Context: an optimization exercise on an open-source flow, tuned for small area and a short achievable clock period. The choices shown serve that exercise and are no tape-out recipe.
The RTL was checked by simulation tests, not by an equivalence proof against the original design.
Not every run is shown, and edits may drop behaviour that the tests do not exercise.
Power and IR drop assume default switching activity.

==> design/flow/design.v <==
`timescale 1ns / 1ps
module pl_adder(
    input  logic [31:0] op1,
    input  logic [31:0] op2,
    output logic [31:0] sum
    );
    assign sum = op1 + op2;
endmodule
`timescale 1ns / 1ps
module pl_alu(
    input  logic [31:0] op1,
    input  logic [31:0] op2,
    input  logic [3:0]  alu_control,
    output logic [31:0] res,
    output logic        zero,
    output logic        overflow
    );
    always_comb begin
        overflow = 1'b0;
        case(alu_control)
            4'b0000: begin  
                res = op1 & op2;
            end
            4'b0001: begin  
                res = op1 | op2;
            end
            4'b0010: begin  
                res = op1 + op2;
                overflow = (op1[31] == op2[31]) && (res[31] != op1[31]);
            end
            4'b0110: begin  
                res = op1 - op2;
                overflow = (op1[31] != op2[31]) && (res[31] == op2[31]);
            end
            default: begin
                res = 32'd0;
            end
        endcase
    end
    assign zero = (res == 32'd0);
endmodule
`timescale 1ns / 1ps
module pl_alu_control(
    input  logic [5:0] funct,
    input  logic [1:0] alu_op,
    output logic [3:0] alu_control,
    output logic       undefined_instr
    );
    always_comb begin
        alu_control = 4'b1111;
        undefined_instr = 1'b0;
        case(alu_op)
            2'b00: begin
                alu_control = 4'b0010;
            end
            2'b01: begin
                alu_control = 4'b0110;
            end
            2'b10: begin
                case(funct)
                    6'b100000:  
                        alu_control = 4'b0010;
                    6'b100010:  
                        alu_control = 4'b0110;
                    6'b100100:  
                        alu_control = 4'b0000;
                    6'b100101:  
                        alu_control = 4'b0001;
                    default: begin
                        undefined_instr = 1'b1;
                    end
                endcase
            end
            default: begin
            end
        endcase
    end   
endmodule
`timescale 1ns / 1ps
module pl_branch_control(
    input  logic zero,
    input  logic branch_eq,
    input  logic branch_ne,
    output logic pc_src
    );
    assign pc_src = (zero & branch_eq) | (~zero & branch_ne);
endmodule
`timescale 1ns / 1ps
module pl_branch_prediction(
    input  logic clk,
    input  logic reset,
    input  logic enable,
    input  logic is_branch_instruction,
    input  logic branch_taken_actual,  
    output logic predicted_taken      
);
    typedef enum logic [1:0] {
        SNT = 2'b00,  
        WNT = 2'b01,  
        WT  = 2'b10,  
        ST  = 2'b11   
    } state_t;
    state_t current_state, next_state;
    always_comb begin
        case (current_state)
            SNT: next_state = branch_taken_actual ? WNT : SNT;
            WNT: next_state = branch_taken_actual ? WT  : SNT;
            WT:  next_state = branch_taken_actual ? ST  : WNT;
            ST:  next_state = branch_taken_actual ? ST  : WT;
            default: next_state = SNT;
        endcase
    end
    always_ff @(posedge clk) begin
        if (reset)
            current_state <= SNT;
        else if (enable && is_branch_instruction)
            current_state <= next_state;
    end
    always_comb begin
        case (current_state)
            SNT, WNT: predicted_taken = 0;
            WT,  ST:  predicted_taken = 1;
        endcase
    end
endmodule
`timescale 1ns / 1ps
module pl_control(
    input  logic [5:0] opcode,
    input  logic       nop,
    output logic       jump,
    output logic       branch_eq,
    output logic       branch_ne,
    output logic       alu_src,
    output logic       mem_write,
    output logic       mem_read,
    output logic [1:0] alu_op,
    output logic       mem_to_reg,
    output logic       reg_write,
    output logic       reg_dst,
    output logic       undefined_instr
    );
    always_comb begin
        jump = 1'b0;
        branch_eq = 1'b0;
        branch_ne = 1'b0;
        alu_src = 1'b0;
        mem_write = 1'b0;
        mem_read = 1'b0;
        alu_op = 2'b11;
        mem_to_reg = 1'b0;
        reg_write = 1'b0;
        reg_dst = 1'b0;
        undefined_instr = 1'b0;
        if (nop) begin
        end else
        case(opcode)
            6'b000000: begin
                reg_dst   = 1'b1;
                reg_write = 1'b1;
                alu_op    = 2'b10;
            end
            6'b100011: begin
                alu_src    = 1'b1;
                mem_to_reg = 1'b1;
                reg_write  = 1'b1;
                mem_read   = 1'b1;
                alu_op     = 2'b00;
            end
            6'b101011: begin
                alu_src   = 1'b1;
                mem_write = 1'b1;
                alu_op    = 2'b00;
            end
            6'b001000: begin
                reg_write = 1'b1;
                alu_src   = 1'b1;
                alu_op    = 2'b00;
            end
            6'b000100: begin
                branch_eq = 1'b1;
                alu_op = 2'b01;
            end
            6'b000101: begin
                branch_ne = 1'b1;
                alu_op = 2'b01;
            end
            6'b000010 : begin
                jump = 1'b1;
            end
            default:begin
                undefined_instr = 1'b1;
            end
        endcase
    end
endmodule
`timescale 1ns / 1ps
module pl_exception_control(
    input  logic        clk,
    input  logic        reset,
    input  logic        enable,
    input  logic        control_undefined_instr,
    input  logic        alu_control_undefined_instr,
    input  logic        overflow,
    input  logic [31:0] pc_current,
    output logic        undefined_instr,
    output logic [31:0] exception_vector,
    output logic        write_epc,
    output logic [31:0] epc_reg
);
    assign undefined_instr = control_undefined_instr | alu_control_undefined_instr;
    assign exception_vector = undefined_instr ? 32'h80000000 :
                              overflow        ? 32'h80000180 :
                              32'h0;
    assign write_epc = undefined_instr || overflow;
    always_ff @(posedge clk) begin
        if (reset) begin
            epc_reg <= 32'h0;
        end else if (enable && write_epc) begin
            epc_reg <= pc_current;
        end
    end
endmodule
`timescale 1ns / 1ps
module pl_forwarding_control(
    input  logic [4:0] ID_EX_rs,
    input  logic [4:0] ID_EX_rt,
    input  logic [4:0] EX_MEM_rd,
    input  logic [4:0] MEM_WB_rd,
    input  logic       EX_MEM_reg_write,
    input  logic       MEM_WB_reg_write,
    output logic [1:0] forward_a,
    output logic [1:0] forward_b,
    output logic [1:0] forward_store_data
);
    always_comb begin
        if (EX_MEM_reg_write && (EX_MEM_rd != 0) && (EX_MEM_rd == ID_EX_rs)) begin
            forward_a = 2'b10;
        end else if (MEM_WB_reg_write && (MEM_WB_rd != 0) && (MEM_WB_rd == ID_EX_rs)) begin
            forward_a = 2'b01;
        end else begin
            forward_a = 2'b00;
        end
        if (EX_MEM_reg_write && (EX_MEM_rd != 0) && (EX_MEM_rd == ID_EX_rt)) begin
            forward_b = 2'b10;
        end else if (MEM_WB_reg_write && (MEM_WB_rd != 0) && (MEM_WB_rd == ID_EX_rt)) begin
            forward_b = 2'b01;
        end else begin
            forward_b = 2'b00;
        end
        if (EX_MEM_reg_write && (EX_MEM_rd != 0) && (EX_MEM_rd == ID_EX_rt)) begin
            forward_store_data = 2'b10;
        end else if (MEM_WB_reg_write && (MEM_WB_rd != 0) && (MEM_WB_rd == ID_EX_rt)) begin
            forward_store_data = 2'b01;
        end else begin
            forward_store_data = 2'b00;
        end
    end
endmodule
`timescale 1ns / 1ps
module pl_hazard_detection(
   input logic [31:0] instr,
   input logic        ID_EX_mem_read,
   input logic [4:0]  ID_EX_rt,
   output logic       nop,
   output logic       pc_write,
   output logic       IF_ID_write
);
    always_comb begin
       if(ID_EX_mem_read && (ID_EX_rt == instr[25:21] || ID_EX_rt == instr[20:16])) begin
           nop = 1'b1;
           pc_write = 1'b0;
           IF_ID_write = 1'b0;
       end else begin
           nop = 1'b0;
           pc_write = 1'b1;
           IF_ID_write = 1'b1;
       end
    end
endmodule
`timescale 1ns / 1ps
module pl_mux2 #(parameter N = 32)(
    input  logic [N-1:0] a, b,
    input  logic        sel,
    output logic [N-1:0] out
    );
    assign out = (sel == 0) ? a :
                 (sel == 1) ? b : 32'hx;
endmodule
`timescale 1ns / 1ps
module pl_mux3 (
    input logic [31:0] a, b, c,
    input logic [1:0] sel,
    output logic [31:0] out
);
    assign out = (sel == 2'b00) ? a :
                 (sel == 2'b01) ? b :
                 (sel == 2'b10) ? c : a;
endmodule
`timescale 1ns / 1ps
module pl_pipe_reg #(parameter W = 32) (
    input  logic [W-1:0] in,
    input  logic         clk, 
    input  logic         reset, 
    input  logic         enable,
    input  logic         flush,
    output logic [W-1:0] out
);
  always_ff @(posedge clk) begin
    if (reset || flush)
      out <= '0;
    else if (enable)
      out <= in;
  end
endmodule
`timescale 1ns / 1ps
module pl_program_counter(
    input  logic [31:0] in,
    input  logic        clk,
    input  logic        reset,
    input  logic        enable,
    output logic [31:0] out
    );
    always_ff @(posedge clk) begin
        if(reset) begin
            out <= 32'd0;
        end
        else if (enable) begin
            out <= in;
        end
    end
endmodule
`timescale 1ns / 1ps
module pl_reg_file(
    input  logic [4:0]  read_reg_1,
    input  logic [4:0]  read_reg_2,
    input  logic [4:0]  write_reg,
    input  logic [31:0] write_data,
    input  logic        reg_write,
    input  logic        clk,
    input  logic        reset,
    input  logic        enable,
    output logic [31:0] read_data_1,
    output logic [31:0] read_data_2
    );
    logic [31:0] registers [0:31];
    always_comb begin
        read_data_1 = (reg_write && (write_reg == read_reg_1) && (write_reg != 0)) 
                  ? write_data 
                  : registers[read_reg_1];
        read_data_2 = (reg_write && (write_reg == read_reg_2) && (write_reg != 0)) 
                  ? write_data 
                  : registers[read_reg_2];
    end
    always_ff @(posedge clk) begin
        if (reset) begin
            for (int i = 0; i < 32; i = i + 1)
                registers[i] <= 32'd0;
        end else if (enable && reg_write) begin
            if (write_reg != 5'd0)
                registers[write_reg] <= write_data;
        end
    end
endmodule
`timescale 1ns / 1ps
module pl_shift_left_2 #(parameter IN = 32, parameter OUT = 32)(
    input  logic [IN-1:0] in,
    output logic [OUT-1:0] out
    );
    assign out = in << 2;
endmodule
`timescale 1ns / 1ps
module pl_sign_extend(
    input  logic [15:0] in,
    output logic [31:0] out
    );
    assign out = {{16{in[15]}}, in};
endmodule
`timescale 1ns / 1ps
module mips_pipeline(
    input  logic        clk,
    input  logic        reset,
    input  logic        enable,
    output logic [31:0] imem_addr,
    input  logic [31:0] imem_rdata,
    output logic [31:0] dmem_addr,
    output logic [31:0] dmem_wdata,
    output logic        dmem_we,
    output logic        dmem_re,
    input  logic [31:0] dmem_rdata,
    output logic        exception,
    output logic [31:0] epc
    );
    typedef struct packed {
        logic [31:0] pc_current;
        logic [31:0] pc_plus_4;
        logic [31:0] instr;
        logic        predicted_taken;
        logic [31:0] predicted_target;
    } IF_ID_t;
    typedef struct packed {
        logic [31:0] pc_current;
        logic [31:0] pc_plus_4;
        logic [31:0] instr;
        logic [31:0] reg_file_read_data;
        logic [31:0] instr_extend;
        logic [27:0] instr_shift;
        logic [31:0] alu_op1;
        logic [3:0]  alu_control_input;
        logic        alu_src;
        logic        mem_read;
        logic        mem_write;
        logic        mem_to_reg;
        logic        reg_write;
        logic        reg_dst;
        logic        branch_eq;
        logic        branch_ne;
        logic        jump;
        logic        control_undefined_instr;
        logic        alu_control_undefined_instr;
        logic        predicted_taken;
        logic [31:0] predicted_target;
    } ID_EX_t;
    typedef struct packed {
        logic [31:0] pc_current;
        logic [31:0] pc_plus_4;
        logic [31:0] branch_target_address;
        logic [31:0] alu_res;
        logic [31:0] reg_file_read_data;
        logic [4:0]  write_reg;
        logic        zero;
        logic        branch_eq;
        logic        branch_ne;
        logic        jump;
        logic        mem_read;
        logic        mem_write;
        logic        mem_to_reg;
        logic        reg_write;
        logic        control_undefined_instr;
        logic        alu_control_undefined_instr;
        logic        overflow;
        logic        predicted_taken;
        logic [31:0] predicted_target;
    } EX_MEM_t;
    typedef struct packed {
        logic [31:0] pc_current;
        logic [31:0] alu_res;
        logic [31:0] data_memory_read_data;
        logic [4:0]  write_reg;
        logic        mem_to_reg;
        logic        reg_write;
        logic        control_undefined_instr;
        logic        alu_control_undefined_instr;
        logic        overflow;
    } MEM_WB_t;
    IF_ID_t IF_ID_in, IF_ID_out;
    ID_EX_t ID_EX_in, ID_EX_out;
    EX_MEM_t EX_MEM_in, EX_MEM_out;
    MEM_WB_t MEM_WB_in, MEM_WB_out;
    logic [31:0] pc_next;
    logic [31:0] instr_extend_shift;
    logic [31:0] write_data;
    logic [31:0] alu_op1;
    logic [31:0] alu_op2;
    logic [31:0] branch_or_plus4_address;
    logic [31:0] branch_or_plus4_address_or_jump;
    logic [1:0]  control_alu_op;
    logic        pc_src;
    logic        branch_flush;
    logic        nop;
    logic        pc_write;
    logic        IF_ID_write;
    logic        reg_write;
    logic        control_undefined_instr;
    logic        alu_control_undefined_instr;
    logic        undefined_instr;
    logic        overflow;
    logic [31:0] epc_reg; 
    logic        write_epc;
    logic [31:0] exception_vector;
    logic [31:0] predicted_branch_target;
    logic [31:0] branch_predicted_address;
    logic [31:0] branch_correction_address;
    logic        predicted_taken;
    logic        branch_taken_actual;
    logic        branch_mispredicted;
    logic        is_branch_instruction;
    pl_branch_prediction bp_inst(
        .clk(clk),
        .reset(reset),
        .enable(enable),
        .is_branch_instruction(is_branch_instruction),
        .branch_taken_actual(branch_taken_actual),
        .predicted_taken(predicted_taken)
    );
    pl_program_counter pc_inst(
        .in(pc_next),
        .clk(clk),
        .reset(reset),
        .enable(enable && pc_write),
        .out(IF_ID_in.pc_current)
    );
    pl_adder adder_pc(
        .op1(32'd4),
        .op2(IF_ID_in.pc_current),
        .sum(IF_ID_in.pc_plus_4)
    );
    assign imem_addr = IF_ID_in.pc_current;
    assign IF_ID_in.instr = (IF_ID_in.pc_current == 32'h80000000) ? 32'h08000000 :
                            (IF_ID_in.pc_current == 32'h80000180)  ? 32'h08200060 :
                            imem_rdata;
    logic [31:0] if_branch_target;
    logic [31:0] if_branch_target_shifted;
    logic        if_is_branch;
    pl_sign_extend sign_extend_if_branch_target(
        .in(IF_ID_in.instr[15:0]),
        .out(if_branch_target)
    );
    pl_shift_left_2 shift_left_2_if_branch_target(
        .in(if_branch_target),
        .out(if_branch_target_shifted)
    );
    pl_adder adder_if_branch(
        .op1(IF_ID_in.pc_plus_4),
        .op2(if_branch_target_shifted),
        .sum(predicted_branch_target)
    );
    assign if_is_branch = (IF_ID_in.instr[31:26] == 6'b000100) || (IF_ID_in.instr[31:26] == 6'b000101);
    assign IF_ID_in.predicted_taken = predicted_taken && if_is_branch;
    assign IF_ID_in.predicted_target = predicted_branch_target;
    pl_mux2 mux2_pc_prediction(
        .a(IF_ID_in.pc_plus_4),
        .b(IF_ID_in.predicted_target),
        .sel(IF_ID_in.predicted_taken),
        .out(branch_predicted_address)
    );
    assign branch_correction_address = EX_MEM_out.predicted_taken ? EX_MEM_out.pc_plus_4 : EX_MEM_out.branch_target_address;
    pl_mux2 mux2_pc_correction(
        .a(branch_predicted_address),
        .b(branch_correction_address),
        .sel(branch_mispredicted),
        .out(branch_or_plus4_address)
    );
    pl_mux2 mux2_jump(
        .a(branch_or_plus4_address),
        .b({IF_ID_in.pc_plus_4[31:28], ID_EX_in.instr_shift}),
        .sel(ID_EX_in.jump),
        .out(branch_or_plus4_address_or_jump)
    );
    pl_mux2 mux2_exception(
        .a(branch_or_plus4_address_or_jump),
        .b(exception_vector),
        .sel(undefined_instr || MEM_WB_out.overflow),
        .out(pc_next)
    );
    pl_pipe_reg #(.W($bits(IF_ID_in))) reg_IF_ID (
        .in(IF_ID_in),
        .clk(clk),
        .reset(reset),
        .enable(enable && IF_ID_write),
        .flush(branch_flush),
        .out(IF_ID_out)
    );
    pl_hazard_detection hazard_detection_inst(
        .instr(IF_ID_out.instr),
        .ID_EX_mem_read(ID_EX_out.mem_read),
        .ID_EX_rt(ID_EX_out.instr[20:16]),
        .nop(nop),
        .pc_write(pc_write),
        .IF_ID_write(IF_ID_write)
    );
    pl_control control_inst(
        .opcode(IF_ID_out.instr[31:26]),
        .nop(nop),
        .jump(ID_EX_in.jump),
        .branch_eq(ID_EX_in.branch_eq),
        .branch_ne(ID_EX_in.branch_ne),
        .alu_src(ID_EX_in.alu_src),
        .mem_write(ID_EX_in.mem_write),
        .mem_read(ID_EX_in.mem_read),
        .alu_op(control_alu_op),
        .mem_to_reg(ID_EX_in.mem_to_reg),
        .reg_write(ID_EX_in.reg_write),
        .reg_dst(ID_EX_in.reg_dst),
        .undefined_instr(control_undefined_instr)
    );
    pl_alu_control alu_control_inst(
        .funct(IF_ID_out.instr[5:0]),
        .alu_op(control_alu_op),
        .alu_control(ID_EX_in.alu_control_input),
        .undefined_instr(alu_control_undefined_instr)
    );
    pl_reg_file reg_file_inst(
        .read_reg_1(IF_ID_out.instr[25:21]),
        .read_reg_2(IF_ID_out.instr[20:16]),
        .write_reg(MEM_WB_out.write_reg),
        .write_data(write_data),
        .reg_write(MEM_WB_out.reg_write),
        .clk(clk),
        .reset(reset),
        .enable(enable),
        .read_data_1(ID_EX_in.alu_op1),
        .read_data_2(ID_EX_in.reg_file_read_data)
    );
    pl_sign_extend sign_extend_inst(
        .in(IF_ID_out.instr[15:0]),
        .out(ID_EX_in.instr_extend)
    );
    pl_shift_left_2 #(.IN(26), .OUT(28)) shift_instr(
        .in(IF_ID_out.instr[25:0]),
        .out(ID_EX_in.instr_shift)
    );
    assign ID_EX_in.pc_current = IF_ID_out.pc_current;
    assign ID_EX_in.pc_plus_4 = IF_ID_out.pc_plus_4;
    assign ID_EX_in.instr = IF_ID_out.instr;
    assign ID_EX_in.control_undefined_instr = control_undefined_instr;
    assign ID_EX_in.alu_control_undefined_instr = alu_control_undefined_instr && (IF_ID_out.instr != 32'd0);
    assign ID_EX_in.predicted_taken = IF_ID_out.predicted_taken;
    assign ID_EX_in.predicted_target = IF_ID_out.predicted_target;
    pl_pipe_reg #(.W($bits(ID_EX_in))) reg_ID_EX (
        .in(ID_EX_in),
        .clk(clk),
        .reset(reset),
        .enable(enable),
        .flush(branch_flush),
        .out(ID_EX_out)
    );
    logic [1:0] forward_a, forward_b, forward_store_data;
    logic [31:0] alu_op2_src;
    pl_forwarding_control forwarding_control_inst(
        .ID_EX_rs(ID_EX_out.instr[25:21]),
        .ID_EX_rt(ID_EX_out.instr[20:16]),
        .EX_MEM_rd(EX_MEM_out.write_reg),
        .MEM_WB_rd(MEM_WB_out.write_reg),
        .EX_MEM_reg_write(EX_MEM_out.reg_write),
        .MEM_WB_reg_write(MEM_WB_out.reg_write),
        .forward_a(forward_a),
        .forward_b(forward_b),
        .forward_store_data(forward_store_data)
    );
    pl_mux3 mux3_forward_a(
        .a(ID_EX_out.alu_op1),
        .b(write_data),
        .c(EX_MEM_out.alu_res),
        .sel(forward_a),
        .out(alu_op1)
    );
    pl_mux3 mux3_forward_b(
        .a(ID_EX_out.reg_file_read_data),
        .b(write_data),
        .c(EX_MEM_out.alu_res),
        .sel(forward_b),
        .out(alu_op2)
    );
    pl_mux3 mux3_forward_store_data(
        .a(ID_EX_out.reg_file_read_data),
        .b(write_data),
        .c(EX_MEM_out.alu_res),
        .sel(forward_store_data),
        .out(EX_MEM_in.reg_file_read_data)
    );
    pl_shift_left_2 shift_instr_extend(
        .in(ID_EX_out.instr_extend),
        .out(instr_extend_shift)
    );
    pl_adder adder_branch_address(
        .op1(ID_EX_out.pc_plus_4),
        .op2(instr_extend_shift),
        .sum(EX_MEM_in.branch_target_address)
    );
    pl_mux2 #(5) mux2_reg_dst(
        .a(ID_EX_out.instr[20:16]),
        .b(ID_EX_out.instr[15:11]),
        .sel(ID_EX_out.reg_dst),
        .out(EX_MEM_in.write_reg)
    );
    pl_mux2 mux2_alu_src(
        .a(alu_op2),
        .b(ID_EX_out.instr_extend),
        .sel(ID_EX_out.alu_src),
        .out(alu_op2_src)
    );
    pl_alu alu_inst(
        .op1(alu_op1),
        .op2(alu_op2_src),
        .alu_control(ID_EX_out.alu_control_input),
        .res(EX_MEM_in.alu_res),
        .zero(EX_MEM_in.zero),
        .overflow(EX_MEM_in.overflow)
    );
    assign EX_MEM_in.pc_current = ID_EX_out.pc_current;
    assign EX_MEM_in.pc_plus_4 = ID_EX_out.pc_plus_4;
    assign EX_MEM_in.branch_eq = ID_EX_out.branch_eq;
    assign EX_MEM_in.branch_ne = ID_EX_out.branch_ne;
    assign EX_MEM_in.jump = ID_EX_out.jump;
    assign EX_MEM_in.mem_read = ID_EX_out.mem_read;
    assign EX_MEM_in.mem_write = ID_EX_out.mem_write;
    assign EX_MEM_in.mem_to_reg = ID_EX_out.mem_to_reg;
    assign EX_MEM_in.reg_write = ID_EX_out.reg_write;
    assign EX_MEM_in.control_undefined_instr = ID_EX_out.control_undefined_instr;
    assign EX_MEM_in.alu_control_undefined_instr = ID_EX_out.alu_control_undefined_instr;
    assign EX_MEM_in.predicted_taken = ID_EX_out.predicted_taken;
    assign EX_MEM_in.predicted_target = ID_EX_out.predicted_target;
    pl_pipe_reg #(.W($bits(EX_MEM_in))) reg_EX_MEM (
        .in(EX_MEM_in),
        .clk(clk),
        .reset(reset),
        .enable(enable),
        .flush(branch_flush),
        .out(EX_MEM_out)
    );
    assign dmem_addr  = EX_MEM_out.alu_res;
    assign dmem_wdata = EX_MEM_out.reg_file_read_data;
    assign dmem_we    = enable && EX_MEM_out.mem_write;
    assign dmem_re    = EX_MEM_out.mem_read;
    assign MEM_WB_in.data_memory_read_data = dmem_rdata;
    pl_branch_control branch_control_inst(
        .zero(EX_MEM_out.zero),
        .branch_eq(EX_MEM_out.branch_eq),
        .branch_ne(EX_MEM_out.branch_ne),
        .pc_src(pc_src)
    );
    assign is_branch_instruction = EX_MEM_out.branch_eq || EX_MEM_out.branch_ne;
    assign branch_taken_actual = pc_src && is_branch_instruction;
    assign branch_mispredicted = is_branch_instruction && ((EX_MEM_out.predicted_taken && !pc_src) || (!EX_MEM_out.predicted_taken && pc_src)); 
    assign branch_flush = branch_mispredicted;
    assign MEM_WB_in.pc_current = EX_MEM_out.pc_current;
    assign MEM_WB_in.alu_res = EX_MEM_out.alu_res;
    assign MEM_WB_in.write_reg = EX_MEM_out.write_reg;
    assign MEM_WB_in.mem_to_reg = EX_MEM_out.mem_to_reg;
    assign MEM_WB_in.reg_write = EX_MEM_out.reg_write;
    assign MEM_WB_in.control_undefined_instr = EX_MEM_out.control_undefined_instr;
    assign MEM_WB_in.alu_control_undefined_instr = EX_MEM_out.alu_control_undefined_instr;
    assign MEM_WB_in.overflow = EX_MEM_out.overflow;
    pl_pipe_reg #(.W($bits(MEM_WB_in))) reg_MEM_WB (
        .in(MEM_WB_in),
        .clk(clk),
        .reset(reset),
        .enable(enable),
        .flush(1'b0),
        .out(MEM_WB_out)
    );
    pl_mux2 mux2_mem_to_reg(
        .a(MEM_WB_out.alu_res),
        .b(MEM_WB_out.data_memory_read_data),
        .sel(MEM_WB_out.mem_to_reg),
        .out(write_data)
    );
    pl_exception_control exception_control_inst(
        .clk(clk),
        .reset(reset),
        .enable(enable),
        .control_undefined_instr(MEM_WB_out.control_undefined_instr),
        .alu_control_undefined_instr(MEM_WB_out.alu_control_undefined_instr),
        .overflow(MEM_WB_out.overflow),
        .pc_current(MEM_WB_out.pc_current),
        .undefined_instr(undefined_instr),
        .exception_vector(exception_vector),
        .write_epc(write_epc),
        .epc_reg(epc_reg)
    );
    assign exception = write_epc;
    assign epc       = epc_reg;
endmodule
==> design/flow/run.sh <==
#!/bin/bash
# synth_recipe.tcl (not shown) runs the flow's synth.tcl, then flattens the netlist and writes it again
# the make line also repeats each setting of config.mk as NAME=value (left out here)
make -C /OpenROAD-flow-scripts/flow DESIGN_CONFIG=/design/flow/config.mk WORK_HOME=/design/flow/orfs CLKGATE_MAP_FILE= SYNTH_SCRIPT=/design/flow/synth_recipe.tcl finish
==> design/flow/config.mk <==
export PLATFORM = sky130hd
export DESIGN_NAME = mips_pipeline
export DESIGN_NICKNAME = mips_pipeline
export VERILOG_FILES = /design/flow/design.v
export SDC_FILE = /design/flow/constraint.sdc
export NUM_CORES = 4
export LEC_CHECK = 0
export CAP_MARGIN = 20
export CORE_MARGIN = 2
export CORE_UTILIZATION = 40
export PLACE_DENSITY = 0.6
export SLEW_MARGIN = 20
==> design/flow/constraint.sdc <==
create_clock -name core_clock -period 8.0 [get_ports {clk}]
set_input_delay 1.6000 -clock core_clock [delete_from_list [all_inputs] [get_ports {clk}]]
set_output_delay 1.6000 -clock core_clock [all_outputs]
set_load 0.01 [all_outputs]
### The metal 1 layer, run 1

Cells faint in the background.
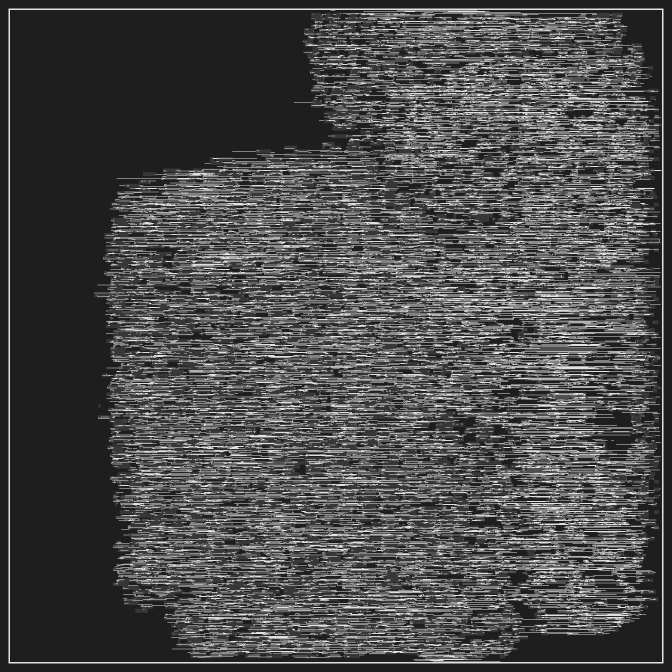
The layer holds 39% of the routed length. The longest straight run is 106 um.
Via Count: 62600
Post-Route WL: 305 mm
GR Util met1: 37.3%

### M2 wires, run 1

Cells faint in the background.
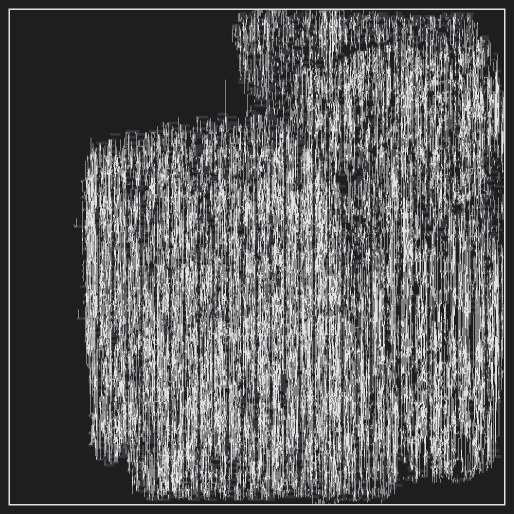
6177 nets have wire on it. The layer holds 46% of the routed length. The longest straight run is 198 um. The wires run mostly vertical.

==> impl_metrics.json, run 1 <==
{
  "worst_setup_path_end_kind": "flop",
  "cts_resized": 0,
  "leakage_nw": 33.6,
  "cts_buffers": 172,
  "postCtsHoldBufs": 0,
  "grt-ovfl-total": 0,
  "max_freq_ghz": 0.147,
  "cts_root_buffer": "clkbuf_16",
  "drive_above_1_share_pct": 17.0,
  "rsz0062_at_grt": "false",
  "fp.dieH_um": 467,
  "cts.sinks": 1628,
  "h-tree-depth": 4,
  "worst-path-buf-inv": 1,
  "die_w_um": 467,
  "start_util_pct": 40.1,
  "wl_per_cell_um": 29.6,
  "hold_viol_final": 0,
  "synth_flop_cell": "edfxtp_1",
  "muxShareOfSynthArea_pct": 23.3,
  "fin_nets": 7534,
  "async_reset_ff_share_pct": 0,
  "crit_family": "compound AO/OA/AOI/OAI gates",
  "viasPerCell": 6.08,
  "synth_top_family_by_area": "multiplexers",
  "worst_ep_required_time_ps": 8750,
  "drv_cap": 0,
  "p_seq_share_pct": 45.7,
  "synth_adder_area_share_pct": 2.44,
  "p_sw_mw": 5.94,
  "num_io_pins": 198,
  "mostFrequentLayoutCells": "nor2_1, edfxtp_1, mux4_2",
  "status": "finished clean",
  "ys_warn_count": 13,
  "worstSetupPathType": "flop to flop",
  "tightest_slew_ps": 1130,
  "std_cell_rows": 170,
  "setup_viol": 0,
  "grt_start_max_net_pins": 169,
  "grt_use_total_pct": 27.4,
  "p_int_mw": 15.0,
  "avgSynthCellArea_um2": 11.5,
  "yosys.area_share.simple_pct": 12.3
}
### Signal wires on met3, run 1

Cells faint in the background.
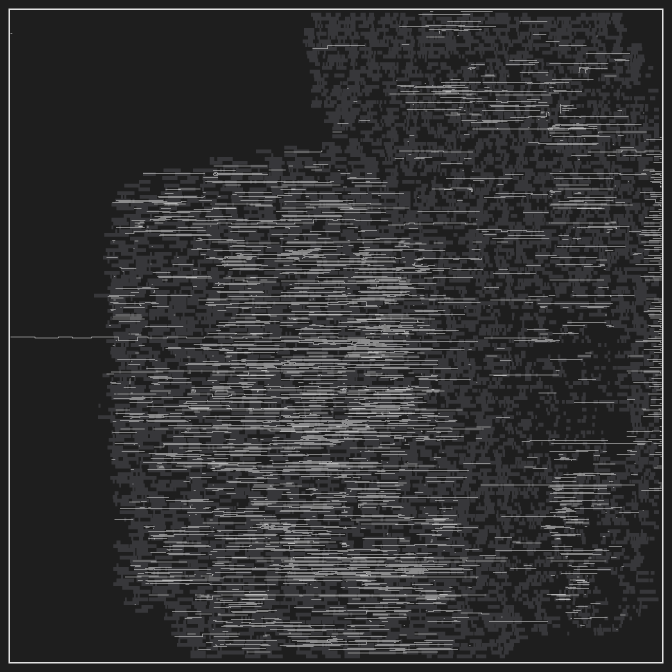
834 nets have wire on it. The longest straight run is 183 um. The wires run mostly horizontal. The layer holds 11% of the routed length.
M3 GR Usage: 5.93%

### Signal wires on met4, run 1

Bar = 100 um.
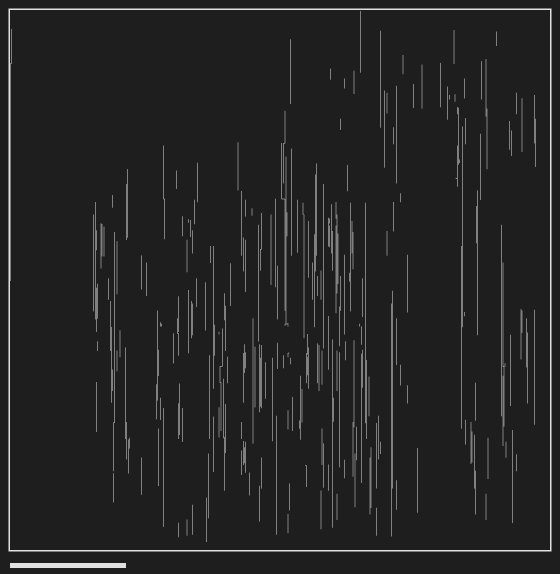
The longest straight run is 201 um. The layer holds 3.8% of the routed length. 144 nets have wire on it. The layer carries 11500 um of wire. The wires run mostly vertical.

run 1: power by group through the flow:
stage / clock [mW] / combinational, mW / sequential (mW)
after floorplan: 0 / 2.34 / 9.54
after global placement: 0 / 3.40 / 9.71
after detailed placement: 0 / 3.40 / 9.73
after CTS: 7.95 / 3.41 / 9.55
after global routing: 8.26 / 3.66 / 9.59
final: 7.88 / 3.47 / 9.56
run 1: per-stage QoR:
stage / util (%) / instance area [um2] / power (mW) / instances / hold WS (ps)
after floorplan: - / 85900 / 11.9 / 7488 / 416
after global placement: 42.3 / 90500 / 13.1 / 9962 / 442
after detailed placement: 42.3 / 90600 / 13.1 / 9964 / 443
after CTS: 44.9 / 96100 / 20.9 / 10300 / 455
after global routing: 44.9 / 96200 / 21.5 / 10300 / 470
final: 44.9 / 96200 / 20.9 / 10300 / 453
run 1: worst paths after layout:
| path | depth (start not counted) | startpoint | slack [ps] | to |
|---|---|---|---|---|
| setup / recovery | 23 | reg_MEM_WB.out[8]$_SDFFE_PP0P_ | 1190 | reg_EX_MEM.out[43]$_SDFFE_PP0P_ |
| hold / removal | 2 | exception_control_inst.epc_reg[13]$_SDFFE_PP0P_ | 450 | exception_control_inst.epc_reg[13]$_SDFFE_PP0P_ |
| setup reg to reg | 23 | reg_MEM_WB.out[8]$_SDFFE_PP0P_ | 1190 | reg_EX_MEM.out[43]$_SDFFE_PP0P_ |
| hold reg to reg | 2 | exception_control_inst.epc_reg[13]$_SDFFE_PP0P_ | 450 | exception_control_inst.epc_reg[13]$_SDFFE_PP0P_ |
run 1: synthesized netlist by cell type (all sizes together) (27+ instances only):
master / number / share of area (%)
nor2: 1686 / 7.4
edfxtp: 1024 / 36
mux4: 640 / 17
dfxtp: 604 / 14
clkbuf: 546 / 2.4
mux2i: 506 / 5.9
nand2: 500 / 2.2
a21oi: 270 / 1.6
o21ai: 240 / 1.4
buf: 186 / 1.3
ha: 159 / 2.3
inv: 157 / 0.69
xnor2: 96 / 0.98
a211oi: 89 / 0.78
nor3: 89 / 0.52
nand3: 67 / 0.39
nand2b: 51 / 0.37
mux2: 42 / 0.55
a21o: 41 / 0.36
o21a: 40 / 0.35
xor2: 40 / 0.41
and2: 27 / 0.20
run 1: metal layers:
layer / vias up / share of wire [%] / global-route usage (%)
li1: 26700 / - / -
met1: 31500 / 39 / 37.3
met2: 3780 / 46 / 43.4
met3: 617 / 11 / 5.93
met4: 8 / 3.8 / 9.57
met5: - / 0.018 / 0
run 1: cell families (layout without fill, tap and decap cells):
| kind of cell | after synthesis | count (layout) |
|---|---|---|
| mux | 1188 | 1188 |
| flops | 1628 | 1628 |
| buf+inv | 890 | 854 |
| fa+ha+maj | 165 | 165 |
| compound gates | 870 | 870 |
| other cells | 1 | 34 |
| simple gates | 2579 | 2579 |
| xor+xnor | 136 | 136 |
run 1: layout make-up:
class	count	area (um2)	area share (%)
inverters	158	593	0.617
well taps	2838	3550	3.69
multi-input cells	4970	40100	41.7
clock buffers	236	4780	4.97
clock inverters	86	709	0.738
diodes	2	5.00	0.00520
repair buffers	374	3500	3.64
flip-flops and latches	1628	42900	44.6
run 1: tightest hold or removal path, stage by stage (launching register included):
cell	delay, ps
dfxtp_1	310
nand2_1	50
a21oi_1	50
--- run 2 (changed files replaced; the others as in run 1) ---
==> design/flow/design.v <==
`timescale 1ns / 1ps
module pl_adder(
    input  logic [31:0] op1,
    input  logic [31:0] op2,
    output logic [31:0] sum
    );
    assign sum = op1 + op2;
endmodule
`timescale 1ns / 1ps
module pl_alu(
    input  logic [31:0] op1,
    input  logic [31:0] op2,
    input  logic [3:0]  alu_control,
    output logic [31:0] res,
    output logic        zero,
    output logic        overflow
    );
    always_comb begin
        overflow = 1'b0;
        case(alu_control)
            4'b0000: begin  
                res = op1 & op2;
            end
            4'b0001: begin  
                res = op1 | op2;
            end
            4'b0010: begin  
                res = op1 + op2;
                overflow = (op1[31] == op2[31]) && (res[31] != op1[31]);
            end
            4'b0110: begin  
                res = op1 - op2;
                overflow = (op1[31] != op2[31]) && (res[31] == op2[31]);
            end
            default: begin
                res = 32'd0;
            end
        endcase
    end
    assign zero = (res == 32'd0);
endmodule
`timescale 1ns / 1ps
module pl_alu_control(
    input  logic [5:0] funct,
    input  logic [1:0] alu_op,
    output logic [3:0] alu_control,
    output logic       undefined_instr
    );
    always_comb begin
        alu_control = 4'b1111;
        undefined_instr = 1'b0;
        case(alu_op)
            2'b00: begin
                alu_control = 4'b0010;
            end
            2'b01: begin
                alu_control = 4'b0110;
            end
            2'b10: begin
                case(funct)
                    6'b100000:  
                        alu_control = 4'b0010;
                    6'b100010:  
                        alu_control = 4'b0110;
                    6'b100100:  
                        alu_control = 4'b0000;
                    6'b100101:  
                        alu_control = 4'b0001;
                    default: begin
                        undefined_instr = 1'b1;
                    end
                endcase
            end
            default: begin
            end
        endcase
    end   
endmodule
`timescale 1ns / 1ps
module pl_branch_control(
    input  logic zero,
    input  logic branch_eq,
    input  logic branch_ne,
    output logic pc_src
    );
    assign pc_src = (zero & branch_eq) | (~zero & branch_ne);
endmodule
`timescale 1ns / 1ps
module pl_branch_prediction(
    input  logic clk,
    input  logic reset,
    input  logic enable,
    input  logic is_branch_instruction,
    input  logic branch_taken_actual,  
    output logic predicted_taken      
);
    typedef enum logic [1:0] {
        SNT = 2'b00,  
        WNT = 2'b01,  
        WT  = 2'b10,  
        ST  = 2'b11   
    } state_t;
    state_t current_state, next_state;
    always_comb begin
        case (current_state)
            SNT: next_state = branch_taken_actual ? WNT : SNT;
            WNT: next_state = branch_taken_actual ? WT  : SNT;
            WT:  next_state = branch_taken_actual ? ST  : WNT;
            ST:  next_state = branch_taken_actual ? ST  : WT;
            default: next_state = SNT;
        endcase
    end
    always_ff @(posedge clk) begin
        if (reset)
            current_state <= SNT;
        else if (enable && is_branch_instruction)
            current_state <= next_state;
    end
    always_comb begin
        case (current_state)
            SNT, WNT: predicted_taken = 0;
            WT,  ST:  predicted_taken = 1;
        endcase
    end
endmodule
`timescale 1ns / 1ps
module pl_control(
    input  logic [5:0] opcode,
    input  logic       nop,
    output logic       jump,
    output logic       branch_eq,
    output logic       branch_ne,
    output logic       alu_src,
    output logic       mem_write,
    output logic       mem_read,
    output logic [1:0] alu_op,
    output logic       mem_to_reg,
    output logic       reg_write,
    output logic       reg_dst,
    output logic       undefined_instr
    );
    always_comb begin
        jump = 1'b0;
        branch_eq = 1'b0;
        branch_ne = 1'b0;
        alu_src = 1'b0;
        mem_write = 1'b0;
        mem_read = 1'b0;
        alu_op = 2'b11;
        mem_to_reg = 1'b0;
        reg_write = 1'b0;
        reg_dst = 1'b0;
        undefined_instr = 1'b0;
        if (nop) begin
        end else
        case(opcode)
            6'b000000: begin
                reg_dst   = 1'b1;
                reg_write = 1'b1;
                alu_op    = 2'b10;
            end
            6'b100011: begin
                alu_src    = 1'b1;
                mem_to_reg = 1'b1;
                reg_write  = 1'b1;
                mem_read   = 1'b1;
                alu_op     = 2'b00;
            end
            6'b101011: begin
                alu_src   = 1'b1;
                mem_write = 1'b1;
                alu_op    = 2'b00;
            end
            6'b001000: begin
                reg_write = 1'b1;
                alu_src   = 1'b1;
                alu_op    = 2'b00;
            end
            6'b000100: begin
                branch_eq = 1'b1;
                alu_op = 2'b01;
            end
            6'b000101: begin
                branch_ne = 1'b1;
                alu_op = 2'b01;
            end
            6'b000010 : begin
                jump = 1'b1;
            end
            default:begin
                undefined_instr = 1'b1;
            end
        endcase
    end
endmodule
`timescale 1ns / 1ps
module pl_exception_control(
    input  logic        clk,
    input  logic        reset,
    input  logic        enable,
    input  logic        control_undefined_instr,
    input  logic        alu_control_undefined_instr,
    input  logic        overflow,
    input  logic [31:0] pc_current,
    output logic        undefined_instr,
    output logic [31:0] exception_vector,
    output logic        write_epc,
    output logic [31:0] epc_reg
);
    assign undefined_instr = control_undefined_instr | alu_control_undefined_instr;
    assign exception_vector = undefined_instr ? 32'h80000000 :
                              overflow        ? 32'h80000180 :
                              32'h0;
    assign write_epc = undefined_instr || overflow;
    always_ff @(posedge clk) begin
        if (reset) begin
            epc_reg <= 32'h0;
        end else if (enable && write_epc) begin
            epc_reg <= pc_current;
        end
    end
endmodule
`timescale 1ns / 1ps
module pl_forwarding_control(
    input  logic [4:0] ID_EX_rs,
    input  logic [4:0] ID_EX_rt,
    input  logic [4:0] EX_MEM_rd,
    input  logic [4:0] MEM_WB_rd,
    input  logic       EX_MEM_reg_write,
    input  logic       MEM_WB_reg_write,
    output logic [1:0] forward_a,
    output logic [1:0] forward_b,
    output logic [1:0] forward_store_data
);
    always_comb begin
        if (EX_MEM_reg_write && (EX_MEM_rd != 0) && (EX_MEM_rd == ID_EX_rs)) begin
            forward_a = 2'b10;
        end else if (MEM_WB_reg_write && (MEM_WB_rd != 0) && (MEM_WB_rd == ID_EX_rs)) begin
            forward_a = 2'b01;
        end else begin
            forward_a = 2'b00;
        end
        if (EX_MEM_reg_write && (EX_MEM_rd != 0) && (EX_MEM_rd == ID_EX_rt)) begin
            forward_b = 2'b10;
        end else if (MEM_WB_reg_write && (MEM_WB_rd != 0) && (MEM_WB_rd == ID_EX_rt)) begin
            forward_b = 2'b01;
        end else begin
            forward_b = 2'b00;
        end
        if (EX_MEM_reg_write && (EX_MEM_rd != 0) && (EX_MEM_rd == ID_EX_rt)) begin
            forward_store_data = 2'b10;
        end else if (MEM_WB_reg_write && (MEM_WB_rd != 0) && (MEM_WB_rd == ID_EX_rt)) begin
            forward_store_data = 2'b01;
        end else begin
            forward_store_data = 2'b00;
        end
    end
endmodule
`timescale 1ns / 1ps
module pl_hazard_detection(
   input logic [31:0] instr,
   input logic        ID_EX_mem_read,
   input logic [4:0]  ID_EX_rt,
   output logic       nop,
   output logic       pc_write,
   output logic       IF_ID_write
);
    always_comb begin
       if(ID_EX_mem_read && (ID_EX_rt == instr[25:21] || ID_EX_rt == instr[20:16])) begin
           nop = 1'b1;
           pc_write = 1'b0;
           IF_ID_write = 1'b0;
       end else begin
           nop = 1'b0;
           pc_write = 1'b1;
           IF_ID_write = 1'b1;
       end
    end
endmodule
`timescale 1ns / 1ps
module pl_mux2 #(parameter N = 32)(
    input  logic [N-1:0] a, b,
    input  logic        sel,
    output logic [N-1:0] out
    );
    assign out = (sel == 0) ? a :
                 (sel == 1) ? b : 32'hx;
endmodule
`timescale 1ns / 1ps
module pl_mux3 (
    input logic [31:0] a, b, c,
    input logic [1:0] sel,
    output logic [31:0] out
);
    assign out = (sel == 2'b00) ? a :
                 (sel == 2'b01) ? b :
                 (sel == 2'b10) ? c : a;
endmodule
`timescale 1ns / 1ps
module pl_pipe_reg #(parameter W = 32) (
    input  logic [W-1:0] in,
    input  logic         clk, 
    input  logic         reset, 
    input  logic         enable,
    input  logic         flush,
    output logic [W-1:0] out
);
  always_ff @(posedge clk) begin
    if (reset || flush)
      out <= '0;
    else if (enable)
      out <= in;
  end
endmodule
`timescale 1ns / 1ps
module pl_program_counter(
    input  logic [31:0] in,
    input  logic        clk,
    input  logic        reset,
    input  logic        enable,
    output logic [31:0] out
    );
    always_ff @(posedge clk) begin
        if(reset) begin
            out <= 32'd0;
        end
        else if (enable) begin
            out <= in;
        end
    end
endmodule
`timescale 1ns / 1ps
module pl_reg_file(
    input  logic [4:0]  read_reg_1,
    input  logic [4:0]  read_reg_2,
    input  logic [4:0]  write_reg,
    input  logic [31:0] write_data,
    input  logic        reg_write,
    input  logic        clk,
    input  logic        reset,
    input  logic        enable,
    output logic [31:0] read_data_1,
    output logic [31:0] read_data_2
    );
    logic [31:0] registers [0:31];
    always_comb begin
        read_data_1 = (reg_write && (write_reg == read_reg_1) && (write_reg != 0)) 
                  ? write_data 
                  : registers[read_reg_1];
        read_data_2 = (reg_write && (write_reg == read_reg_2) && (write_reg != 0)) 
                  ? write_data 
                  : registers[read_reg_2];
    end
    always_ff @(posedge clk) begin
        if (reset) begin
            for (int i = 0; i < 32; i = i + 1)
                registers[i] <= 32'd0;
        end else if (enable && reg_write) begin
            if (write_reg != 5'd0)
                registers[write_reg] <= write_data;
        end
    end
endmodule
`timescale 1ns / 1ps
module pl_shift_left_2 #(parameter IN = 32, parameter OUT = 32)(
    input  logic [IN-1:0] in,
    output logic [OUT-1:0] out
    );
    assign out = in << 2;
endmodule
`timescale 1ns / 1ps
module pl_sign_extend(
    input  logic [15:0] in,
    output logic [31:0] out
    );
    assign out = {{16{in[15]}}, in};
endmodule
`timescale 1ns / 1ps
module mips_pipeline(
    input  logic        clk,
    input  logic        reset,
    input  logic        enable,
    output logic [31:0] imem_addr,
    input  logic [31:0] imem_rdata,
    output logic [31:0] dmem_addr,
    output logic [31:0] dmem_wdata,
    output logic        dmem_we,
    output logic        dmem_re,
    input  logic [31:0] dmem_rdata,
    output logic        exception,
    output logic [31:0] epc
    );
    logic [29:0] pc;             
    logic [1:0]  bp;             
    logic [31:0] d_instr;        
    logic        d_pred;         
    logic [29:0] d_pc;
    logic        e_beq, e_bne, e_mr, e_mw, e_m2r, e_rw, e_und, e_pred, e_ar;   
    logic        e_sub, e_and, e_or, e_alusrc, e_regdst;
    logic [25:0] e_ins;
    logic [29:0] e_pc;
    logic [31:0] e_a, e_b;
    logic        m_beq, m_bne, m_mr, m_mw, m_m2r, m_rw, m_und, m_ovf, m_pred;   
    logic        m_zero;
    logic [31:0] m_res, m_sd;
    logic [4:0]  m_wr;
    logic [29:0] m_pc;
    logic [15:0] m_imm;
    logic        w_rw, w_und, w_ovf;    
    logic [31:0] w_wd;
    logic [4:0]  w_wr;
    logic [29:0] w_pc;
    logic [29:0] epc_r;
    logic [31:1][31:0] rf;
    logic [31:1]       rf_v;
    logic exc;
    assign exc = w_und | w_ovf;
    assign exception = exc;
    assign epc = {epc_r, 2'b00};
    logic m_isbr, m_taken, mispred;
    assign m_isbr  = m_beq | m_bne;
    assign m_taken = (m_zero & m_beq) | (~m_zero & m_bne);
    assign mispred = m_isbr & (m_pred ^ m_taken);
    logic [29:0] m_alt;
    assign m_alt = m_pc + 30'd1 + (m_pred ? 30'd0 : {{14{m_imm[15]}}, m_imm});
    assign dmem_addr  = m_res;
    assign dmem_wdata = m_sd;
    assign dmem_we    = enable & m_mw;
    assign dmem_re    = m_mr;
    logic [5:0] op, fn;
    logic [4:0] rs, rt;
    assign op = d_instr[31:26];
    assign fn = d_instr[5:0];
    assign rs = d_instr[25:21];
    assign rt = d_instr[20:16];
    logic nop;
    assign nop = e_mr & ((e_ins[20:16] == rs) | (e_ins[20:16] == rt));
    logic o_r, o_lw, o_sw, o_addi, o_beq, o_bne, o_j;
    assign o_r    = (op == 6'b000000);
    assign o_lw   = (op == 6'b100011);
    assign o_sw   = (op == 6'b101011);
    assign o_addi = (op == 6'b001000);
    assign o_beq  = (op == 6'b000100);
    assign o_bne  = (op == 6'b000101);
    assign o_j    = (op == 6'b000010);
    logic f_add, f_sub, f_and, f_or;
    assign f_add = (fn == 6'b100000);
    assign f_sub = (fn == 6'b100010);
    assign f_and = (fn == 6'b100100);
    assign f_or  = (fn == 6'b100101);
    logic id_jump, id_cu, id_acu;
    assign id_jump = ~nop & o_j;
    assign id_cu   = ~nop & ~(o_r | o_lw | o_sw | o_addi | o_beq | o_bne | o_j);
    assign id_acu  = ~nop & o_r & ~(f_add | f_sub | f_and | f_or) & (d_instr != 32'd0);
    logic [31:0] rd1, rd2;
    logic        byp1, byp2;
    assign byp1 = w_rw & (w_wr == rs) & (w_wr != 5'd0);
    assign byp2 = w_rw & (w_wr == rt) & (w_wr != 5'd0);
    always_comb begin
        logic [31:0] a1, a2;
        a1 = '0;
        a2 = '0;
        for (int i = 1; i < 32; i++) begin
            a1 = a1 | ({32{rf_v[i] & (rs == i[4:0])}} & rf[i]);
            a2 = a2 | ({32{rf_v[i] & (rt == i[4:0])}} & rf[i]);
        end
        rd1 = byp1 ? w_wd : a1;
        rd2 = byp2 ? w_wd : a2;
    end
    logic [31:0] instr_if;
    assign instr_if = (pc == 30'h20000000) ? 32'h08000000 :
                      (pc == 30'h20000060) ? 32'h08200060 :
                      imem_rdata;
    logic [29:0] pc4, tgt;
    assign pc4 = pc + 30'd1;
    assign tgt = pc4 + {{14{instr_if[15]}}, instr_if[15:0]};
    logic pred_if;
    assign pred_if = bp[1] & (instr_if[31:27] == 5'b00010);
    logic [29:0] pc_other, pc_next;
    always_comb begin
        if (exc)
            pc_other = w_und ? 30'h20000000 : 30'h20000060;
        else if (id_jump)
            pc_other = {pc4[29:26], d_instr[25:0]};
        else if (mispred)
            pc_other = m_alt;
        else
            pc_other = pc4;
    end
    assign pc_next = (pred_if & ~exc & ~id_jump & ~mispred) ? tgt : pc_other;
    assign imem_addr = {pc, 2'b00};
    always_ff @(posedge clk) begin
        if (reset)
            pc <= '0;
        else if (enable & ~nop)
            pc <= pc_next;
    end
    always_ff @(posedge clk) begin
        if (reset)
            bp <= 2'b00;
        else if (enable & m_isbr) begin
            if (m_taken) bp <= (bp == 2'b11) ? 2'b11 : bp + 2'b01;
            else         bp <= (bp == 2'b00) ? 2'b00 : bp - 2'b01;
        end
    end
    always_ff @(posedge clk) begin
        if (reset | mispred) begin
            d_instr <= '0;
            d_pred  <= 1'b0;
        end else if (enable & ~nop) begin
            d_instr <= instr_if;
            d_pred  <= pred_if;
        end
    end
    always_ff @(posedge clk) begin
        if (enable & ~nop)
            d_pc <= pc;
    end
    always_ff @(posedge clk) begin
        if (reset | mispred) begin
            e_beq  <= 1'b0;
            e_bne  <= 1'b0;
            e_mr   <= 1'b0;
            e_mw   <= 1'b0;
            e_m2r  <= 1'b0;
            e_rw   <= 1'b0;
            e_und  <= 1'b0;
            e_pred <= 1'b0;
            e_ar   <= 1'b0;
        end else if (enable) begin
            e_beq  <= ~nop & o_beq;
            e_bne  <= ~nop & o_bne;
            e_mr   <= ~nop & o_lw;
            e_mw   <= ~nop & o_sw;
            e_m2r  <= ~nop & o_lw;
            e_rw   <= ~nop & (o_r | o_lw | o_addi);
            e_und  <= id_cu | id_acu;
            e_pred <= d_pred;
            e_ar   <= ~nop & (o_lw | o_sw | o_addi | o_beq | o_bne | (o_r & (f_add | f_sub)));
        end
    end
    always_ff @(posedge clk) begin
        if (enable) begin
            e_sub    <= o_beq | o_bne | (o_r & f_sub);
            e_and    <= o_r & f_and;
            e_or     <= o_r & f_or;
            e_alusrc <= o_lw | o_sw | o_addi;
            e_regdst <= o_r;
            e_ins    <= d_instr[25:0];
            e_pc     <= d_pc;
            e_a      <= rd1;
            e_b      <= rd2;
        end
    end
    logic [4:0] e_rs, e_rt;
    assign e_rs = e_ins[25:21];
    assign e_rt = e_ins[20:16];
    logic fa_m, fa_w, fb_m, fb_w;
    assign fa_m = m_rw & (m_wr != 5'd0) & (m_wr == e_rs);
    assign fa_w = w_rw & (w_wr != 5'd0) & (w_wr == e_rs);
    assign fb_m = m_rw & (m_wr != 5'd0) & (m_wr == e_rt);
    assign fb_w = w_rw & (w_wr != 5'd0) & (w_wr == e_rt);
    logic [31:0] fa, fb, op2, op2x, sum, res;
    assign fa = fa_m ? m_res : fa_w ? w_wd : e_a;
    assign fb = fb_m ? m_res : fb_w ? w_wd : e_b;
    assign op2  = e_alusrc ? {{16{e_ins[15]}}, e_ins[15:0]} : fb;
    assign op2x = e_sub ? ~op2 : op2;
    assign sum  = fa + op2x + {31'd0, e_sub};
    always_comb begin
        if (e_ar)       res = sum;
        else if (e_and) res = fa & op2;
        else if (e_or)  res = fa | op2;
        else            res = 32'd0;
    end
    logic ovf;
    assign ovf = e_ar & (fa[31] == op2x[31]) & (sum[31] != fa[31]);
    always_ff @(posedge clk) begin
        if (reset | mispred) begin
            m_beq  <= 1'b0;
            m_bne  <= 1'b0;
            m_mr   <= 1'b0;
            m_mw   <= 1'b0;
            m_m2r  <= 1'b0;
            m_rw   <= 1'b0;
            m_und  <= 1'b0;
            m_ovf  <= 1'b0;
            m_pred <= 1'b0;
        end else if (enable) begin
            m_beq  <= e_beq;
            m_bne  <= e_bne;
            m_mr   <= e_mr;
            m_mw   <= e_mw;
            m_m2r  <= e_m2r;
            m_rw   <= e_rw;
            m_und  <= e_und;
            m_ovf  <= ovf;
            m_pred <= e_pred;
        end
    end
    always_ff @(posedge clk) begin
        if (enable) begin
            m_zero <= (fa == fb);
            m_res  <= res;
            m_sd   <= fb;
            m_wr   <= e_regdst ? e_ins[15:11] : e_rt;
            m_pc   <= e_pc;
            m_imm  <= e_ins[15:0];
        end
    end
    always_ff @(posedge clk) begin
        if (reset) begin
            w_rw  <= 1'b0;
            w_und <= 1'b0;
            w_ovf <= 1'b0;
        end else if (enable) begin
            w_rw  <= m_rw;
            w_und <= m_und;
            w_ovf <= m_ovf;
        end
    end
    always_ff @(posedge clk) begin
        if (enable) begin
            w_wd <= m_m2r ? dmem_rdata : m_res;
            w_wr <= m_wr;
            w_pc <= m_pc;
        end
    end
    always_ff @(posedge clk) begin
        if (reset)
            epc_r <= '0;
        else if (enable & exc)
            epc_r <= w_pc;
    end
    genvar gi;
    generate
        for (gi = 1; gi < 32; gi++) begin : g_rf
            logic we;
            assign we = enable & w_rw & (w_wr == gi);
            always_ff @(posedge clk) begin
                if (we)
                    rf[gi] <= w_wd;
            end
            always_ff @(posedge clk) begin
                if (reset)
                    rf_v[gi] <= 1'b0;
                else if (we)
                    rf_v[gi] <= 1'b1;
            end
        end
    endgenerate
endmodule
### Signal wires on met3, run 2

Cells faint in the background.
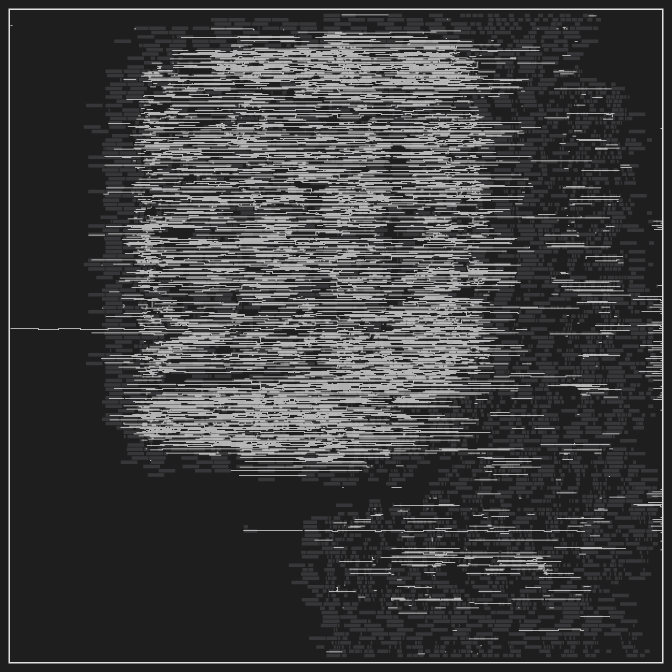
The longest straight run is 244 um. The wires run mostly horizontal. The layer holds 17% of the routed length. The layer carries 48.7 mm of wire. 927 nets have wire on it.
Post-Route WL: 289 mm
M3 GR Usage: 15.0%
Via Count: 53900

### M2 wires, run 2

Cells faint in the background.
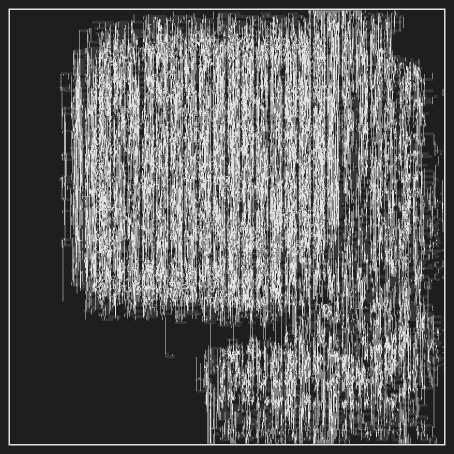
4630 nets have wire on it. The layer carries 118 mm of wire. The longest straight run is 166 um. The layer holds 41% of the routed length. The wires run mostly vertical.
grt met2 use: 46.6%

### Signal wires on met4, run 2

Bar = 100 um.
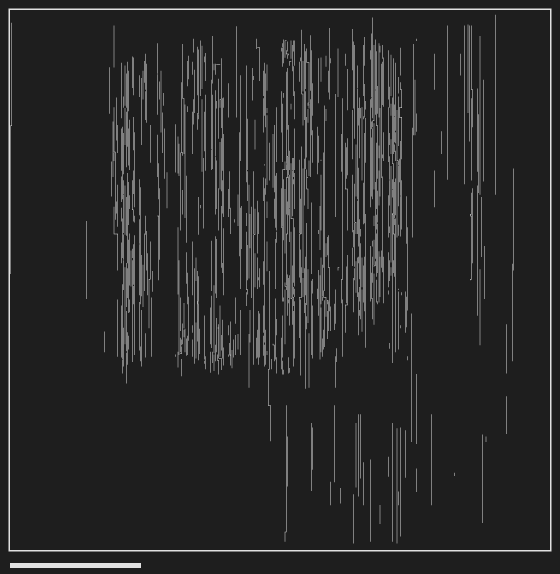
The layer carries 21.5 mm of wire. The wires run mostly vertical. 246 nets have wire on it. The longest straight run is 141 um.

==> impl_metrics.json, run 2 <==
{
  "status": "finished clean",
  "cts_tree": "built",
  "worst-path-buf-inv": 1,
  "hold_viol_final": 0,
  "drive_above_1_share_pct": 11.2,
  "leakage_nw": 25.7,
  "largest_reg_flops": 992,
  "r2r-start": "pc[0]$_SDFFE_PP0P_",
  "clk_pin_slew_ps": 60,
  "wl_per_cell_um": 37.8,
  "synth_top_cells_by_count": "edfxtp_1, clkbuf_1, nand2_1, a221oi_1, a22o_1",
  "fin_nets": 5458,
  "rsz0062_at_grt": "false",
  "synth_flop_cell": "edfxtp_1",
  "cts_root_buffer": "clkbuf_16",
  "std_cell_rows": 150,
  "h-tree-depth": 4,
  "worstSetupPathType": "flop to flop",
  "cp-startpoint": "pc[0]$_SDFFE_PP0P_",
  "num_io_pins": 198,
  "worst_ep_required_time_ps": 8650,
  "max_freq_ghz": 0.149,
  "drv_cap": 0,
  "mostFrequentLayoutCells": "edfxtp_1, nand2_1, a221oi_1",
  "viasPerCell": 7.06,
  "crit_family": "compound AO/OA/AOI/OAI gates",
  "min_from": "e_pc[17]$_DFFE_PP_",
  "placed_area_um2": 71800,
  "tightest_slew_ps": 1300,
  "grt_pass1_wl_mm": 391,
  "final_cells": 7635,
  "fp.dieH_um": 413,
  "cts.sinks": 1475,
  "async_reset_ff_share_pct": 0,
  "cts_resized": 0,
  "dp.cells": 7335,
  "cts_buffers": 152,
  "yosysTopAreaCell": "edfxtp_1",
  "avgSynthCellArea_um2": 12.9,
  "start_util_pct": 40.2,
  "grt-ovfl-total": 0,
  "grt_use_total_pct": 32.8,
  "setup_viol": 0,
  "drtAntennaViolNets": 0,
  "postCtsHoldBufs": 0,
  "grt_start_max_net_pins": 78
}
[run 2: cell count changes after synthesis, sizes merged, moves of 260 or more]
cell,before,now
a22o,1,285
a22oi,19,279
edfxtp,1024,1330
mux2i,506,98
mux4,640,0
a221oi,7,292
nor2,1686,282
dfxtp,604,145
[run 2: layout make-up]
type | instances | area (um2) | share of cell area [%]
Antenna cell | 4 | 10.0 | 0.0130
Clock buffer | 181 | 3970 | 5.14
Clock inverter | 102 | 1040 | 1.34
Inverter | 39 | 146 | 0.190
Multi-Input combinational cell | 3257 | 22900 | 29.6
Sequential cell | 1475 | 42800 | 55.6
Tap cell | 2204 | 2760 | 3.58
Timing Repair Buffer | 373 | 3480 | 4.52
[run 2: metal layers]
layer / track usage [%] / routed length (um)
met5: 1.58 / 496
met4: 18.5 / 21500
met3: 15.0 / 48700
met2: 46.6 / 118000
met1: 40.9 / 100000
[run 2: path summary, 6_finish.rpt]
check | end | slack, ps | cells after the start
max | pc[28]$_SDFFE_PP0P_ | 1310 | 19
min reg2reg | m_pc[17]$_DFFE_PP_ | 380 | 0
max reg2reg | pc[28]$_SDFFE_PP0P_ | 1310 | 19
min | m_pc[17]$_DFFE_PP_ | 380 | 0
[run 2: metrics by stage]
| step | util [%] | total power, mW |
|---|---|---|
| floorplan | - | 9.46 |
| global placement | 43.0 | 9.91 |
| detailed placement | 43.2 | 9.92 |
| CTS | 46.2 | 17.0 |
| global route | 46.3 | 17.4 |
| finish | 46.3 | 17.0 |
[run 2: kinds of logic (layout without fill, tap and decap cells)]
logic type               Yosys count  in the layout  synth area share (%)
multiplexers                     139            139                  2.16
XOR/XNOR                         203            203                  2.66
adder cells (fa/ha/maj)           93             93                  1.77
AND/OR/NAND/NOR                 1197           1197                  8.58
AO/OA/AOI/OAI                   1621           1621                  18.2
flip-flops                      1475           1475                  64.1
buffers and inverters            437            695                  2.52
other                              1              8               0.00561
[run 2: power breakdown]
part,switching [mW],leakage [nW],internal [mW]
Clock,3.28,2.42,3.96
Combinational,0.677,9.76,0.415
Sequential,0.142,13.5,8.56
Total,4.10,25.7,12.9
## Run 3: what changed since run 2
--- a/design/flow/design.v
+++ b/design/flow/design.v
@@ -402,2 +402,3 @@
     logic [31:0] e_a, e_b;
+    logic        e_fam, e_fbm;    
     logic        m_beq, m_bne, m_mr, m_mw, m_m2r, m_rw, m_und, m_ovf, m_pred;   
@@ -424,3 +425,5 @@
     logic [29:0] m_alt;
-    assign m_alt = m_pc + 30'd1 + (m_pred ? 30'd0 : {{14{m_imm[15]}}, m_imm});
+    logic [30:0] m_altc;
+    assign m_altc = {m_pc, 1'b1} + {(m_pred ? 30'd0 : {{14{m_imm[15]}}, m_imm}), 1'b1};
+    assign m_alt  = m_altc[30:1];
     assign dmem_addr  = m_res;
@@ -429,2 +432,4 @@
     assign dmem_re    = m_mr;
+    logic [31:0] m_wd;
+    assign m_wd = m_m2r ? dmem_rdata : m_res;
     logic [5:0] op, fn;
@@ -454,17 +459,48 @@
     assign id_acu  = ~nop & o_r & ~(f_add | f_sub | f_and | f_or) & (d_instr != 32'd0);
-    logic [31:0] rd1, rd2;
-    logic        byp1, byp2;
+    logic [4:0] x_wr;
+    logic       x_ok, y_ok;
+    assign x_wr = e_regdst ? e_ins[15:11] : e_ins[20:16];
+    assign x_ok = e_rw & (x_wr != 5'd0);
+    assign y_ok = m_rw & (m_wr != 5'd0);
+    logic [32:0] sel1, sel2;
+    logic        mem1, mem2, byp1, byp2;
+    assign mem1 = y_ok & (m_wr == rs);
+    assign mem2 = y_ok & (m_wr == rt);
     assign byp1 = w_rw & (w_wr == rs) & (w_wr != 5'd0);
     assign byp2 = w_rw & (w_wr == rt) & (w_wr != 5'd0);
+    assign sel1[0] = mem1;
+    assign sel2[0] = mem2;
+    assign sel1[1] = ~mem1 & byp1;
+    assign sel2[1] = ~mem2 & byp2;
+    genvar gs;
+    generate
+        for (gs = 1; gs < 32; gs++) begin : g_sel
+            assign sel1[gs+1] = ~mem1 & ~byp1 & rf_v[gs] & (rs == gs);
+            assign sel2[gs+1] = ~mem2 & ~byp2 & rf_v[gs] & (rt == gs);
+        end
+    endgenerate
+    logic [32:0][31:0] src;
+    assign src[0] = m_wd;
+    assign src[1] = w_wd;
+    assign src[32:2] = rf;
+    logic [10:0][31:0] g1, g2;
+    generate
+        for (gs = 0; gs < 11; gs++) begin : g_aoi
+            mp_aoi222 aoi1(.s(sel1[3*gs+2:3*gs]), .a(src[3*gs]), .b(src[3*gs+1]), .c(src[3*gs+2]), .y(g1[gs]));
+            mp_aoi222 aoi2(.s(sel2[3*gs+2:3*gs]), .a(src[3*gs]), .b(src[3*gs+1]), .c(src[3*gs+2]), .y(g2[gs]));
+        end
+    endgenerate
+    logic [31:0] rd1, rd2;
     always_comb begin
-        logic [31:0] a1, a2;
-        a1 = '0;
-        a2 = '0;
-        for (int i = 1; i < 32; i++) begin
-            a1 = a1 | ({32{rf_v[i] & (rs == i[4:0])}} & rf[i]);
-            a2 = a2 | ({32{rf_v[i] & (rt == i[4:0])}} & rf[i]);
+        rd1 = '1;
+        rd2 = '1;
+        for (int k = 0; k < 11; k++) begin
+            rd1 = rd1 & g1[k];
+            rd2 = rd2 & g2[k];
         end
-        rd1 = byp1 ? w_wd : a1;
-        rd2 = byp2 ? w_wd : a2;
+        rd1 = ~rd1;
+        rd2 = ~rd2;
     end
+    logic at_vec;
+    assign at_vec = (pc == 30'h20000000) | (pc == 30'h20000060);
     logic [31:0] instr_if;
@@ -474,6 +510,12 @@
     logic [29:0] pc4, tgt;
-    assign pc4 = pc + 30'd1;
-    assign tgt = pc4 + {{14{instr_if[15]}}, instr_if[15:0]};
+    logic [16:0] tlo;
+    logic [13:0] hi_p, hi_m;
+    assign pc4  = pc + 30'd1;
+    mp_add16c add_tgt(.a(pc[15:0]), .b(imem_rdata[15:0]), .s(tlo));
+    assign hi_p = pc[29:16] + 14'd1;
+    assign hi_m = pc[29:16] - 14'd1;
+    assign tgt[15:0] = tlo[15:0];
+    mp_csel #(14) sel_tgt(.c(tlo[16]), .n(imem_rdata[15]), .z(pc[29:16]), .p(hi_p), .m(hi_m), .y(tgt[29:16]));
     logic pred_if;
-    assign pred_if = bp[1] & (instr_if[31:27] == 5'b00010);
+    assign pred_if = bp[1] & (imem_rdata[31:27] == 5'b00010) & ~at_vec;
     logic [29:0] pc_other, pc_next;
@@ -489,3 +531,3 @@
     end
-    assign pc_next = (pred_if & ~exc & ~id_jump & ~mispred) ? tgt : pc_other;
+    mp_mux2 #(30) mux_pc(.s(pred_if & ~exc & ~id_jump & ~mispred), .a(pc_other), .b(tgt), .y(pc_next));
     assign imem_addr = {pc, 2'b00};
@@ -552,2 +594,4 @@
             e_b      <= rd2;
+            e_fam    <= x_ok & (x_wr == rs);
+            e_fbm    <= x_ok & (x_wr == rt);
         end
@@ -557,13 +601,10 @@
     assign e_rt = e_ins[20:16];
-    logic fa_m, fa_w, fb_m, fb_w;
-    assign fa_m = m_rw & (m_wr != 5'd0) & (m_wr == e_rs);
-    assign fa_w = w_rw & (w_wr != 5'd0) & (w_wr == e_rs);
-    assign fb_m = m_rw & (m_wr != 5'd0) & (m_wr == e_rt);
-    assign fb_w = w_rw & (w_wr != 5'd0) & (w_wr == e_rt);
     logic [31:0] fa, fb, op2, op2x, sum, res;
-    assign fa = fa_m ? m_res : fa_w ? w_wd : e_a;
-    assign fb = fb_m ? m_res : fb_w ? w_wd : e_b;
+    logic [32:0] sumc;
+    assign fa = e_fam ? m_res : e_a;
+    assign fb = e_fbm ? m_res : e_b;
     assign op2  = e_alusrc ? {{16{e_ins[15]}}, e_ins[15:0]} : fb;
     assign op2x = e_sub ? ~op2 : op2;
-    assign sum  = fa + op2x + {31'd0, e_sub};
+    assign sumc = {fa, 1'b1} + {op2x, e_sub};
+    assign sum  = sumc[32:1];
     always_comb begin
@@ -622,3 +663,3 @@
         if (enable) begin
-            w_wd <= m_m2r ? dmem_rdata : m_res;
+            w_wd <= m_wd;
             w_wr <= m_wr;
@@ -637,3 +678,3 @@
             logic we;
-            assign we = enable & w_rw & (w_wr == gi);
+            assign we = w_rw & (w_wr == gi);
             always_ff @(posedge clk) begin
@@ -651 +692,37 @@
 endmodule
+module mp_add16c(
+    input  logic [15:0] a,
+    input  logic [15:0] b,
+    output logic [16:0] s
+    );
+    logic [17:0] t;
+    assign t = {1'b0, a, 1'b1} + {1'b0, b, 1'b1};
+    assign s = t[17:1];
+endmodule
+module mp_csel #(parameter W = 14) (
+    input  logic         c,
+    input  logic         n,
+    input  logic [W-1:0] z,
+    input  logic [W-1:0] p,
+    input  logic [W-1:0] m,
+    output logic [W-1:0] y
+    );
+    assign y = ({W{c == n}} & z) | ({W{c & ~n}} & p) | ({W{~c & n}} & m);
+endmodule
+module mp_mux2 #(parameter W = 32) (
+    input  logic         s,
+    input  logic [W-1:0] a,
+    input  logic [W-1:0] b,
+    output logic [W-1:0] y
+    );
+    assign y = s ? b : a;
+endmodule
+module mp_aoi222(
+    input  logic [2:0]  s,
+    input  logic [31:0] a,
+    input  logic [31:0] b,
+    input  logic [31:0] c,
+    output logic [31:0] y
+    );
+    assign y = ~(({32{s[0]}} & a) | ({32{s[1]}} & b) | ({32{s[2]}} & c));
+endmodule
--- a/design/flow/config.mk
+++ b/design/flow/config.mk
@@ -11,2 +11,4 @@
 export PLACE_DENSITY = 0.6
+export SETUP_SLACK_MARGIN = 4
 export SLEW_MARGIN = 20
+export SYNTH_HIERARCHICAL = 1
==> impl_metrics.json, run 3 <==
{
  "final_cells": 7251,
  "avgSynthCellArea_um2": 14.0,
  "synth-xor-area-share_pct": 2.77,
  "ys_warn_count": 7,
  "grt_pass1_wl_mm": 327,
  "rsz0062_at_grt": "true",
  "cts_root_buffer": "clkbuf_16",
  "synth_compound_area_share_pct": 15.9,
  "synth_top_family_by_area": "compound AO/OA/AOI/OAI gates",
  "design_area_um2": 76700,
  "finalPower_mw": 17.3,
  "worst-path-buf-inv": 2,
  "yosysTopAreaCellShare_pct": 60.1,
  "tightest_slew_ps": 1110,
  "status": "finished clean",
  "r2r-start": "d_instr[20]$_SDFFE_PP0P_",
  "seqCellArea_um2": 42800,
  "mostFrequentLayoutCells": "edfxtp_1, a222oi_1, nand2_1",
  "ys_top_cells_by_area": "edfxtp_1, a222oi_1, dfxtp_1",
  "drtAntennaViolNets": 0,
  "grt-ovfl-total": 0,
  "multi_input_area_um2": 21600,
  "r2r_cells": 12,
  "muxShareOfSynthArea_pct": 2.88,
  "cts_tree": "built",
  "worst_ep_required_time_ps": 8500,
  "h-tree-depth": 4,
  "fp.dieH_um": 411,
  "drive_above_1_share_pct": 14.4,
  "fin_nets": 5080,
  "yosys.area_share.simple_pct": 8.09,
  "yosysMostFrequentCell": "edfxtp_1",
  "worst_setup_path_end_kind": "flop",
  "worstSetupPathType": "flop to flop",
  "yosysTopAreaCell": "edfxtp_1",
  "dp.cells": 6899,
  "die_w_um": 411,
  "clk_pin_slew_ps": 60,
  "postCtsHoldBufs": 0,
  "num_io_pins": 198,
  "std_cell_rows": 149
}
-- run 3: changes by cell type in the layout (fill, tap and decap cells not counted), sizes merged, moves of 42 or more --
cell,change
nand2,-85
mux2,+69
inv,+43
a22o,-285
a22oi,-276
a221oi,-287
a222oi,+625
mux2i,-42
o21ai,-67
nor3,-43
a21oi,-47
nand4,+81
-- run 3: final cells by class --
class | count | area share (%)
clock inverter | 91 | 1.39
inverter | 86 | 0.444
sequential | 1472 | 55.8
multi-input combinational | 2816 | 28.2
antenna | 3 | 0.00979
timing repair buffer | 399 | 5.37
tap | 2189 | 3.57
clock buffer | 195 | 5.25
-- run 3: worst register-to-register path: stages, from the launching register on --
cell	delay [ps]
dfxtp_1	410
buf_4	290
xor2_1	110
nor4_1	390
a31oi_1	230
nand2b_1	280
nor2b_2	120
and3_1	220
clkbuf_8	280
a222oi_1	480
nand4_1	350
nor2_2	350
nand4_1	250
-- run 3: logic make-up (layout without fill, tap and decap cells) --
kind of cell	after synthesis	count (layout)
adders and majority gates	84	84
muxes	166	166
AOI/OAI and AO/OA	1255	1255
buffers and inverters	438	771
other	1	7
and+or+nand+nor	1097	1097
xor gates and xnor gates	210	210
DFF	1472	1472
-- run 3: routing by layer --
layer / GRT usage (%) / routed length (um) / vias up
li1: - / - / 20300
met1: 34.1 / 85500 / 23800
met2: 42.2 / 108000 / 3432
met3: 6.77 / 28600 / 643
met4: 11.0 / 10700 / 4
met5: 0 / 63 / -
-- run 3: stage by stage --
step | util [%] | hold slack [ps]
final | 46.5 | 416
after global routing | 46.5 | 422
after CTS | 45.8 | 415
after detailed placement | 42.4 | 405
after global placement | 42.4 | 401
after floorplan | - | 400
-- run 3: what timing repair did --
| action | CTS | global route |
|---|---|---|
| pin swaps | 10 | 43 |
| buffers inserted | 11 | 22 |
| endpoints found under the setup margin | 146 | 118 |
| cloned | 4 | 1 |
| resized for setup | 76 | 126 |
-- run 3: worst min-delay path by stage --
stage | slack, ps | from | to
2_1_floorplan | 400 | d_pc[0]$_DFFE_PP_ | e_pc[0]$_DFFE_PP_
3_3_place_gp | 400 | d_pc[17]$_DFFE_PP_ | e_pc[17]$_DFFE_PP_
3_5_place_dp | 400 | d_pc[14]$_DFFE_PP_ | e_pc[14]$_DFFE_PP_
4_1_cts | 410 | e_pc[19]$_DFFE_PP_ | m_pc[19]$_DFFE_PP_
5_1_grt | 420 | d_pc[13]$_DFFE_PP_ | e_pc[13]$_DFFE_PP_
6_report | 420 | e_pc[19]$_DFFE_PP_ | m_pc[19]$_DFFE_PP_
-- run 3: where the power goes --
| part | switching (mW) | total, mW | internal [mW] |
|---|---|---|---|
| logic | 0.856 | 1.41 | 0.551 |
| clock network | 3.19 | 7.19 | 4.00 |
| registers | 0.175 | 8.73 | 8.55 |
-- run 3: per-module statistics from Yosys (local to each module, per instance), excerpt --
module / copies in the design / cells
mips_pipeline: 1 / 3649
mp_add16c: 1 / 104
mp_aoi222: 22 / 41
### Congestion heat map, run 3

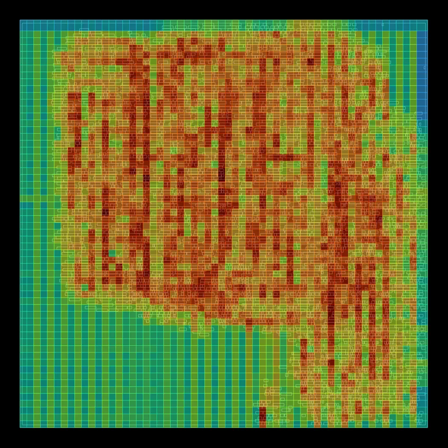
GR Util met1: 34.1%
Final Core Density: 46.5%
grt met2 use: 42.2%
M3 GR Usage: 6.77%
DR WL/cell: 32.1 um

### M2 wires, run 3

Cells faint in the background.
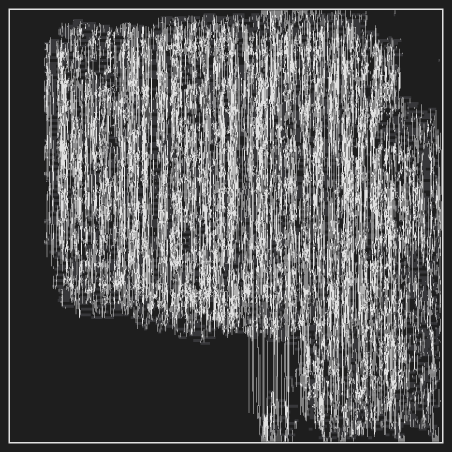
Via Count: 48200
Post-Route WL: 233 mm

### The metal 1 layer, run 3

Cells faint in the background.
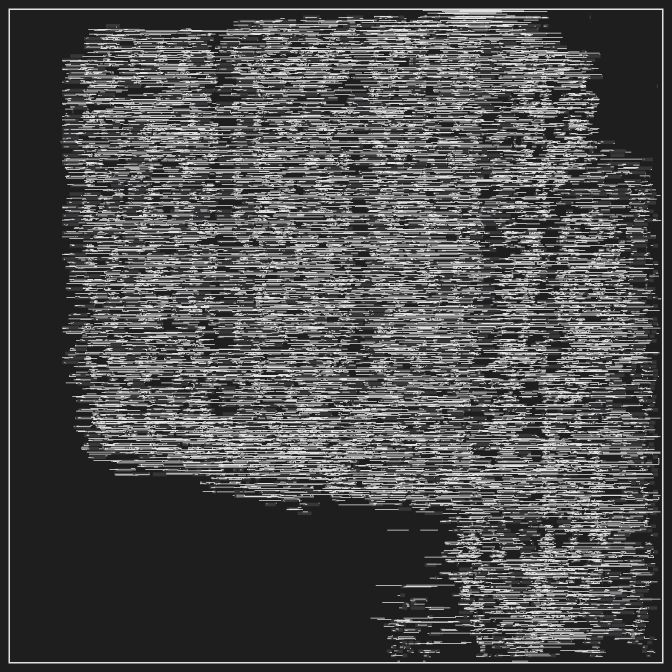
The layer carries 85.5 mm of wire. 4824 nets have wire on it. The wires run mostly horizontal. The longest straight run is 139 um.

## Run 4: what changed since run 3
--- a/design/flow/config.mk
+++ b/design/flow/config.mk
@@ -9,4 +9,4 @@
 export CORE_MARGIN = 2
-export CORE_UTILIZATION = 40
-export PLACE_DENSITY = 0.6
+export CORE_UTILIZATION = 55
+export PLACE_DENSITY = 0.7
 export SETUP_SLACK_MARGIN = 4
==> impl_metrics.json, run 4 <==
{
  "placed_area_um2": 69000,
  "dp_hpwl_mm": 132,
  "viasPerCell": 7.39,
  "largest_reg_flops": 992,
  "fin_hold_ws_ps": 417,
  "status": "finished clean",
  "avgSynthCellArea_um2": 14.0,
  "synthCells": 4723,
  "place.gp.congestion": 1.06,
  "hold_viol_final": 0,
  "synth_area_um2": 66300,
  "setup_viol": 0,
  "finalMaxSlewViolations": 0,
  "grt_use_total_pct": 34.8,
  "mostFrequentLayoutCells": "edfxtp_1, a222oi_1, nor2_1",
  "yosysTopAreaCellShare_pct": 60.1,
  "fill_cells": 8836,
  "max_freq_ghz": 0.247,
  "worstSetupPathType": "flop to flop",
  "synth-xor-area-share_pct": 2.77,
  "drv_cap": 0,
  "dp.cells": 6299,
  "yosysTopAreaCell": "edfxtp_1",
  "h-tree-depth": 4,
  "core_area_um2": 120000,
  "grt_pass1_wl_mm": 312,
  "design_area_um2": 75000,
  "min_from": "d_pc[1]$_DFFE_PP_",
  "cp-startpoint": "m_wr[0]$_DFFE_PP_",
  "seq_area_frac_synth_pct": 64.5,
  "yosysMostFrequentCell": "edfxtp_1",
  "cts_tree": "built",
  "ir_worst_vdd_v": 0.000200,
  "final_cells": 6622,
  "finalPower_mw": 17.0,
  "yosys.area_share.simple_pct": 8.09,
  "synth_flop_cell": "edfxtp_1",
  "ys_top_cells_by_area": "edfxtp_1, a222oi_1, dfxtp_1",
  "drtAntennaViolNets": 0,
  "wl_per_cell_um": 33.6,
  "cp.arrival_ps": 4680,
  "synth_compound_area_share_pct": 15.9,
  "muxShareOfSynthArea_pct": 2.88,
  "slew-limit-headroom_pct": 16.1,
  "worst_setup_path_end_kind": "flop",
  "tightest_slew_ps": 1260,
  "syn_to_final_growth_pct": 13.1,
  "finalSetupTns_ps": 0,
  "worst_ep_required_time_ps": 8640,
  "r2r-start": "m_wr[0]$_DFFE_PP_",
  "met2_usage_pct": 55.5,
  "drive_above_1_share_pct": 13.1,
  "clock_path_buffers": 3,
  "ys_warn_count": 7,
  "critPathMaxFanout": 32,
  "finalCritPeriodShare_pct": 50.5,
  "post-route-drc-count": 0,
  "antenna_found_initial": 4,
  "leakage_nw": 25.1,
  "grt-ovfl-total": 0,
  "mostFrequentLayoutCell": "edfxtp_1",
  "fp.dieH_um": 351,
  "fin_nets": 5033,
  "start_kind": "flop",
  "clk_pin_slew_ps": 60,
  "p_per_area_nw_per_um2": 226,
  "rsz0062_at_grt": "true",
  "async_reset_ff_share_pct": 0,
  "grt_start_max_net_pins": 74,
  "rrSetupSlack_ps": 3960,
  "worst_hold_path_type": "flop to flop",
  "synth_top_cells_by_count": "edfxtp_1, a222oi_1, nor2_1, nand2_1, a21oi_1",
  "skew_ps": 40.3,
  "largest_register": "rf",
  "cts.sinks": 1472,
  "grt_pass1_vias": 47200,
  "cts_buffers": 150,
  "synth_adder_area_share_pct": 1.61,
  "synth_cell_types": 89,
  "period_needed_ps": 4040,
  "first_pass_iters": 15,
  "grt-busiest-layer": "met2",
  "num_io_pins": 198,
  "std_cell_rows": 127,
  "synth_top_family_by_area": "compound AO/OA/AOI/OAI gates",
  "synth-edff-count": 1327,
  "port_buffers": 193,
  "design.die.area_um2": 123000,
  "ys_ff_latch": 1472,
  "die_w_um": 351,
  "clk_latency_ps": 790,
  "cts_root_buffer": "clkbuf_16",
  "start_util_pct": 55.3,
  "drt_iter0_drc": 11400
}
## run 4: modules after synthesis, one instance, submodules excluded, excerpt
module,flip-flops and latches,cells,times used,area [um2]
mips_pipeline,1472,3649,1,56000
mp_add16c,0,104,1,753
mp_aoi222,0,41,22,403
## run 4: power breakdown
group          internal, mW  switching [mW]
clock                  3.89            3.02
sequential             8.56           0.191
combinational         0.514           0.807
total                  13.0            4.02
## run 4: layout make-up
cell class / count / area, um2 / area share (%)
Multi-Input combinational cell: 2822 / 21600 / 28.7
Timing Repair Buffer: 350 / 3490 / 4.66
Clock buffer: 198 / 4050 / 5.40
Clock inverter: 79 / 759 / 1.01
Sequential cell: 1472 / 42800 / 57.0
Inverter: 86 / 337 / 0.449
Tap cell: 1612 / 2020 / 2.69
Antenna cell: 3 / 7.51 / 0.0100
## run 4: worst max-delay path, stage by stage, from the launching register on
cell	delay, ps
edfxtp_1	460
or4_1	580
o21ai_2	280
nor4_4	100
bufbuf_16	320
a31oi_2	260
and3_1	380
and3_1	230
buf_4	490
a222oi_1	180
nand4_1	310
nor2_1	170
nand4_1	130
## run 4: final timing paths
kind	end	cells past startpoint
setup / recovery	e_b[2]$_DFFE_PP_	12
hold / removal	e_pc[1]$_DFFE_PP_	0
setup reg to reg	e_b[2]$_DFFE_PP_	12
hold reg to reg	e_pc[1]$_DFFE_PP_	0
## run 4: through the flow
step                      util [%]  setup WS (ps)
after CTS                     61.9           4010
final                         62.6           3960
after detailed placement      57.6           2740
after floorplan                  -           3860
after global placement        57.6           2790
after global routing          62.6           3930
## run 4: metal layers
metal | share of wire [%] | vias to the layer above
met3 | 14 | 856
li1 | - | 20300
met1 | 33 | 23700
met2 | 46 | 4183
met5 | 0 | -
met4 | 6.3 | 0
## run 4: kinds of logic after synthesis
kind of cell               Yosys count
AOI/OAI and AO/OA                 1255
muxes                              166
other                                1
buffers and inverters              438
DFF                               1472
xor gates and xnor gates           210
and+or+nand+nor                   1097
adders and majority gates           84
## run 4: what timing repair did
action	CTS	global route
pin swaps	5	26
cloned	4	5
endpoints found under the setup margin	94	93
hold buffers	0	0
setup buffers	4	19
gates resized for setup	69	97
hold endpoints to repair	0	0
### Signal wires on met3, run 4

Cells faint in the background.
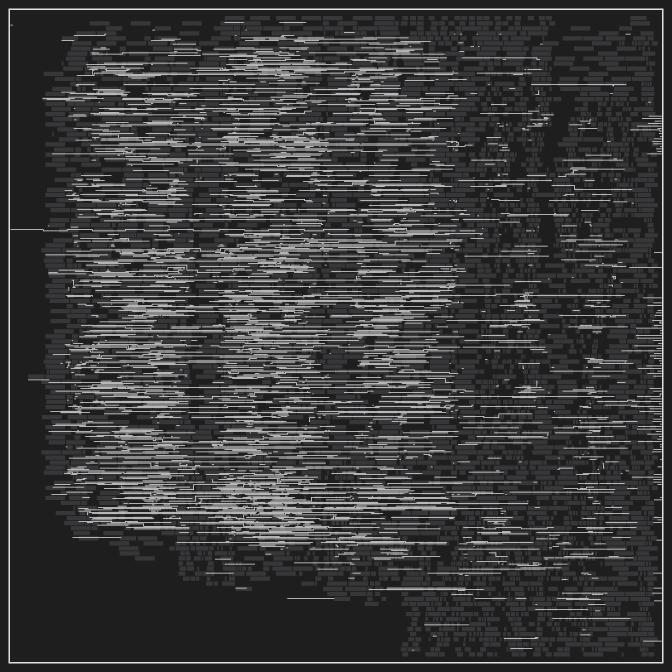
M3 GR Usage: 9.46%
Post-Route WL: 223 mm
Via Count: 49000

### The metal 1 layer, run 4

Cells faint in the background.
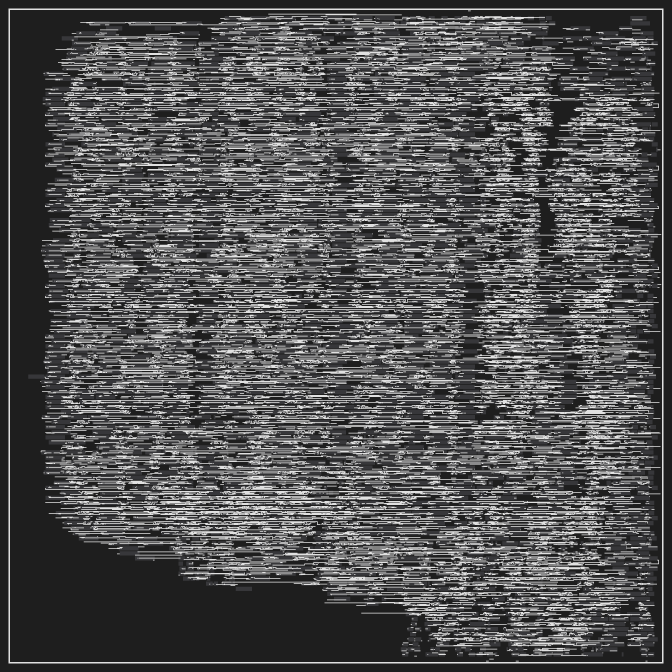
GR Util met1: 42.9%

### Signal wires on met4, run 4

Bar = 100 um.
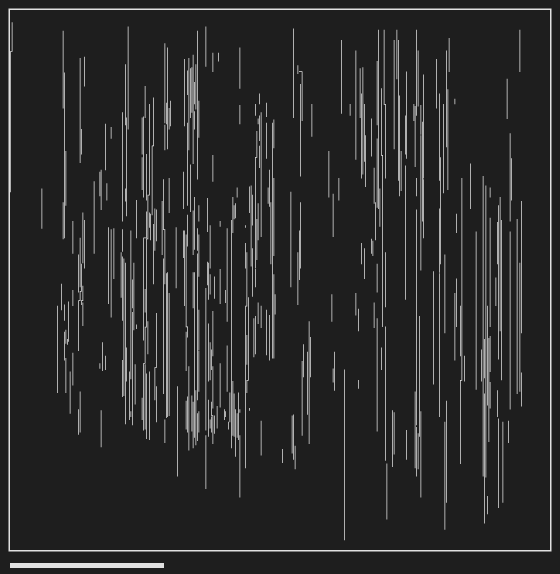
The layer carries 14000 um of wire. The layer holds 6.3% of the routed length.

## Run 5: what changed since run 4
--- a/design/flow/config.mk
+++ b/design/flow/config.mk
@@ -10,2 +10,5 @@
 export CORE_UTILIZATION = 55
+export CTS_BUF_LIST = sky130_fd_sc_hd__clkbuf_8
+export CTS_CLUSTER_DIAMETER = 50
+export CTS_CLUSTER_SIZE = 20
 export PLACE_DENSITY = 0.7
### Signal wires on met4, run 5

Bar = 100 um.
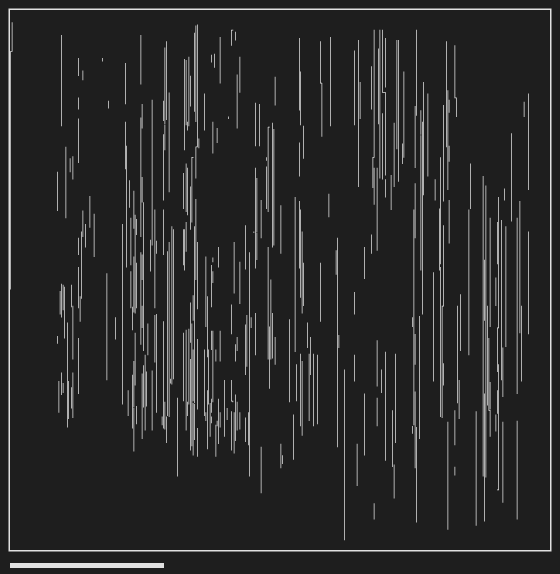
Via Count: 48800
Post-Route WL: 221 mm

### The metal 1 layer, run 5

Cells faint in the background.
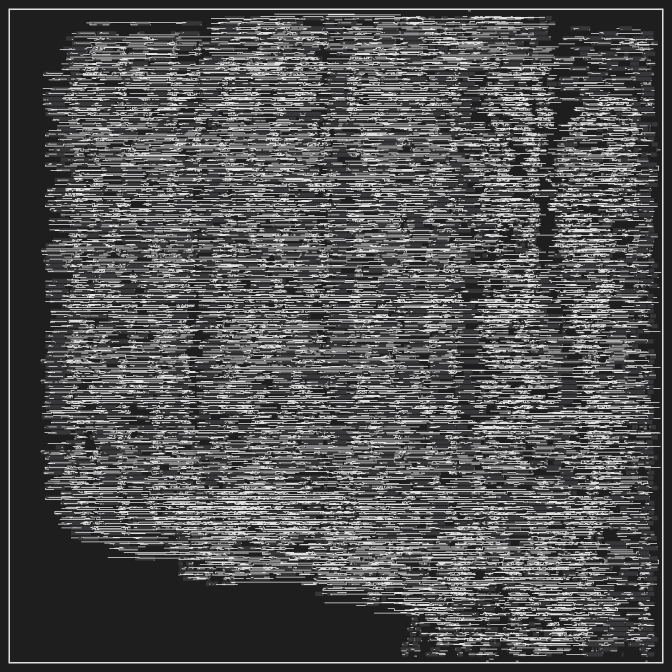
The wires run mostly horizontal. The layer holds 34% of the routed length. 4764 nets have wire on it. The longest straight run is 109 um. The layer carries 74.4 mm of wire.

==> impl_metrics.json, run 5 <==
{
  "ys_warn_count": 7,
  "drv_cap": 0,
  "critPathMaxFanout": 28,
  "cts_buffers": 133,
  "finalCritPeriodShare_pct": 50.3,
  "drtAntennaViolNets": 0,
  "fin_nets": 5011,
  "worstSetupPathType": "flop to flop",
  "setup_slack_ps": 3980,
  "ir_worst_vdd_v": 0.000153,
  "status": "finished clean",
  "drt_iter0_drc": 11700,
  "min_from": "e_pc[21]$_DFFE_PP_",
  "rsz0062_at_grt": "true",
  "design_area_um2": 73100,
  "first_pass_iters": 13,
  "yosysTopAreaCellShare_pct": 60.1,
  "cp-endpoint": "e_b[22]$_DFFE_PP_",
  "synth_cell_types": 89,
  "largest_register": "rf",
  "hold_viol_final": 0,
  "finalSetupTns_ps": 0,
  "fill_cells": 9074,
  "viasPerCell": 7.41,
  "rrSetupSlack_ps": 3980,
  "p_per_area_nw_per_um2": 205,
  "fp.dieH_um": 351,
  "dp_hpwl_mm": 132,
  "core_area_um2": 120000,
  "worst_ep_required_time_ps": 8700,
  "ys_top_cells_by_area": "edfxtp_1, a222oi_1, dfxtp_1",
  "grt_pass1_vias": 46800,
  "seq_area_frac_synth_pct": 64.5,
  "postCtsHoldBufs": 0,
  "r2r_cells": 13,
  "grt_use_total_pct": 34.5,
  "async_reset_ff_share_pct": 0,
  "synthCells": 4723,
  "synth_top_cells_by_count": "edfxtp_1, a222oi_1, nor2_1, nand2_1, a21oi_1",
  "clk_pin_slew_ps": 110,
  "ys_ff_latch": 1472,
  "wl_per_cell_um": 33.6,
  "h-tree-depth": 4,
  "cp-startpoint": "m_wr[0]$_DFFE_PP_",
  "cp.arrival_ps": 4720,
  "cts.sinks": 1472,
  "port_buffers": 193,
  "placed_area_um2": 69000,
  "synth_flop_cell": "edfxtp_1",
  "place.gp.congestion": 1.06,
  "cts_root_buffer": "clkbuf_8",
  "grt_pass1_wl_mm": 309,
  "worst_hold_path_type": "flop to flop",
  "yosysTopAreaCell": "edfxtp_1",
  "worst_setup_path_end_kind": "flop",
  "r2r-start": "m_wr[0]$_DFFE_PP_",
  "std_cell_rows": 127,
  "place_ws_ps": 2740,
  "setup_viol": 0,
  "grt_start_max_net_pins": 74,
  "start_kind": "flop",
  "leakage_nw": 24.3,
  "slew-limit-headroom_pct": 9.16,
  "tightest_slew_ps": 1360,
  "synth-edff-count": 1327,
  "yosysMostFrequentCell": "edfxtp_1",
  "syn_to_final_growth_pct": 10.2,
  "max_freq_ghz": 0.249,
  "finalPower_mw": 15.0,
  "drive_above_1_share_pct": 13.5,
  "mostFrequentLayoutCell": "edfxtp_1",
  "largest_reg_flops": 992,
  "skew_ps": 71.4
}
### M2 wires, run 5

Cells faint in the background.
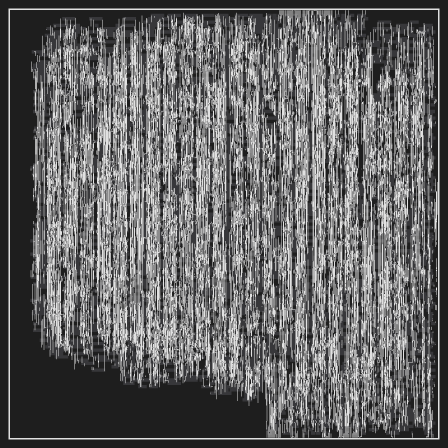
The wires run mostly vertical. The longest straight run is 135 um. The layer carries 103 mm of wire.

run 5: per-layer routing:
| metal | global-route usage [%] | vias to the layer above | wire, um |
|---|---|---|---|
| li1 | - | 20200 | - |
| met1 | 42.6 | 23700 | 74400 |
| met2 | 55.4 | 4143 | 103000 |
| met3 | 9.15 | 792 | 31200 |
| met4 | 19.1 | 0 | 13000 |
| met5 | 0 | - | 0 |
run 5: modules after synthesis, one instance, submodules excluded, excerpt:
module         cells inside  flip-flops and latches  area (um2)  copies in the design
mips_pipeline          3649                    1472       56000                     1
mp_add16c               104                       0         753                     1
mp_aoi222                41                       0         403                    22
run 5: logic make-up (layout without fill, tap and decap cells):
| group | Yosys count | after routing | synth area share (%) |
|---|---|---|---|
| AND/OR/NAND/NOR | 1097 | 1103 | 8.09 |
| other | 1 | 10 | 0.00565 |
| XOR/XNOR | 210 | 210 | 2.77 |
| multiplexers | 166 | 166 | 2.88 |
| adder cells (fa/ha/maj) | 84 | 84 | 1.61 |
| AO/OA/AOI/OAI | 1255 | 1255 | 15.9 |
| flip-flops | 1472 | 1472 | 64.5 |
| buffers and inverters | 438 | 674 | 4.30 |
run 5: timing repair:
item | CTS | global route
setup endpoints to repair | 94 | 95
buffers inserted | 5 | 15
cloned | 3 | 6
pin swaps | 4 | 22
endpoints found under the hold margin | 0 | 0
resized for setup | 66 | 96
run 5: final cells by class:
class | instances | area (um2) | share of cell area, %
antenna | 6 | 15.0 | 0.0205
tap | 1612 | 2020 | 2.76
multi-input combinational | 2822 | 21500 | 29.4
inverter | 86 | 337 | 0.461
clock inverter | 107 | 1140 | 1.56
clock buffer | 136 | 1870 | 2.56
sequential | 1472 | 42800 | 58.5
timing repair buffer | 345 | 3450 | 4.72
run 5: where the power goes:
group	leakage, nW	internal [mW]	switching (mW)
logic	9.22	0.509	0.798
registers	13.5	8.54	0.196
clock network	1.52	2.01	2.93
total	24.3	11.1	3.93
run 5: worst min-delay path by stage:
stage                               endpoint  slack, ps  cells past startpoint
after global routing      m_pc[21]$_DFFE_PP_        400                      0
after CTS                 m_pc[21]$_DFFE_PP_        410                      0
after detailed placement  e_pc[13]$_DFFE_PP_        400                      0
after global placement    e_pc[17]$_DFFE_PP_        400                      0
after floorplan            e_pc[0]$_DFFE_PP_        400                      0
final                     m_pc[21]$_DFFE_PP_        410                      0
run 5: metrics by stage:
| stage | util, % | cells | hold WS, ps |
|---|---|---|---|
| after floorplan | - | 4726 | 400 |
| after CTS | 60.4 | 6550 | 406 |
| after global routing | 61.0 | 6581 | 404 |
| final | 61.0 | 6586 | 408 |
| after detailed placement | 57.6 | 6299 | 405 |
| after global placement | 57.6 | 6298 | 401 |
run 5: critical path, stage by stage, from the launching register on:
cell and delay, ps:
edfxtp_1 470, or4_1 570, o21ai_2 280, nor4_4 100
bufbuf_16 310, a31oi_2 270, nand2b_2 220, nor2b_2 280
and3_1 420, buf_6 360, a222oi_1 130, nand4_1 170
nor2_4 80, nand4_1 140
## Run 6: what changed since run 5
--- a/design/flow/design.v
+++ b/design/flow/design.v
@@ -470,6 +470,4 @@
     assign byp2 = w_rw & (w_wr == rt) & (w_wr != 5'd0);
-    assign sel1[0] = mem1;
-    assign sel2[0] = mem2;
-    assign sel1[1] = ~mem1 & byp1;
-    assign sel2[1] = ~mem2 & byp2;
+    assign sel1[1:0] = 2'b00;
+    assign sel2[1:0] = 2'b00;
     genvar gs;
@@ -477,4 +475,4 @@
         for (gs = 1; gs < 32; gs++) begin : g_sel
-            assign sel1[gs+1] = ~mem1 & ~byp1 & rf_v[gs] & (rs == gs);
-            assign sel2[gs+1] = ~mem2 & ~byp2 & rf_v[gs] & (rt == gs);
+            assign sel1[gs+1] = rf_v[gs] & (rs == gs);
+            assign sel2[gs+1] = rf_v[gs] & (rt == gs);
         end
@@ -482,4 +480,3 @@
     logic [32:0][31:0] src;
-    assign src[0] = m_wd;
-    assign src[1] = w_wd;
+    assign src[1:0] = '0;
     assign src[32:2] = rf;
@@ -492,13 +489,15 @@
     endgenerate
-    logic [31:0] rd1, rd2;
+    logic [31:0] r1, r2, rd1, rd2;
     always_comb begin
-        rd1 = '1;
-        rd2 = '1;
+        r1 = '1;
+        r2 = '1;
         for (int k = 0; k < 11; k++) begin
-            rd1 = rd1 & g1[k];
-            rd2 = rd2 & g2[k];
+            r1 = r1 & g1[k];
+            r2 = r2 & g2[k];
         end
-        rd1 = ~rd1;
-        rd2 = ~rd2;
+        r1 = ~r1;
+        r2 = ~r2;
     end
+    assign rd1 = mem1 ? m_wd : byp1 ? w_wd : r1;
+    assign rd2 = mem2 ? m_wd : byp2 ? w_wd : r2;
     logic at_vec;
--- a/design/flow/config.mk
+++ b/design/flow/config.mk
@@ -14,3 +14,3 @@
 export PLACE_DENSITY = 0.7
-export SETUP_SLACK_MARGIN = 4
+export SETUP_SLACK_MARGIN = 4.3
 export SLEW_MARGIN = 20
==> impl_metrics.json, run 6 <==
{
  "min_from": "e_pc[0]$_DFFE_PP_",
  "start_util_pct": 55.3,
  "leakage_nw": 25.6,
  "worst_hold_path_type": "flop to flop",
  "cp.arrival_ps": 4800,
  "std_cell_rows": 128,
  "dp_hpwl_mm": 134,
  "yosysTopAreaCellShare_pct": 59.3,
  "crit_chain": "buf_12, mux2_4, mux2_4, xor2_2, ha_4, a21o_1, a31o_1, a221o_1, a41oi_4, o41ai_4, o31ai_4, o21a_1, o21ai_2, and3_1, o211ai_1, a21oi_1",
  "setup_viol": 0,
  "grt_start_max_net_pins": 158,
  "ys_warn_count": 7,
  "synth-edff-count": 1327,
  "synth_cell_types": 96,
  "crit_family": "compound AO/OA/AOI/OAI gates",
  "synthCells": 4883,
  "synth_area_um2": 67200,
  "avgSynthCellArea_um2": 13.8,
  "cts_tree": "built",
  "h-tree-depth": 4,
  "p_per_area_nw_per_um2": 203,
  "clk_pin_slew_ps": 100,
  "yosysMostFrequentCell": "edfxtp_1",
  "cpPeakStageDelay_ps": 440,
  "grt_pass1_vias": 47600,
  "clock_path_buffers": 3,
  "mostFrequentLayoutCells": "edfxtp_1, a222oi_1, nand2_1",
  "largest_register": "rf",
  "period_needed_ps": 4030,
  "worst-path-buf-inv": 1,
  "port_buffers": 193,
  "cts_buffers": 132,
  "cts_root_buffer": "clkbuf_8",
  "crit_top_cell": "mux2_4",
  "ys_top_cells_by_area": "edfxtp_1, a222oi_1, dfxtp_1",
  "wl_mm": 222,
  "fin_nets": 5363,
  "die_w_um": 354,
  "drv_cap": 0,
  "drtAntennaViolNets": 0,
  "num_io_pins": 198,
  "cts.sinks": 1472,
  "slew-limit-headroom_pct": 26.4,
  "routed-via-count": 50400,
  "first_pass_iters": 14,
  "mostFrequentLayoutCell": "edfxtp_1",
  "drive_above_1_share_pct": 14.9,
  "antenna_found_initial": 7,
  "start_kind": "flop",
  "hold_viol_final": 0,
  "placed_area_um2": 70600,
  "worst_ep_required_time_ps": 8770,
  "grt-ovfl-total": 0,
  "ir_worst_vdd_v": 0.000210,
  "max_freq_ghz": 0.248,
  "worstSetupPathType": "flop to flop",
  "cp-startpoint": "e_fbm$_DFFE_PP_",
  "async_reset_ff_share_pct": 0,
  "status": "finished clean"
}
==> run 6: what timing repair did <==
| item | CTS | global route |
|---|---|---|
| cloned | 4 | 0 |
| endpoints found under the setup margin | 133 | 89 |
| pin swaps | 36 | 75 |
| gates resized for setup | 134 | 146 |
| buffers inserted | 37 | 20 |
==> run 6: cells by family (layout without fill, tap and decap cells) <==
group / Yosys count / in the layout / synth area share, %
AND/OR/NAND/NOR: 1110 / 1110 / 8.07
flip-flops: 1472 / 1472 / 63.6
multiplexers: 164 / 164 / 2.78
XOR/XNOR: 212 / 212 / 2.76
adder cells (fa/ha/maj): 84 / 84 / 1.59
other: 1 / 156 / 0.00558
AO/OA/AOI/OAI: 1360 / 1360 / 16.8
buffers and inverters: 480 / 767 / 4.39
==> run 6: per-module statistics from Yosys, one instance, submodules excluded, a selection <==
module / area, um2 / cells / flops+latches
mp_aoi222: 403 / 41 / 0
mp_add16c: 842 / 106 / 0
mips_pipeline: 56700 / 3807 / 1472
==> run 6: path summary, 6_finish.rpt <==
path | to | slack [ps] | cells after the start
worst max register to register | m_ovf$_SDFFE_PP0P_ | 3970 | 16
worst max-delay path | m_ovf$_SDFFE_PP0P_ | 3970 | 16
worst min-delay path | m_pc[0]$_DFFE_PP_ | 400 | 0
worst min register to register | m_pc[0]$_DFFE_PP_ | 400 | 0
==> run 6: area by class of cell <==
type / instances / area, um2 / share of cell area (%)
timing repair buffer: 411 / 4110 / 5.43
inverter: 113 / 439 / 0.580
sequential: 1472 / 42800 / 56.6
multi-input combinational: 3082 / 23300 / 30.8
tap: 1625 / 2030 / 2.69
clock inverter: 105 / 1070 / 1.42
antenna: 4 / 10.0 / 0.0132
clock buffer: 138 / 1900 / 2.51
==> run 6: worst reg2reg max path: stages, from the launching register on <==
cell and delay (ps):
edfxtp_1 440, buf_12 170, mux2_4 300, mux2_4 290
xor2_2 160, ha_4 280, a21o_1 170, a31o_1 180
a221o_1 370, a41oi_4 240, o41ai_4 110, o31ai_4 380
o21a_1 260, o21ai_2 100, and3_1 170, o211ai_1 160
a21oi_1 90
==> run 6: routing by layer <==
layer	wire (um)	vias to the layer above	GRT usage, %
li1	-	20900	-
met1	79400	24500	45.7
met2	97700	4358	50.9
met3	36000	572	11.5
met4	8420	4	13.6
met5	27	-	0
==> run 6: power breakdown <==
| part | leakage [nW] | switching (mW) | total, mW | internal (mW) |
|---|---|---|---|---|
| Sequential | 13.5 | 0.184 | 8.75 | 8.57 |
| Clock | 1.51 | 2.95 | 4.91 | 1.96 |
| Combinational | 10.6 | 1.00 | 1.72 | 0.718 |
==> run 6: metrics by stage <==
stage	power [mW]	worst slack, ps	hold slack (ps)	utilization (%)	instances
after floorplan	9.81	3930	400	-	5034
after global routing	15.8	3850	396	62.3	6948
final	15.4	3970	402	62.3	6950
after detailed placement	10.4	2570	405	58.1	6611
after global placement	10.3	2580	401	58.0	6607
after CTS	15.2	3990	403	61.2	6895
### Congestion heat map, run 6

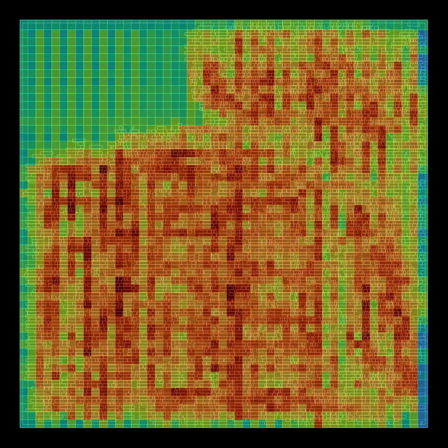
busiest layer in global routing: met2
all-layer global routing usage: 34.0%
DR WL/cell: 31.9 um
grt met2 use: 50.9%

### Signal wires on met4, run 6

Bar = 100 um.
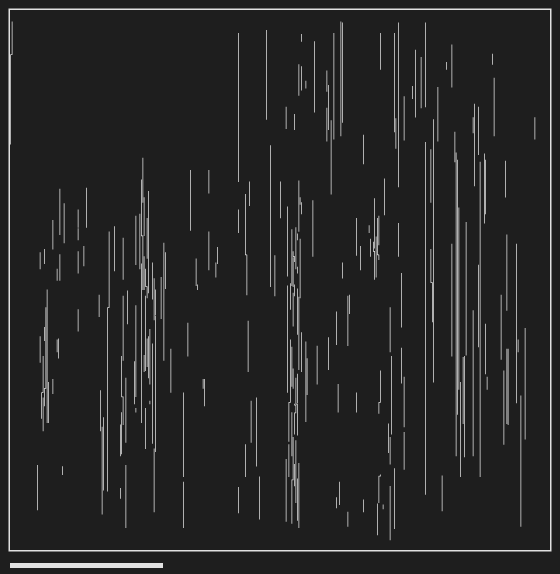
145 nets have wire on it. The layer carries 8420 um of wire.

### Signal wires on met3, run 6

Cells faint in the background.
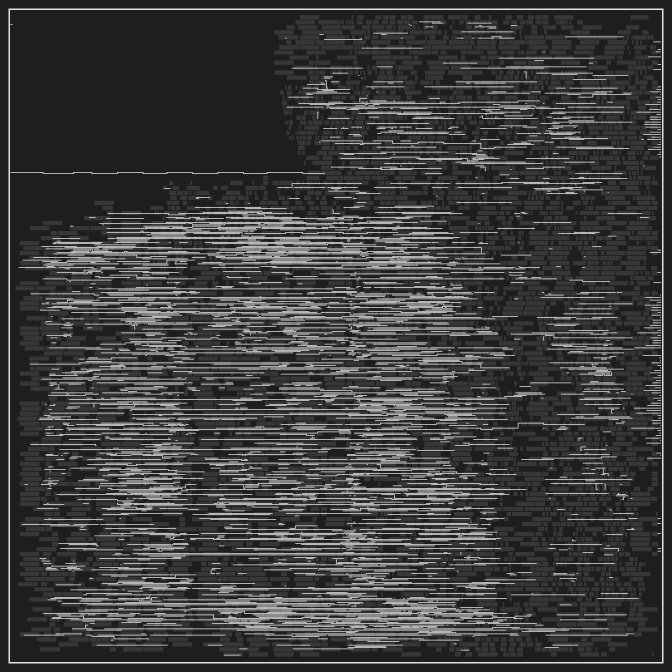
The layer holds 16% of the routed length. The longest straight run is 165 um. 1044 nets have wire on it. The wires run mostly horizontal.


==> gallery <==
Congestion heat map.
image #1
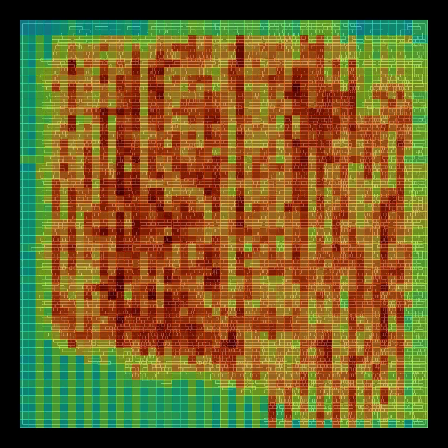
image #2
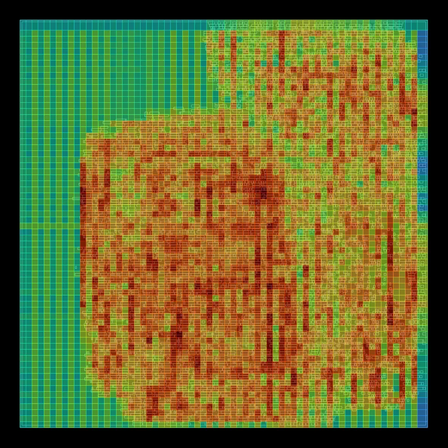
image #3
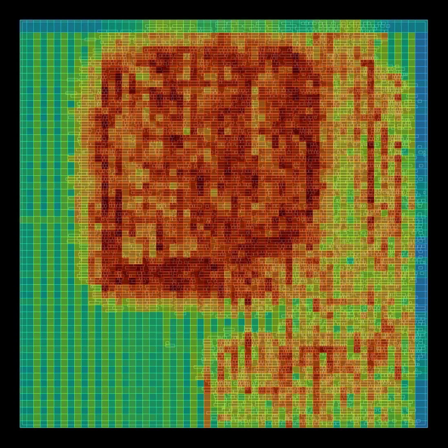
image #2 -> run 1
image #1 -> run 4
image #3 -> run 2
The one with the highest utilization is image #1.
The one with the lowest track usage is image #2.

[port drivers added, routing unchanged]
The results above use ideal ports. As a check the final layouts listed here were re-extracted and re-timed, cells and wires unchanged. Step 1 (the two cells are an assumption about what drives the block):
set clk [get_ports {clk}]
set_driving_cell -lib_cell sky130_fd_sc_hd__clkbuf_16 $clk
set_driving_cell -lib_cell sky130_fd_sc_hd__buf_2 [delete_from_list [all_inputs] $clk]
Step 2 also shifts input and output timing later by t, the mid clock arrival at the registers, as if the neighbouring blocks saw the same clock. Three values: ideal, step 1, step 2; two values: the first two.
run	t, ns	setup slack, ns	worst setup path at the end
run 1	0.905	1.189 / 1.189 / 1.189	register to register
run 2	0.905	1.307 / 1.307 / 1.307	register to register
run 3	0.873	3.923 / 3.923 / 3.325	input to register
run 4	0.851	3.956 / 3.956 / 3.249	input to register
run 5	0.958	3.979 / 3.979 / 3.124	input to register
run 6	0.987	3.968 / 3.968 / 3.406	input to register
After both steps setup and hold are still met in every run listed. The setup slack of run 5, which loses most, moves by 0.000 ns with the drivers and by -0.855 ns with both steps.
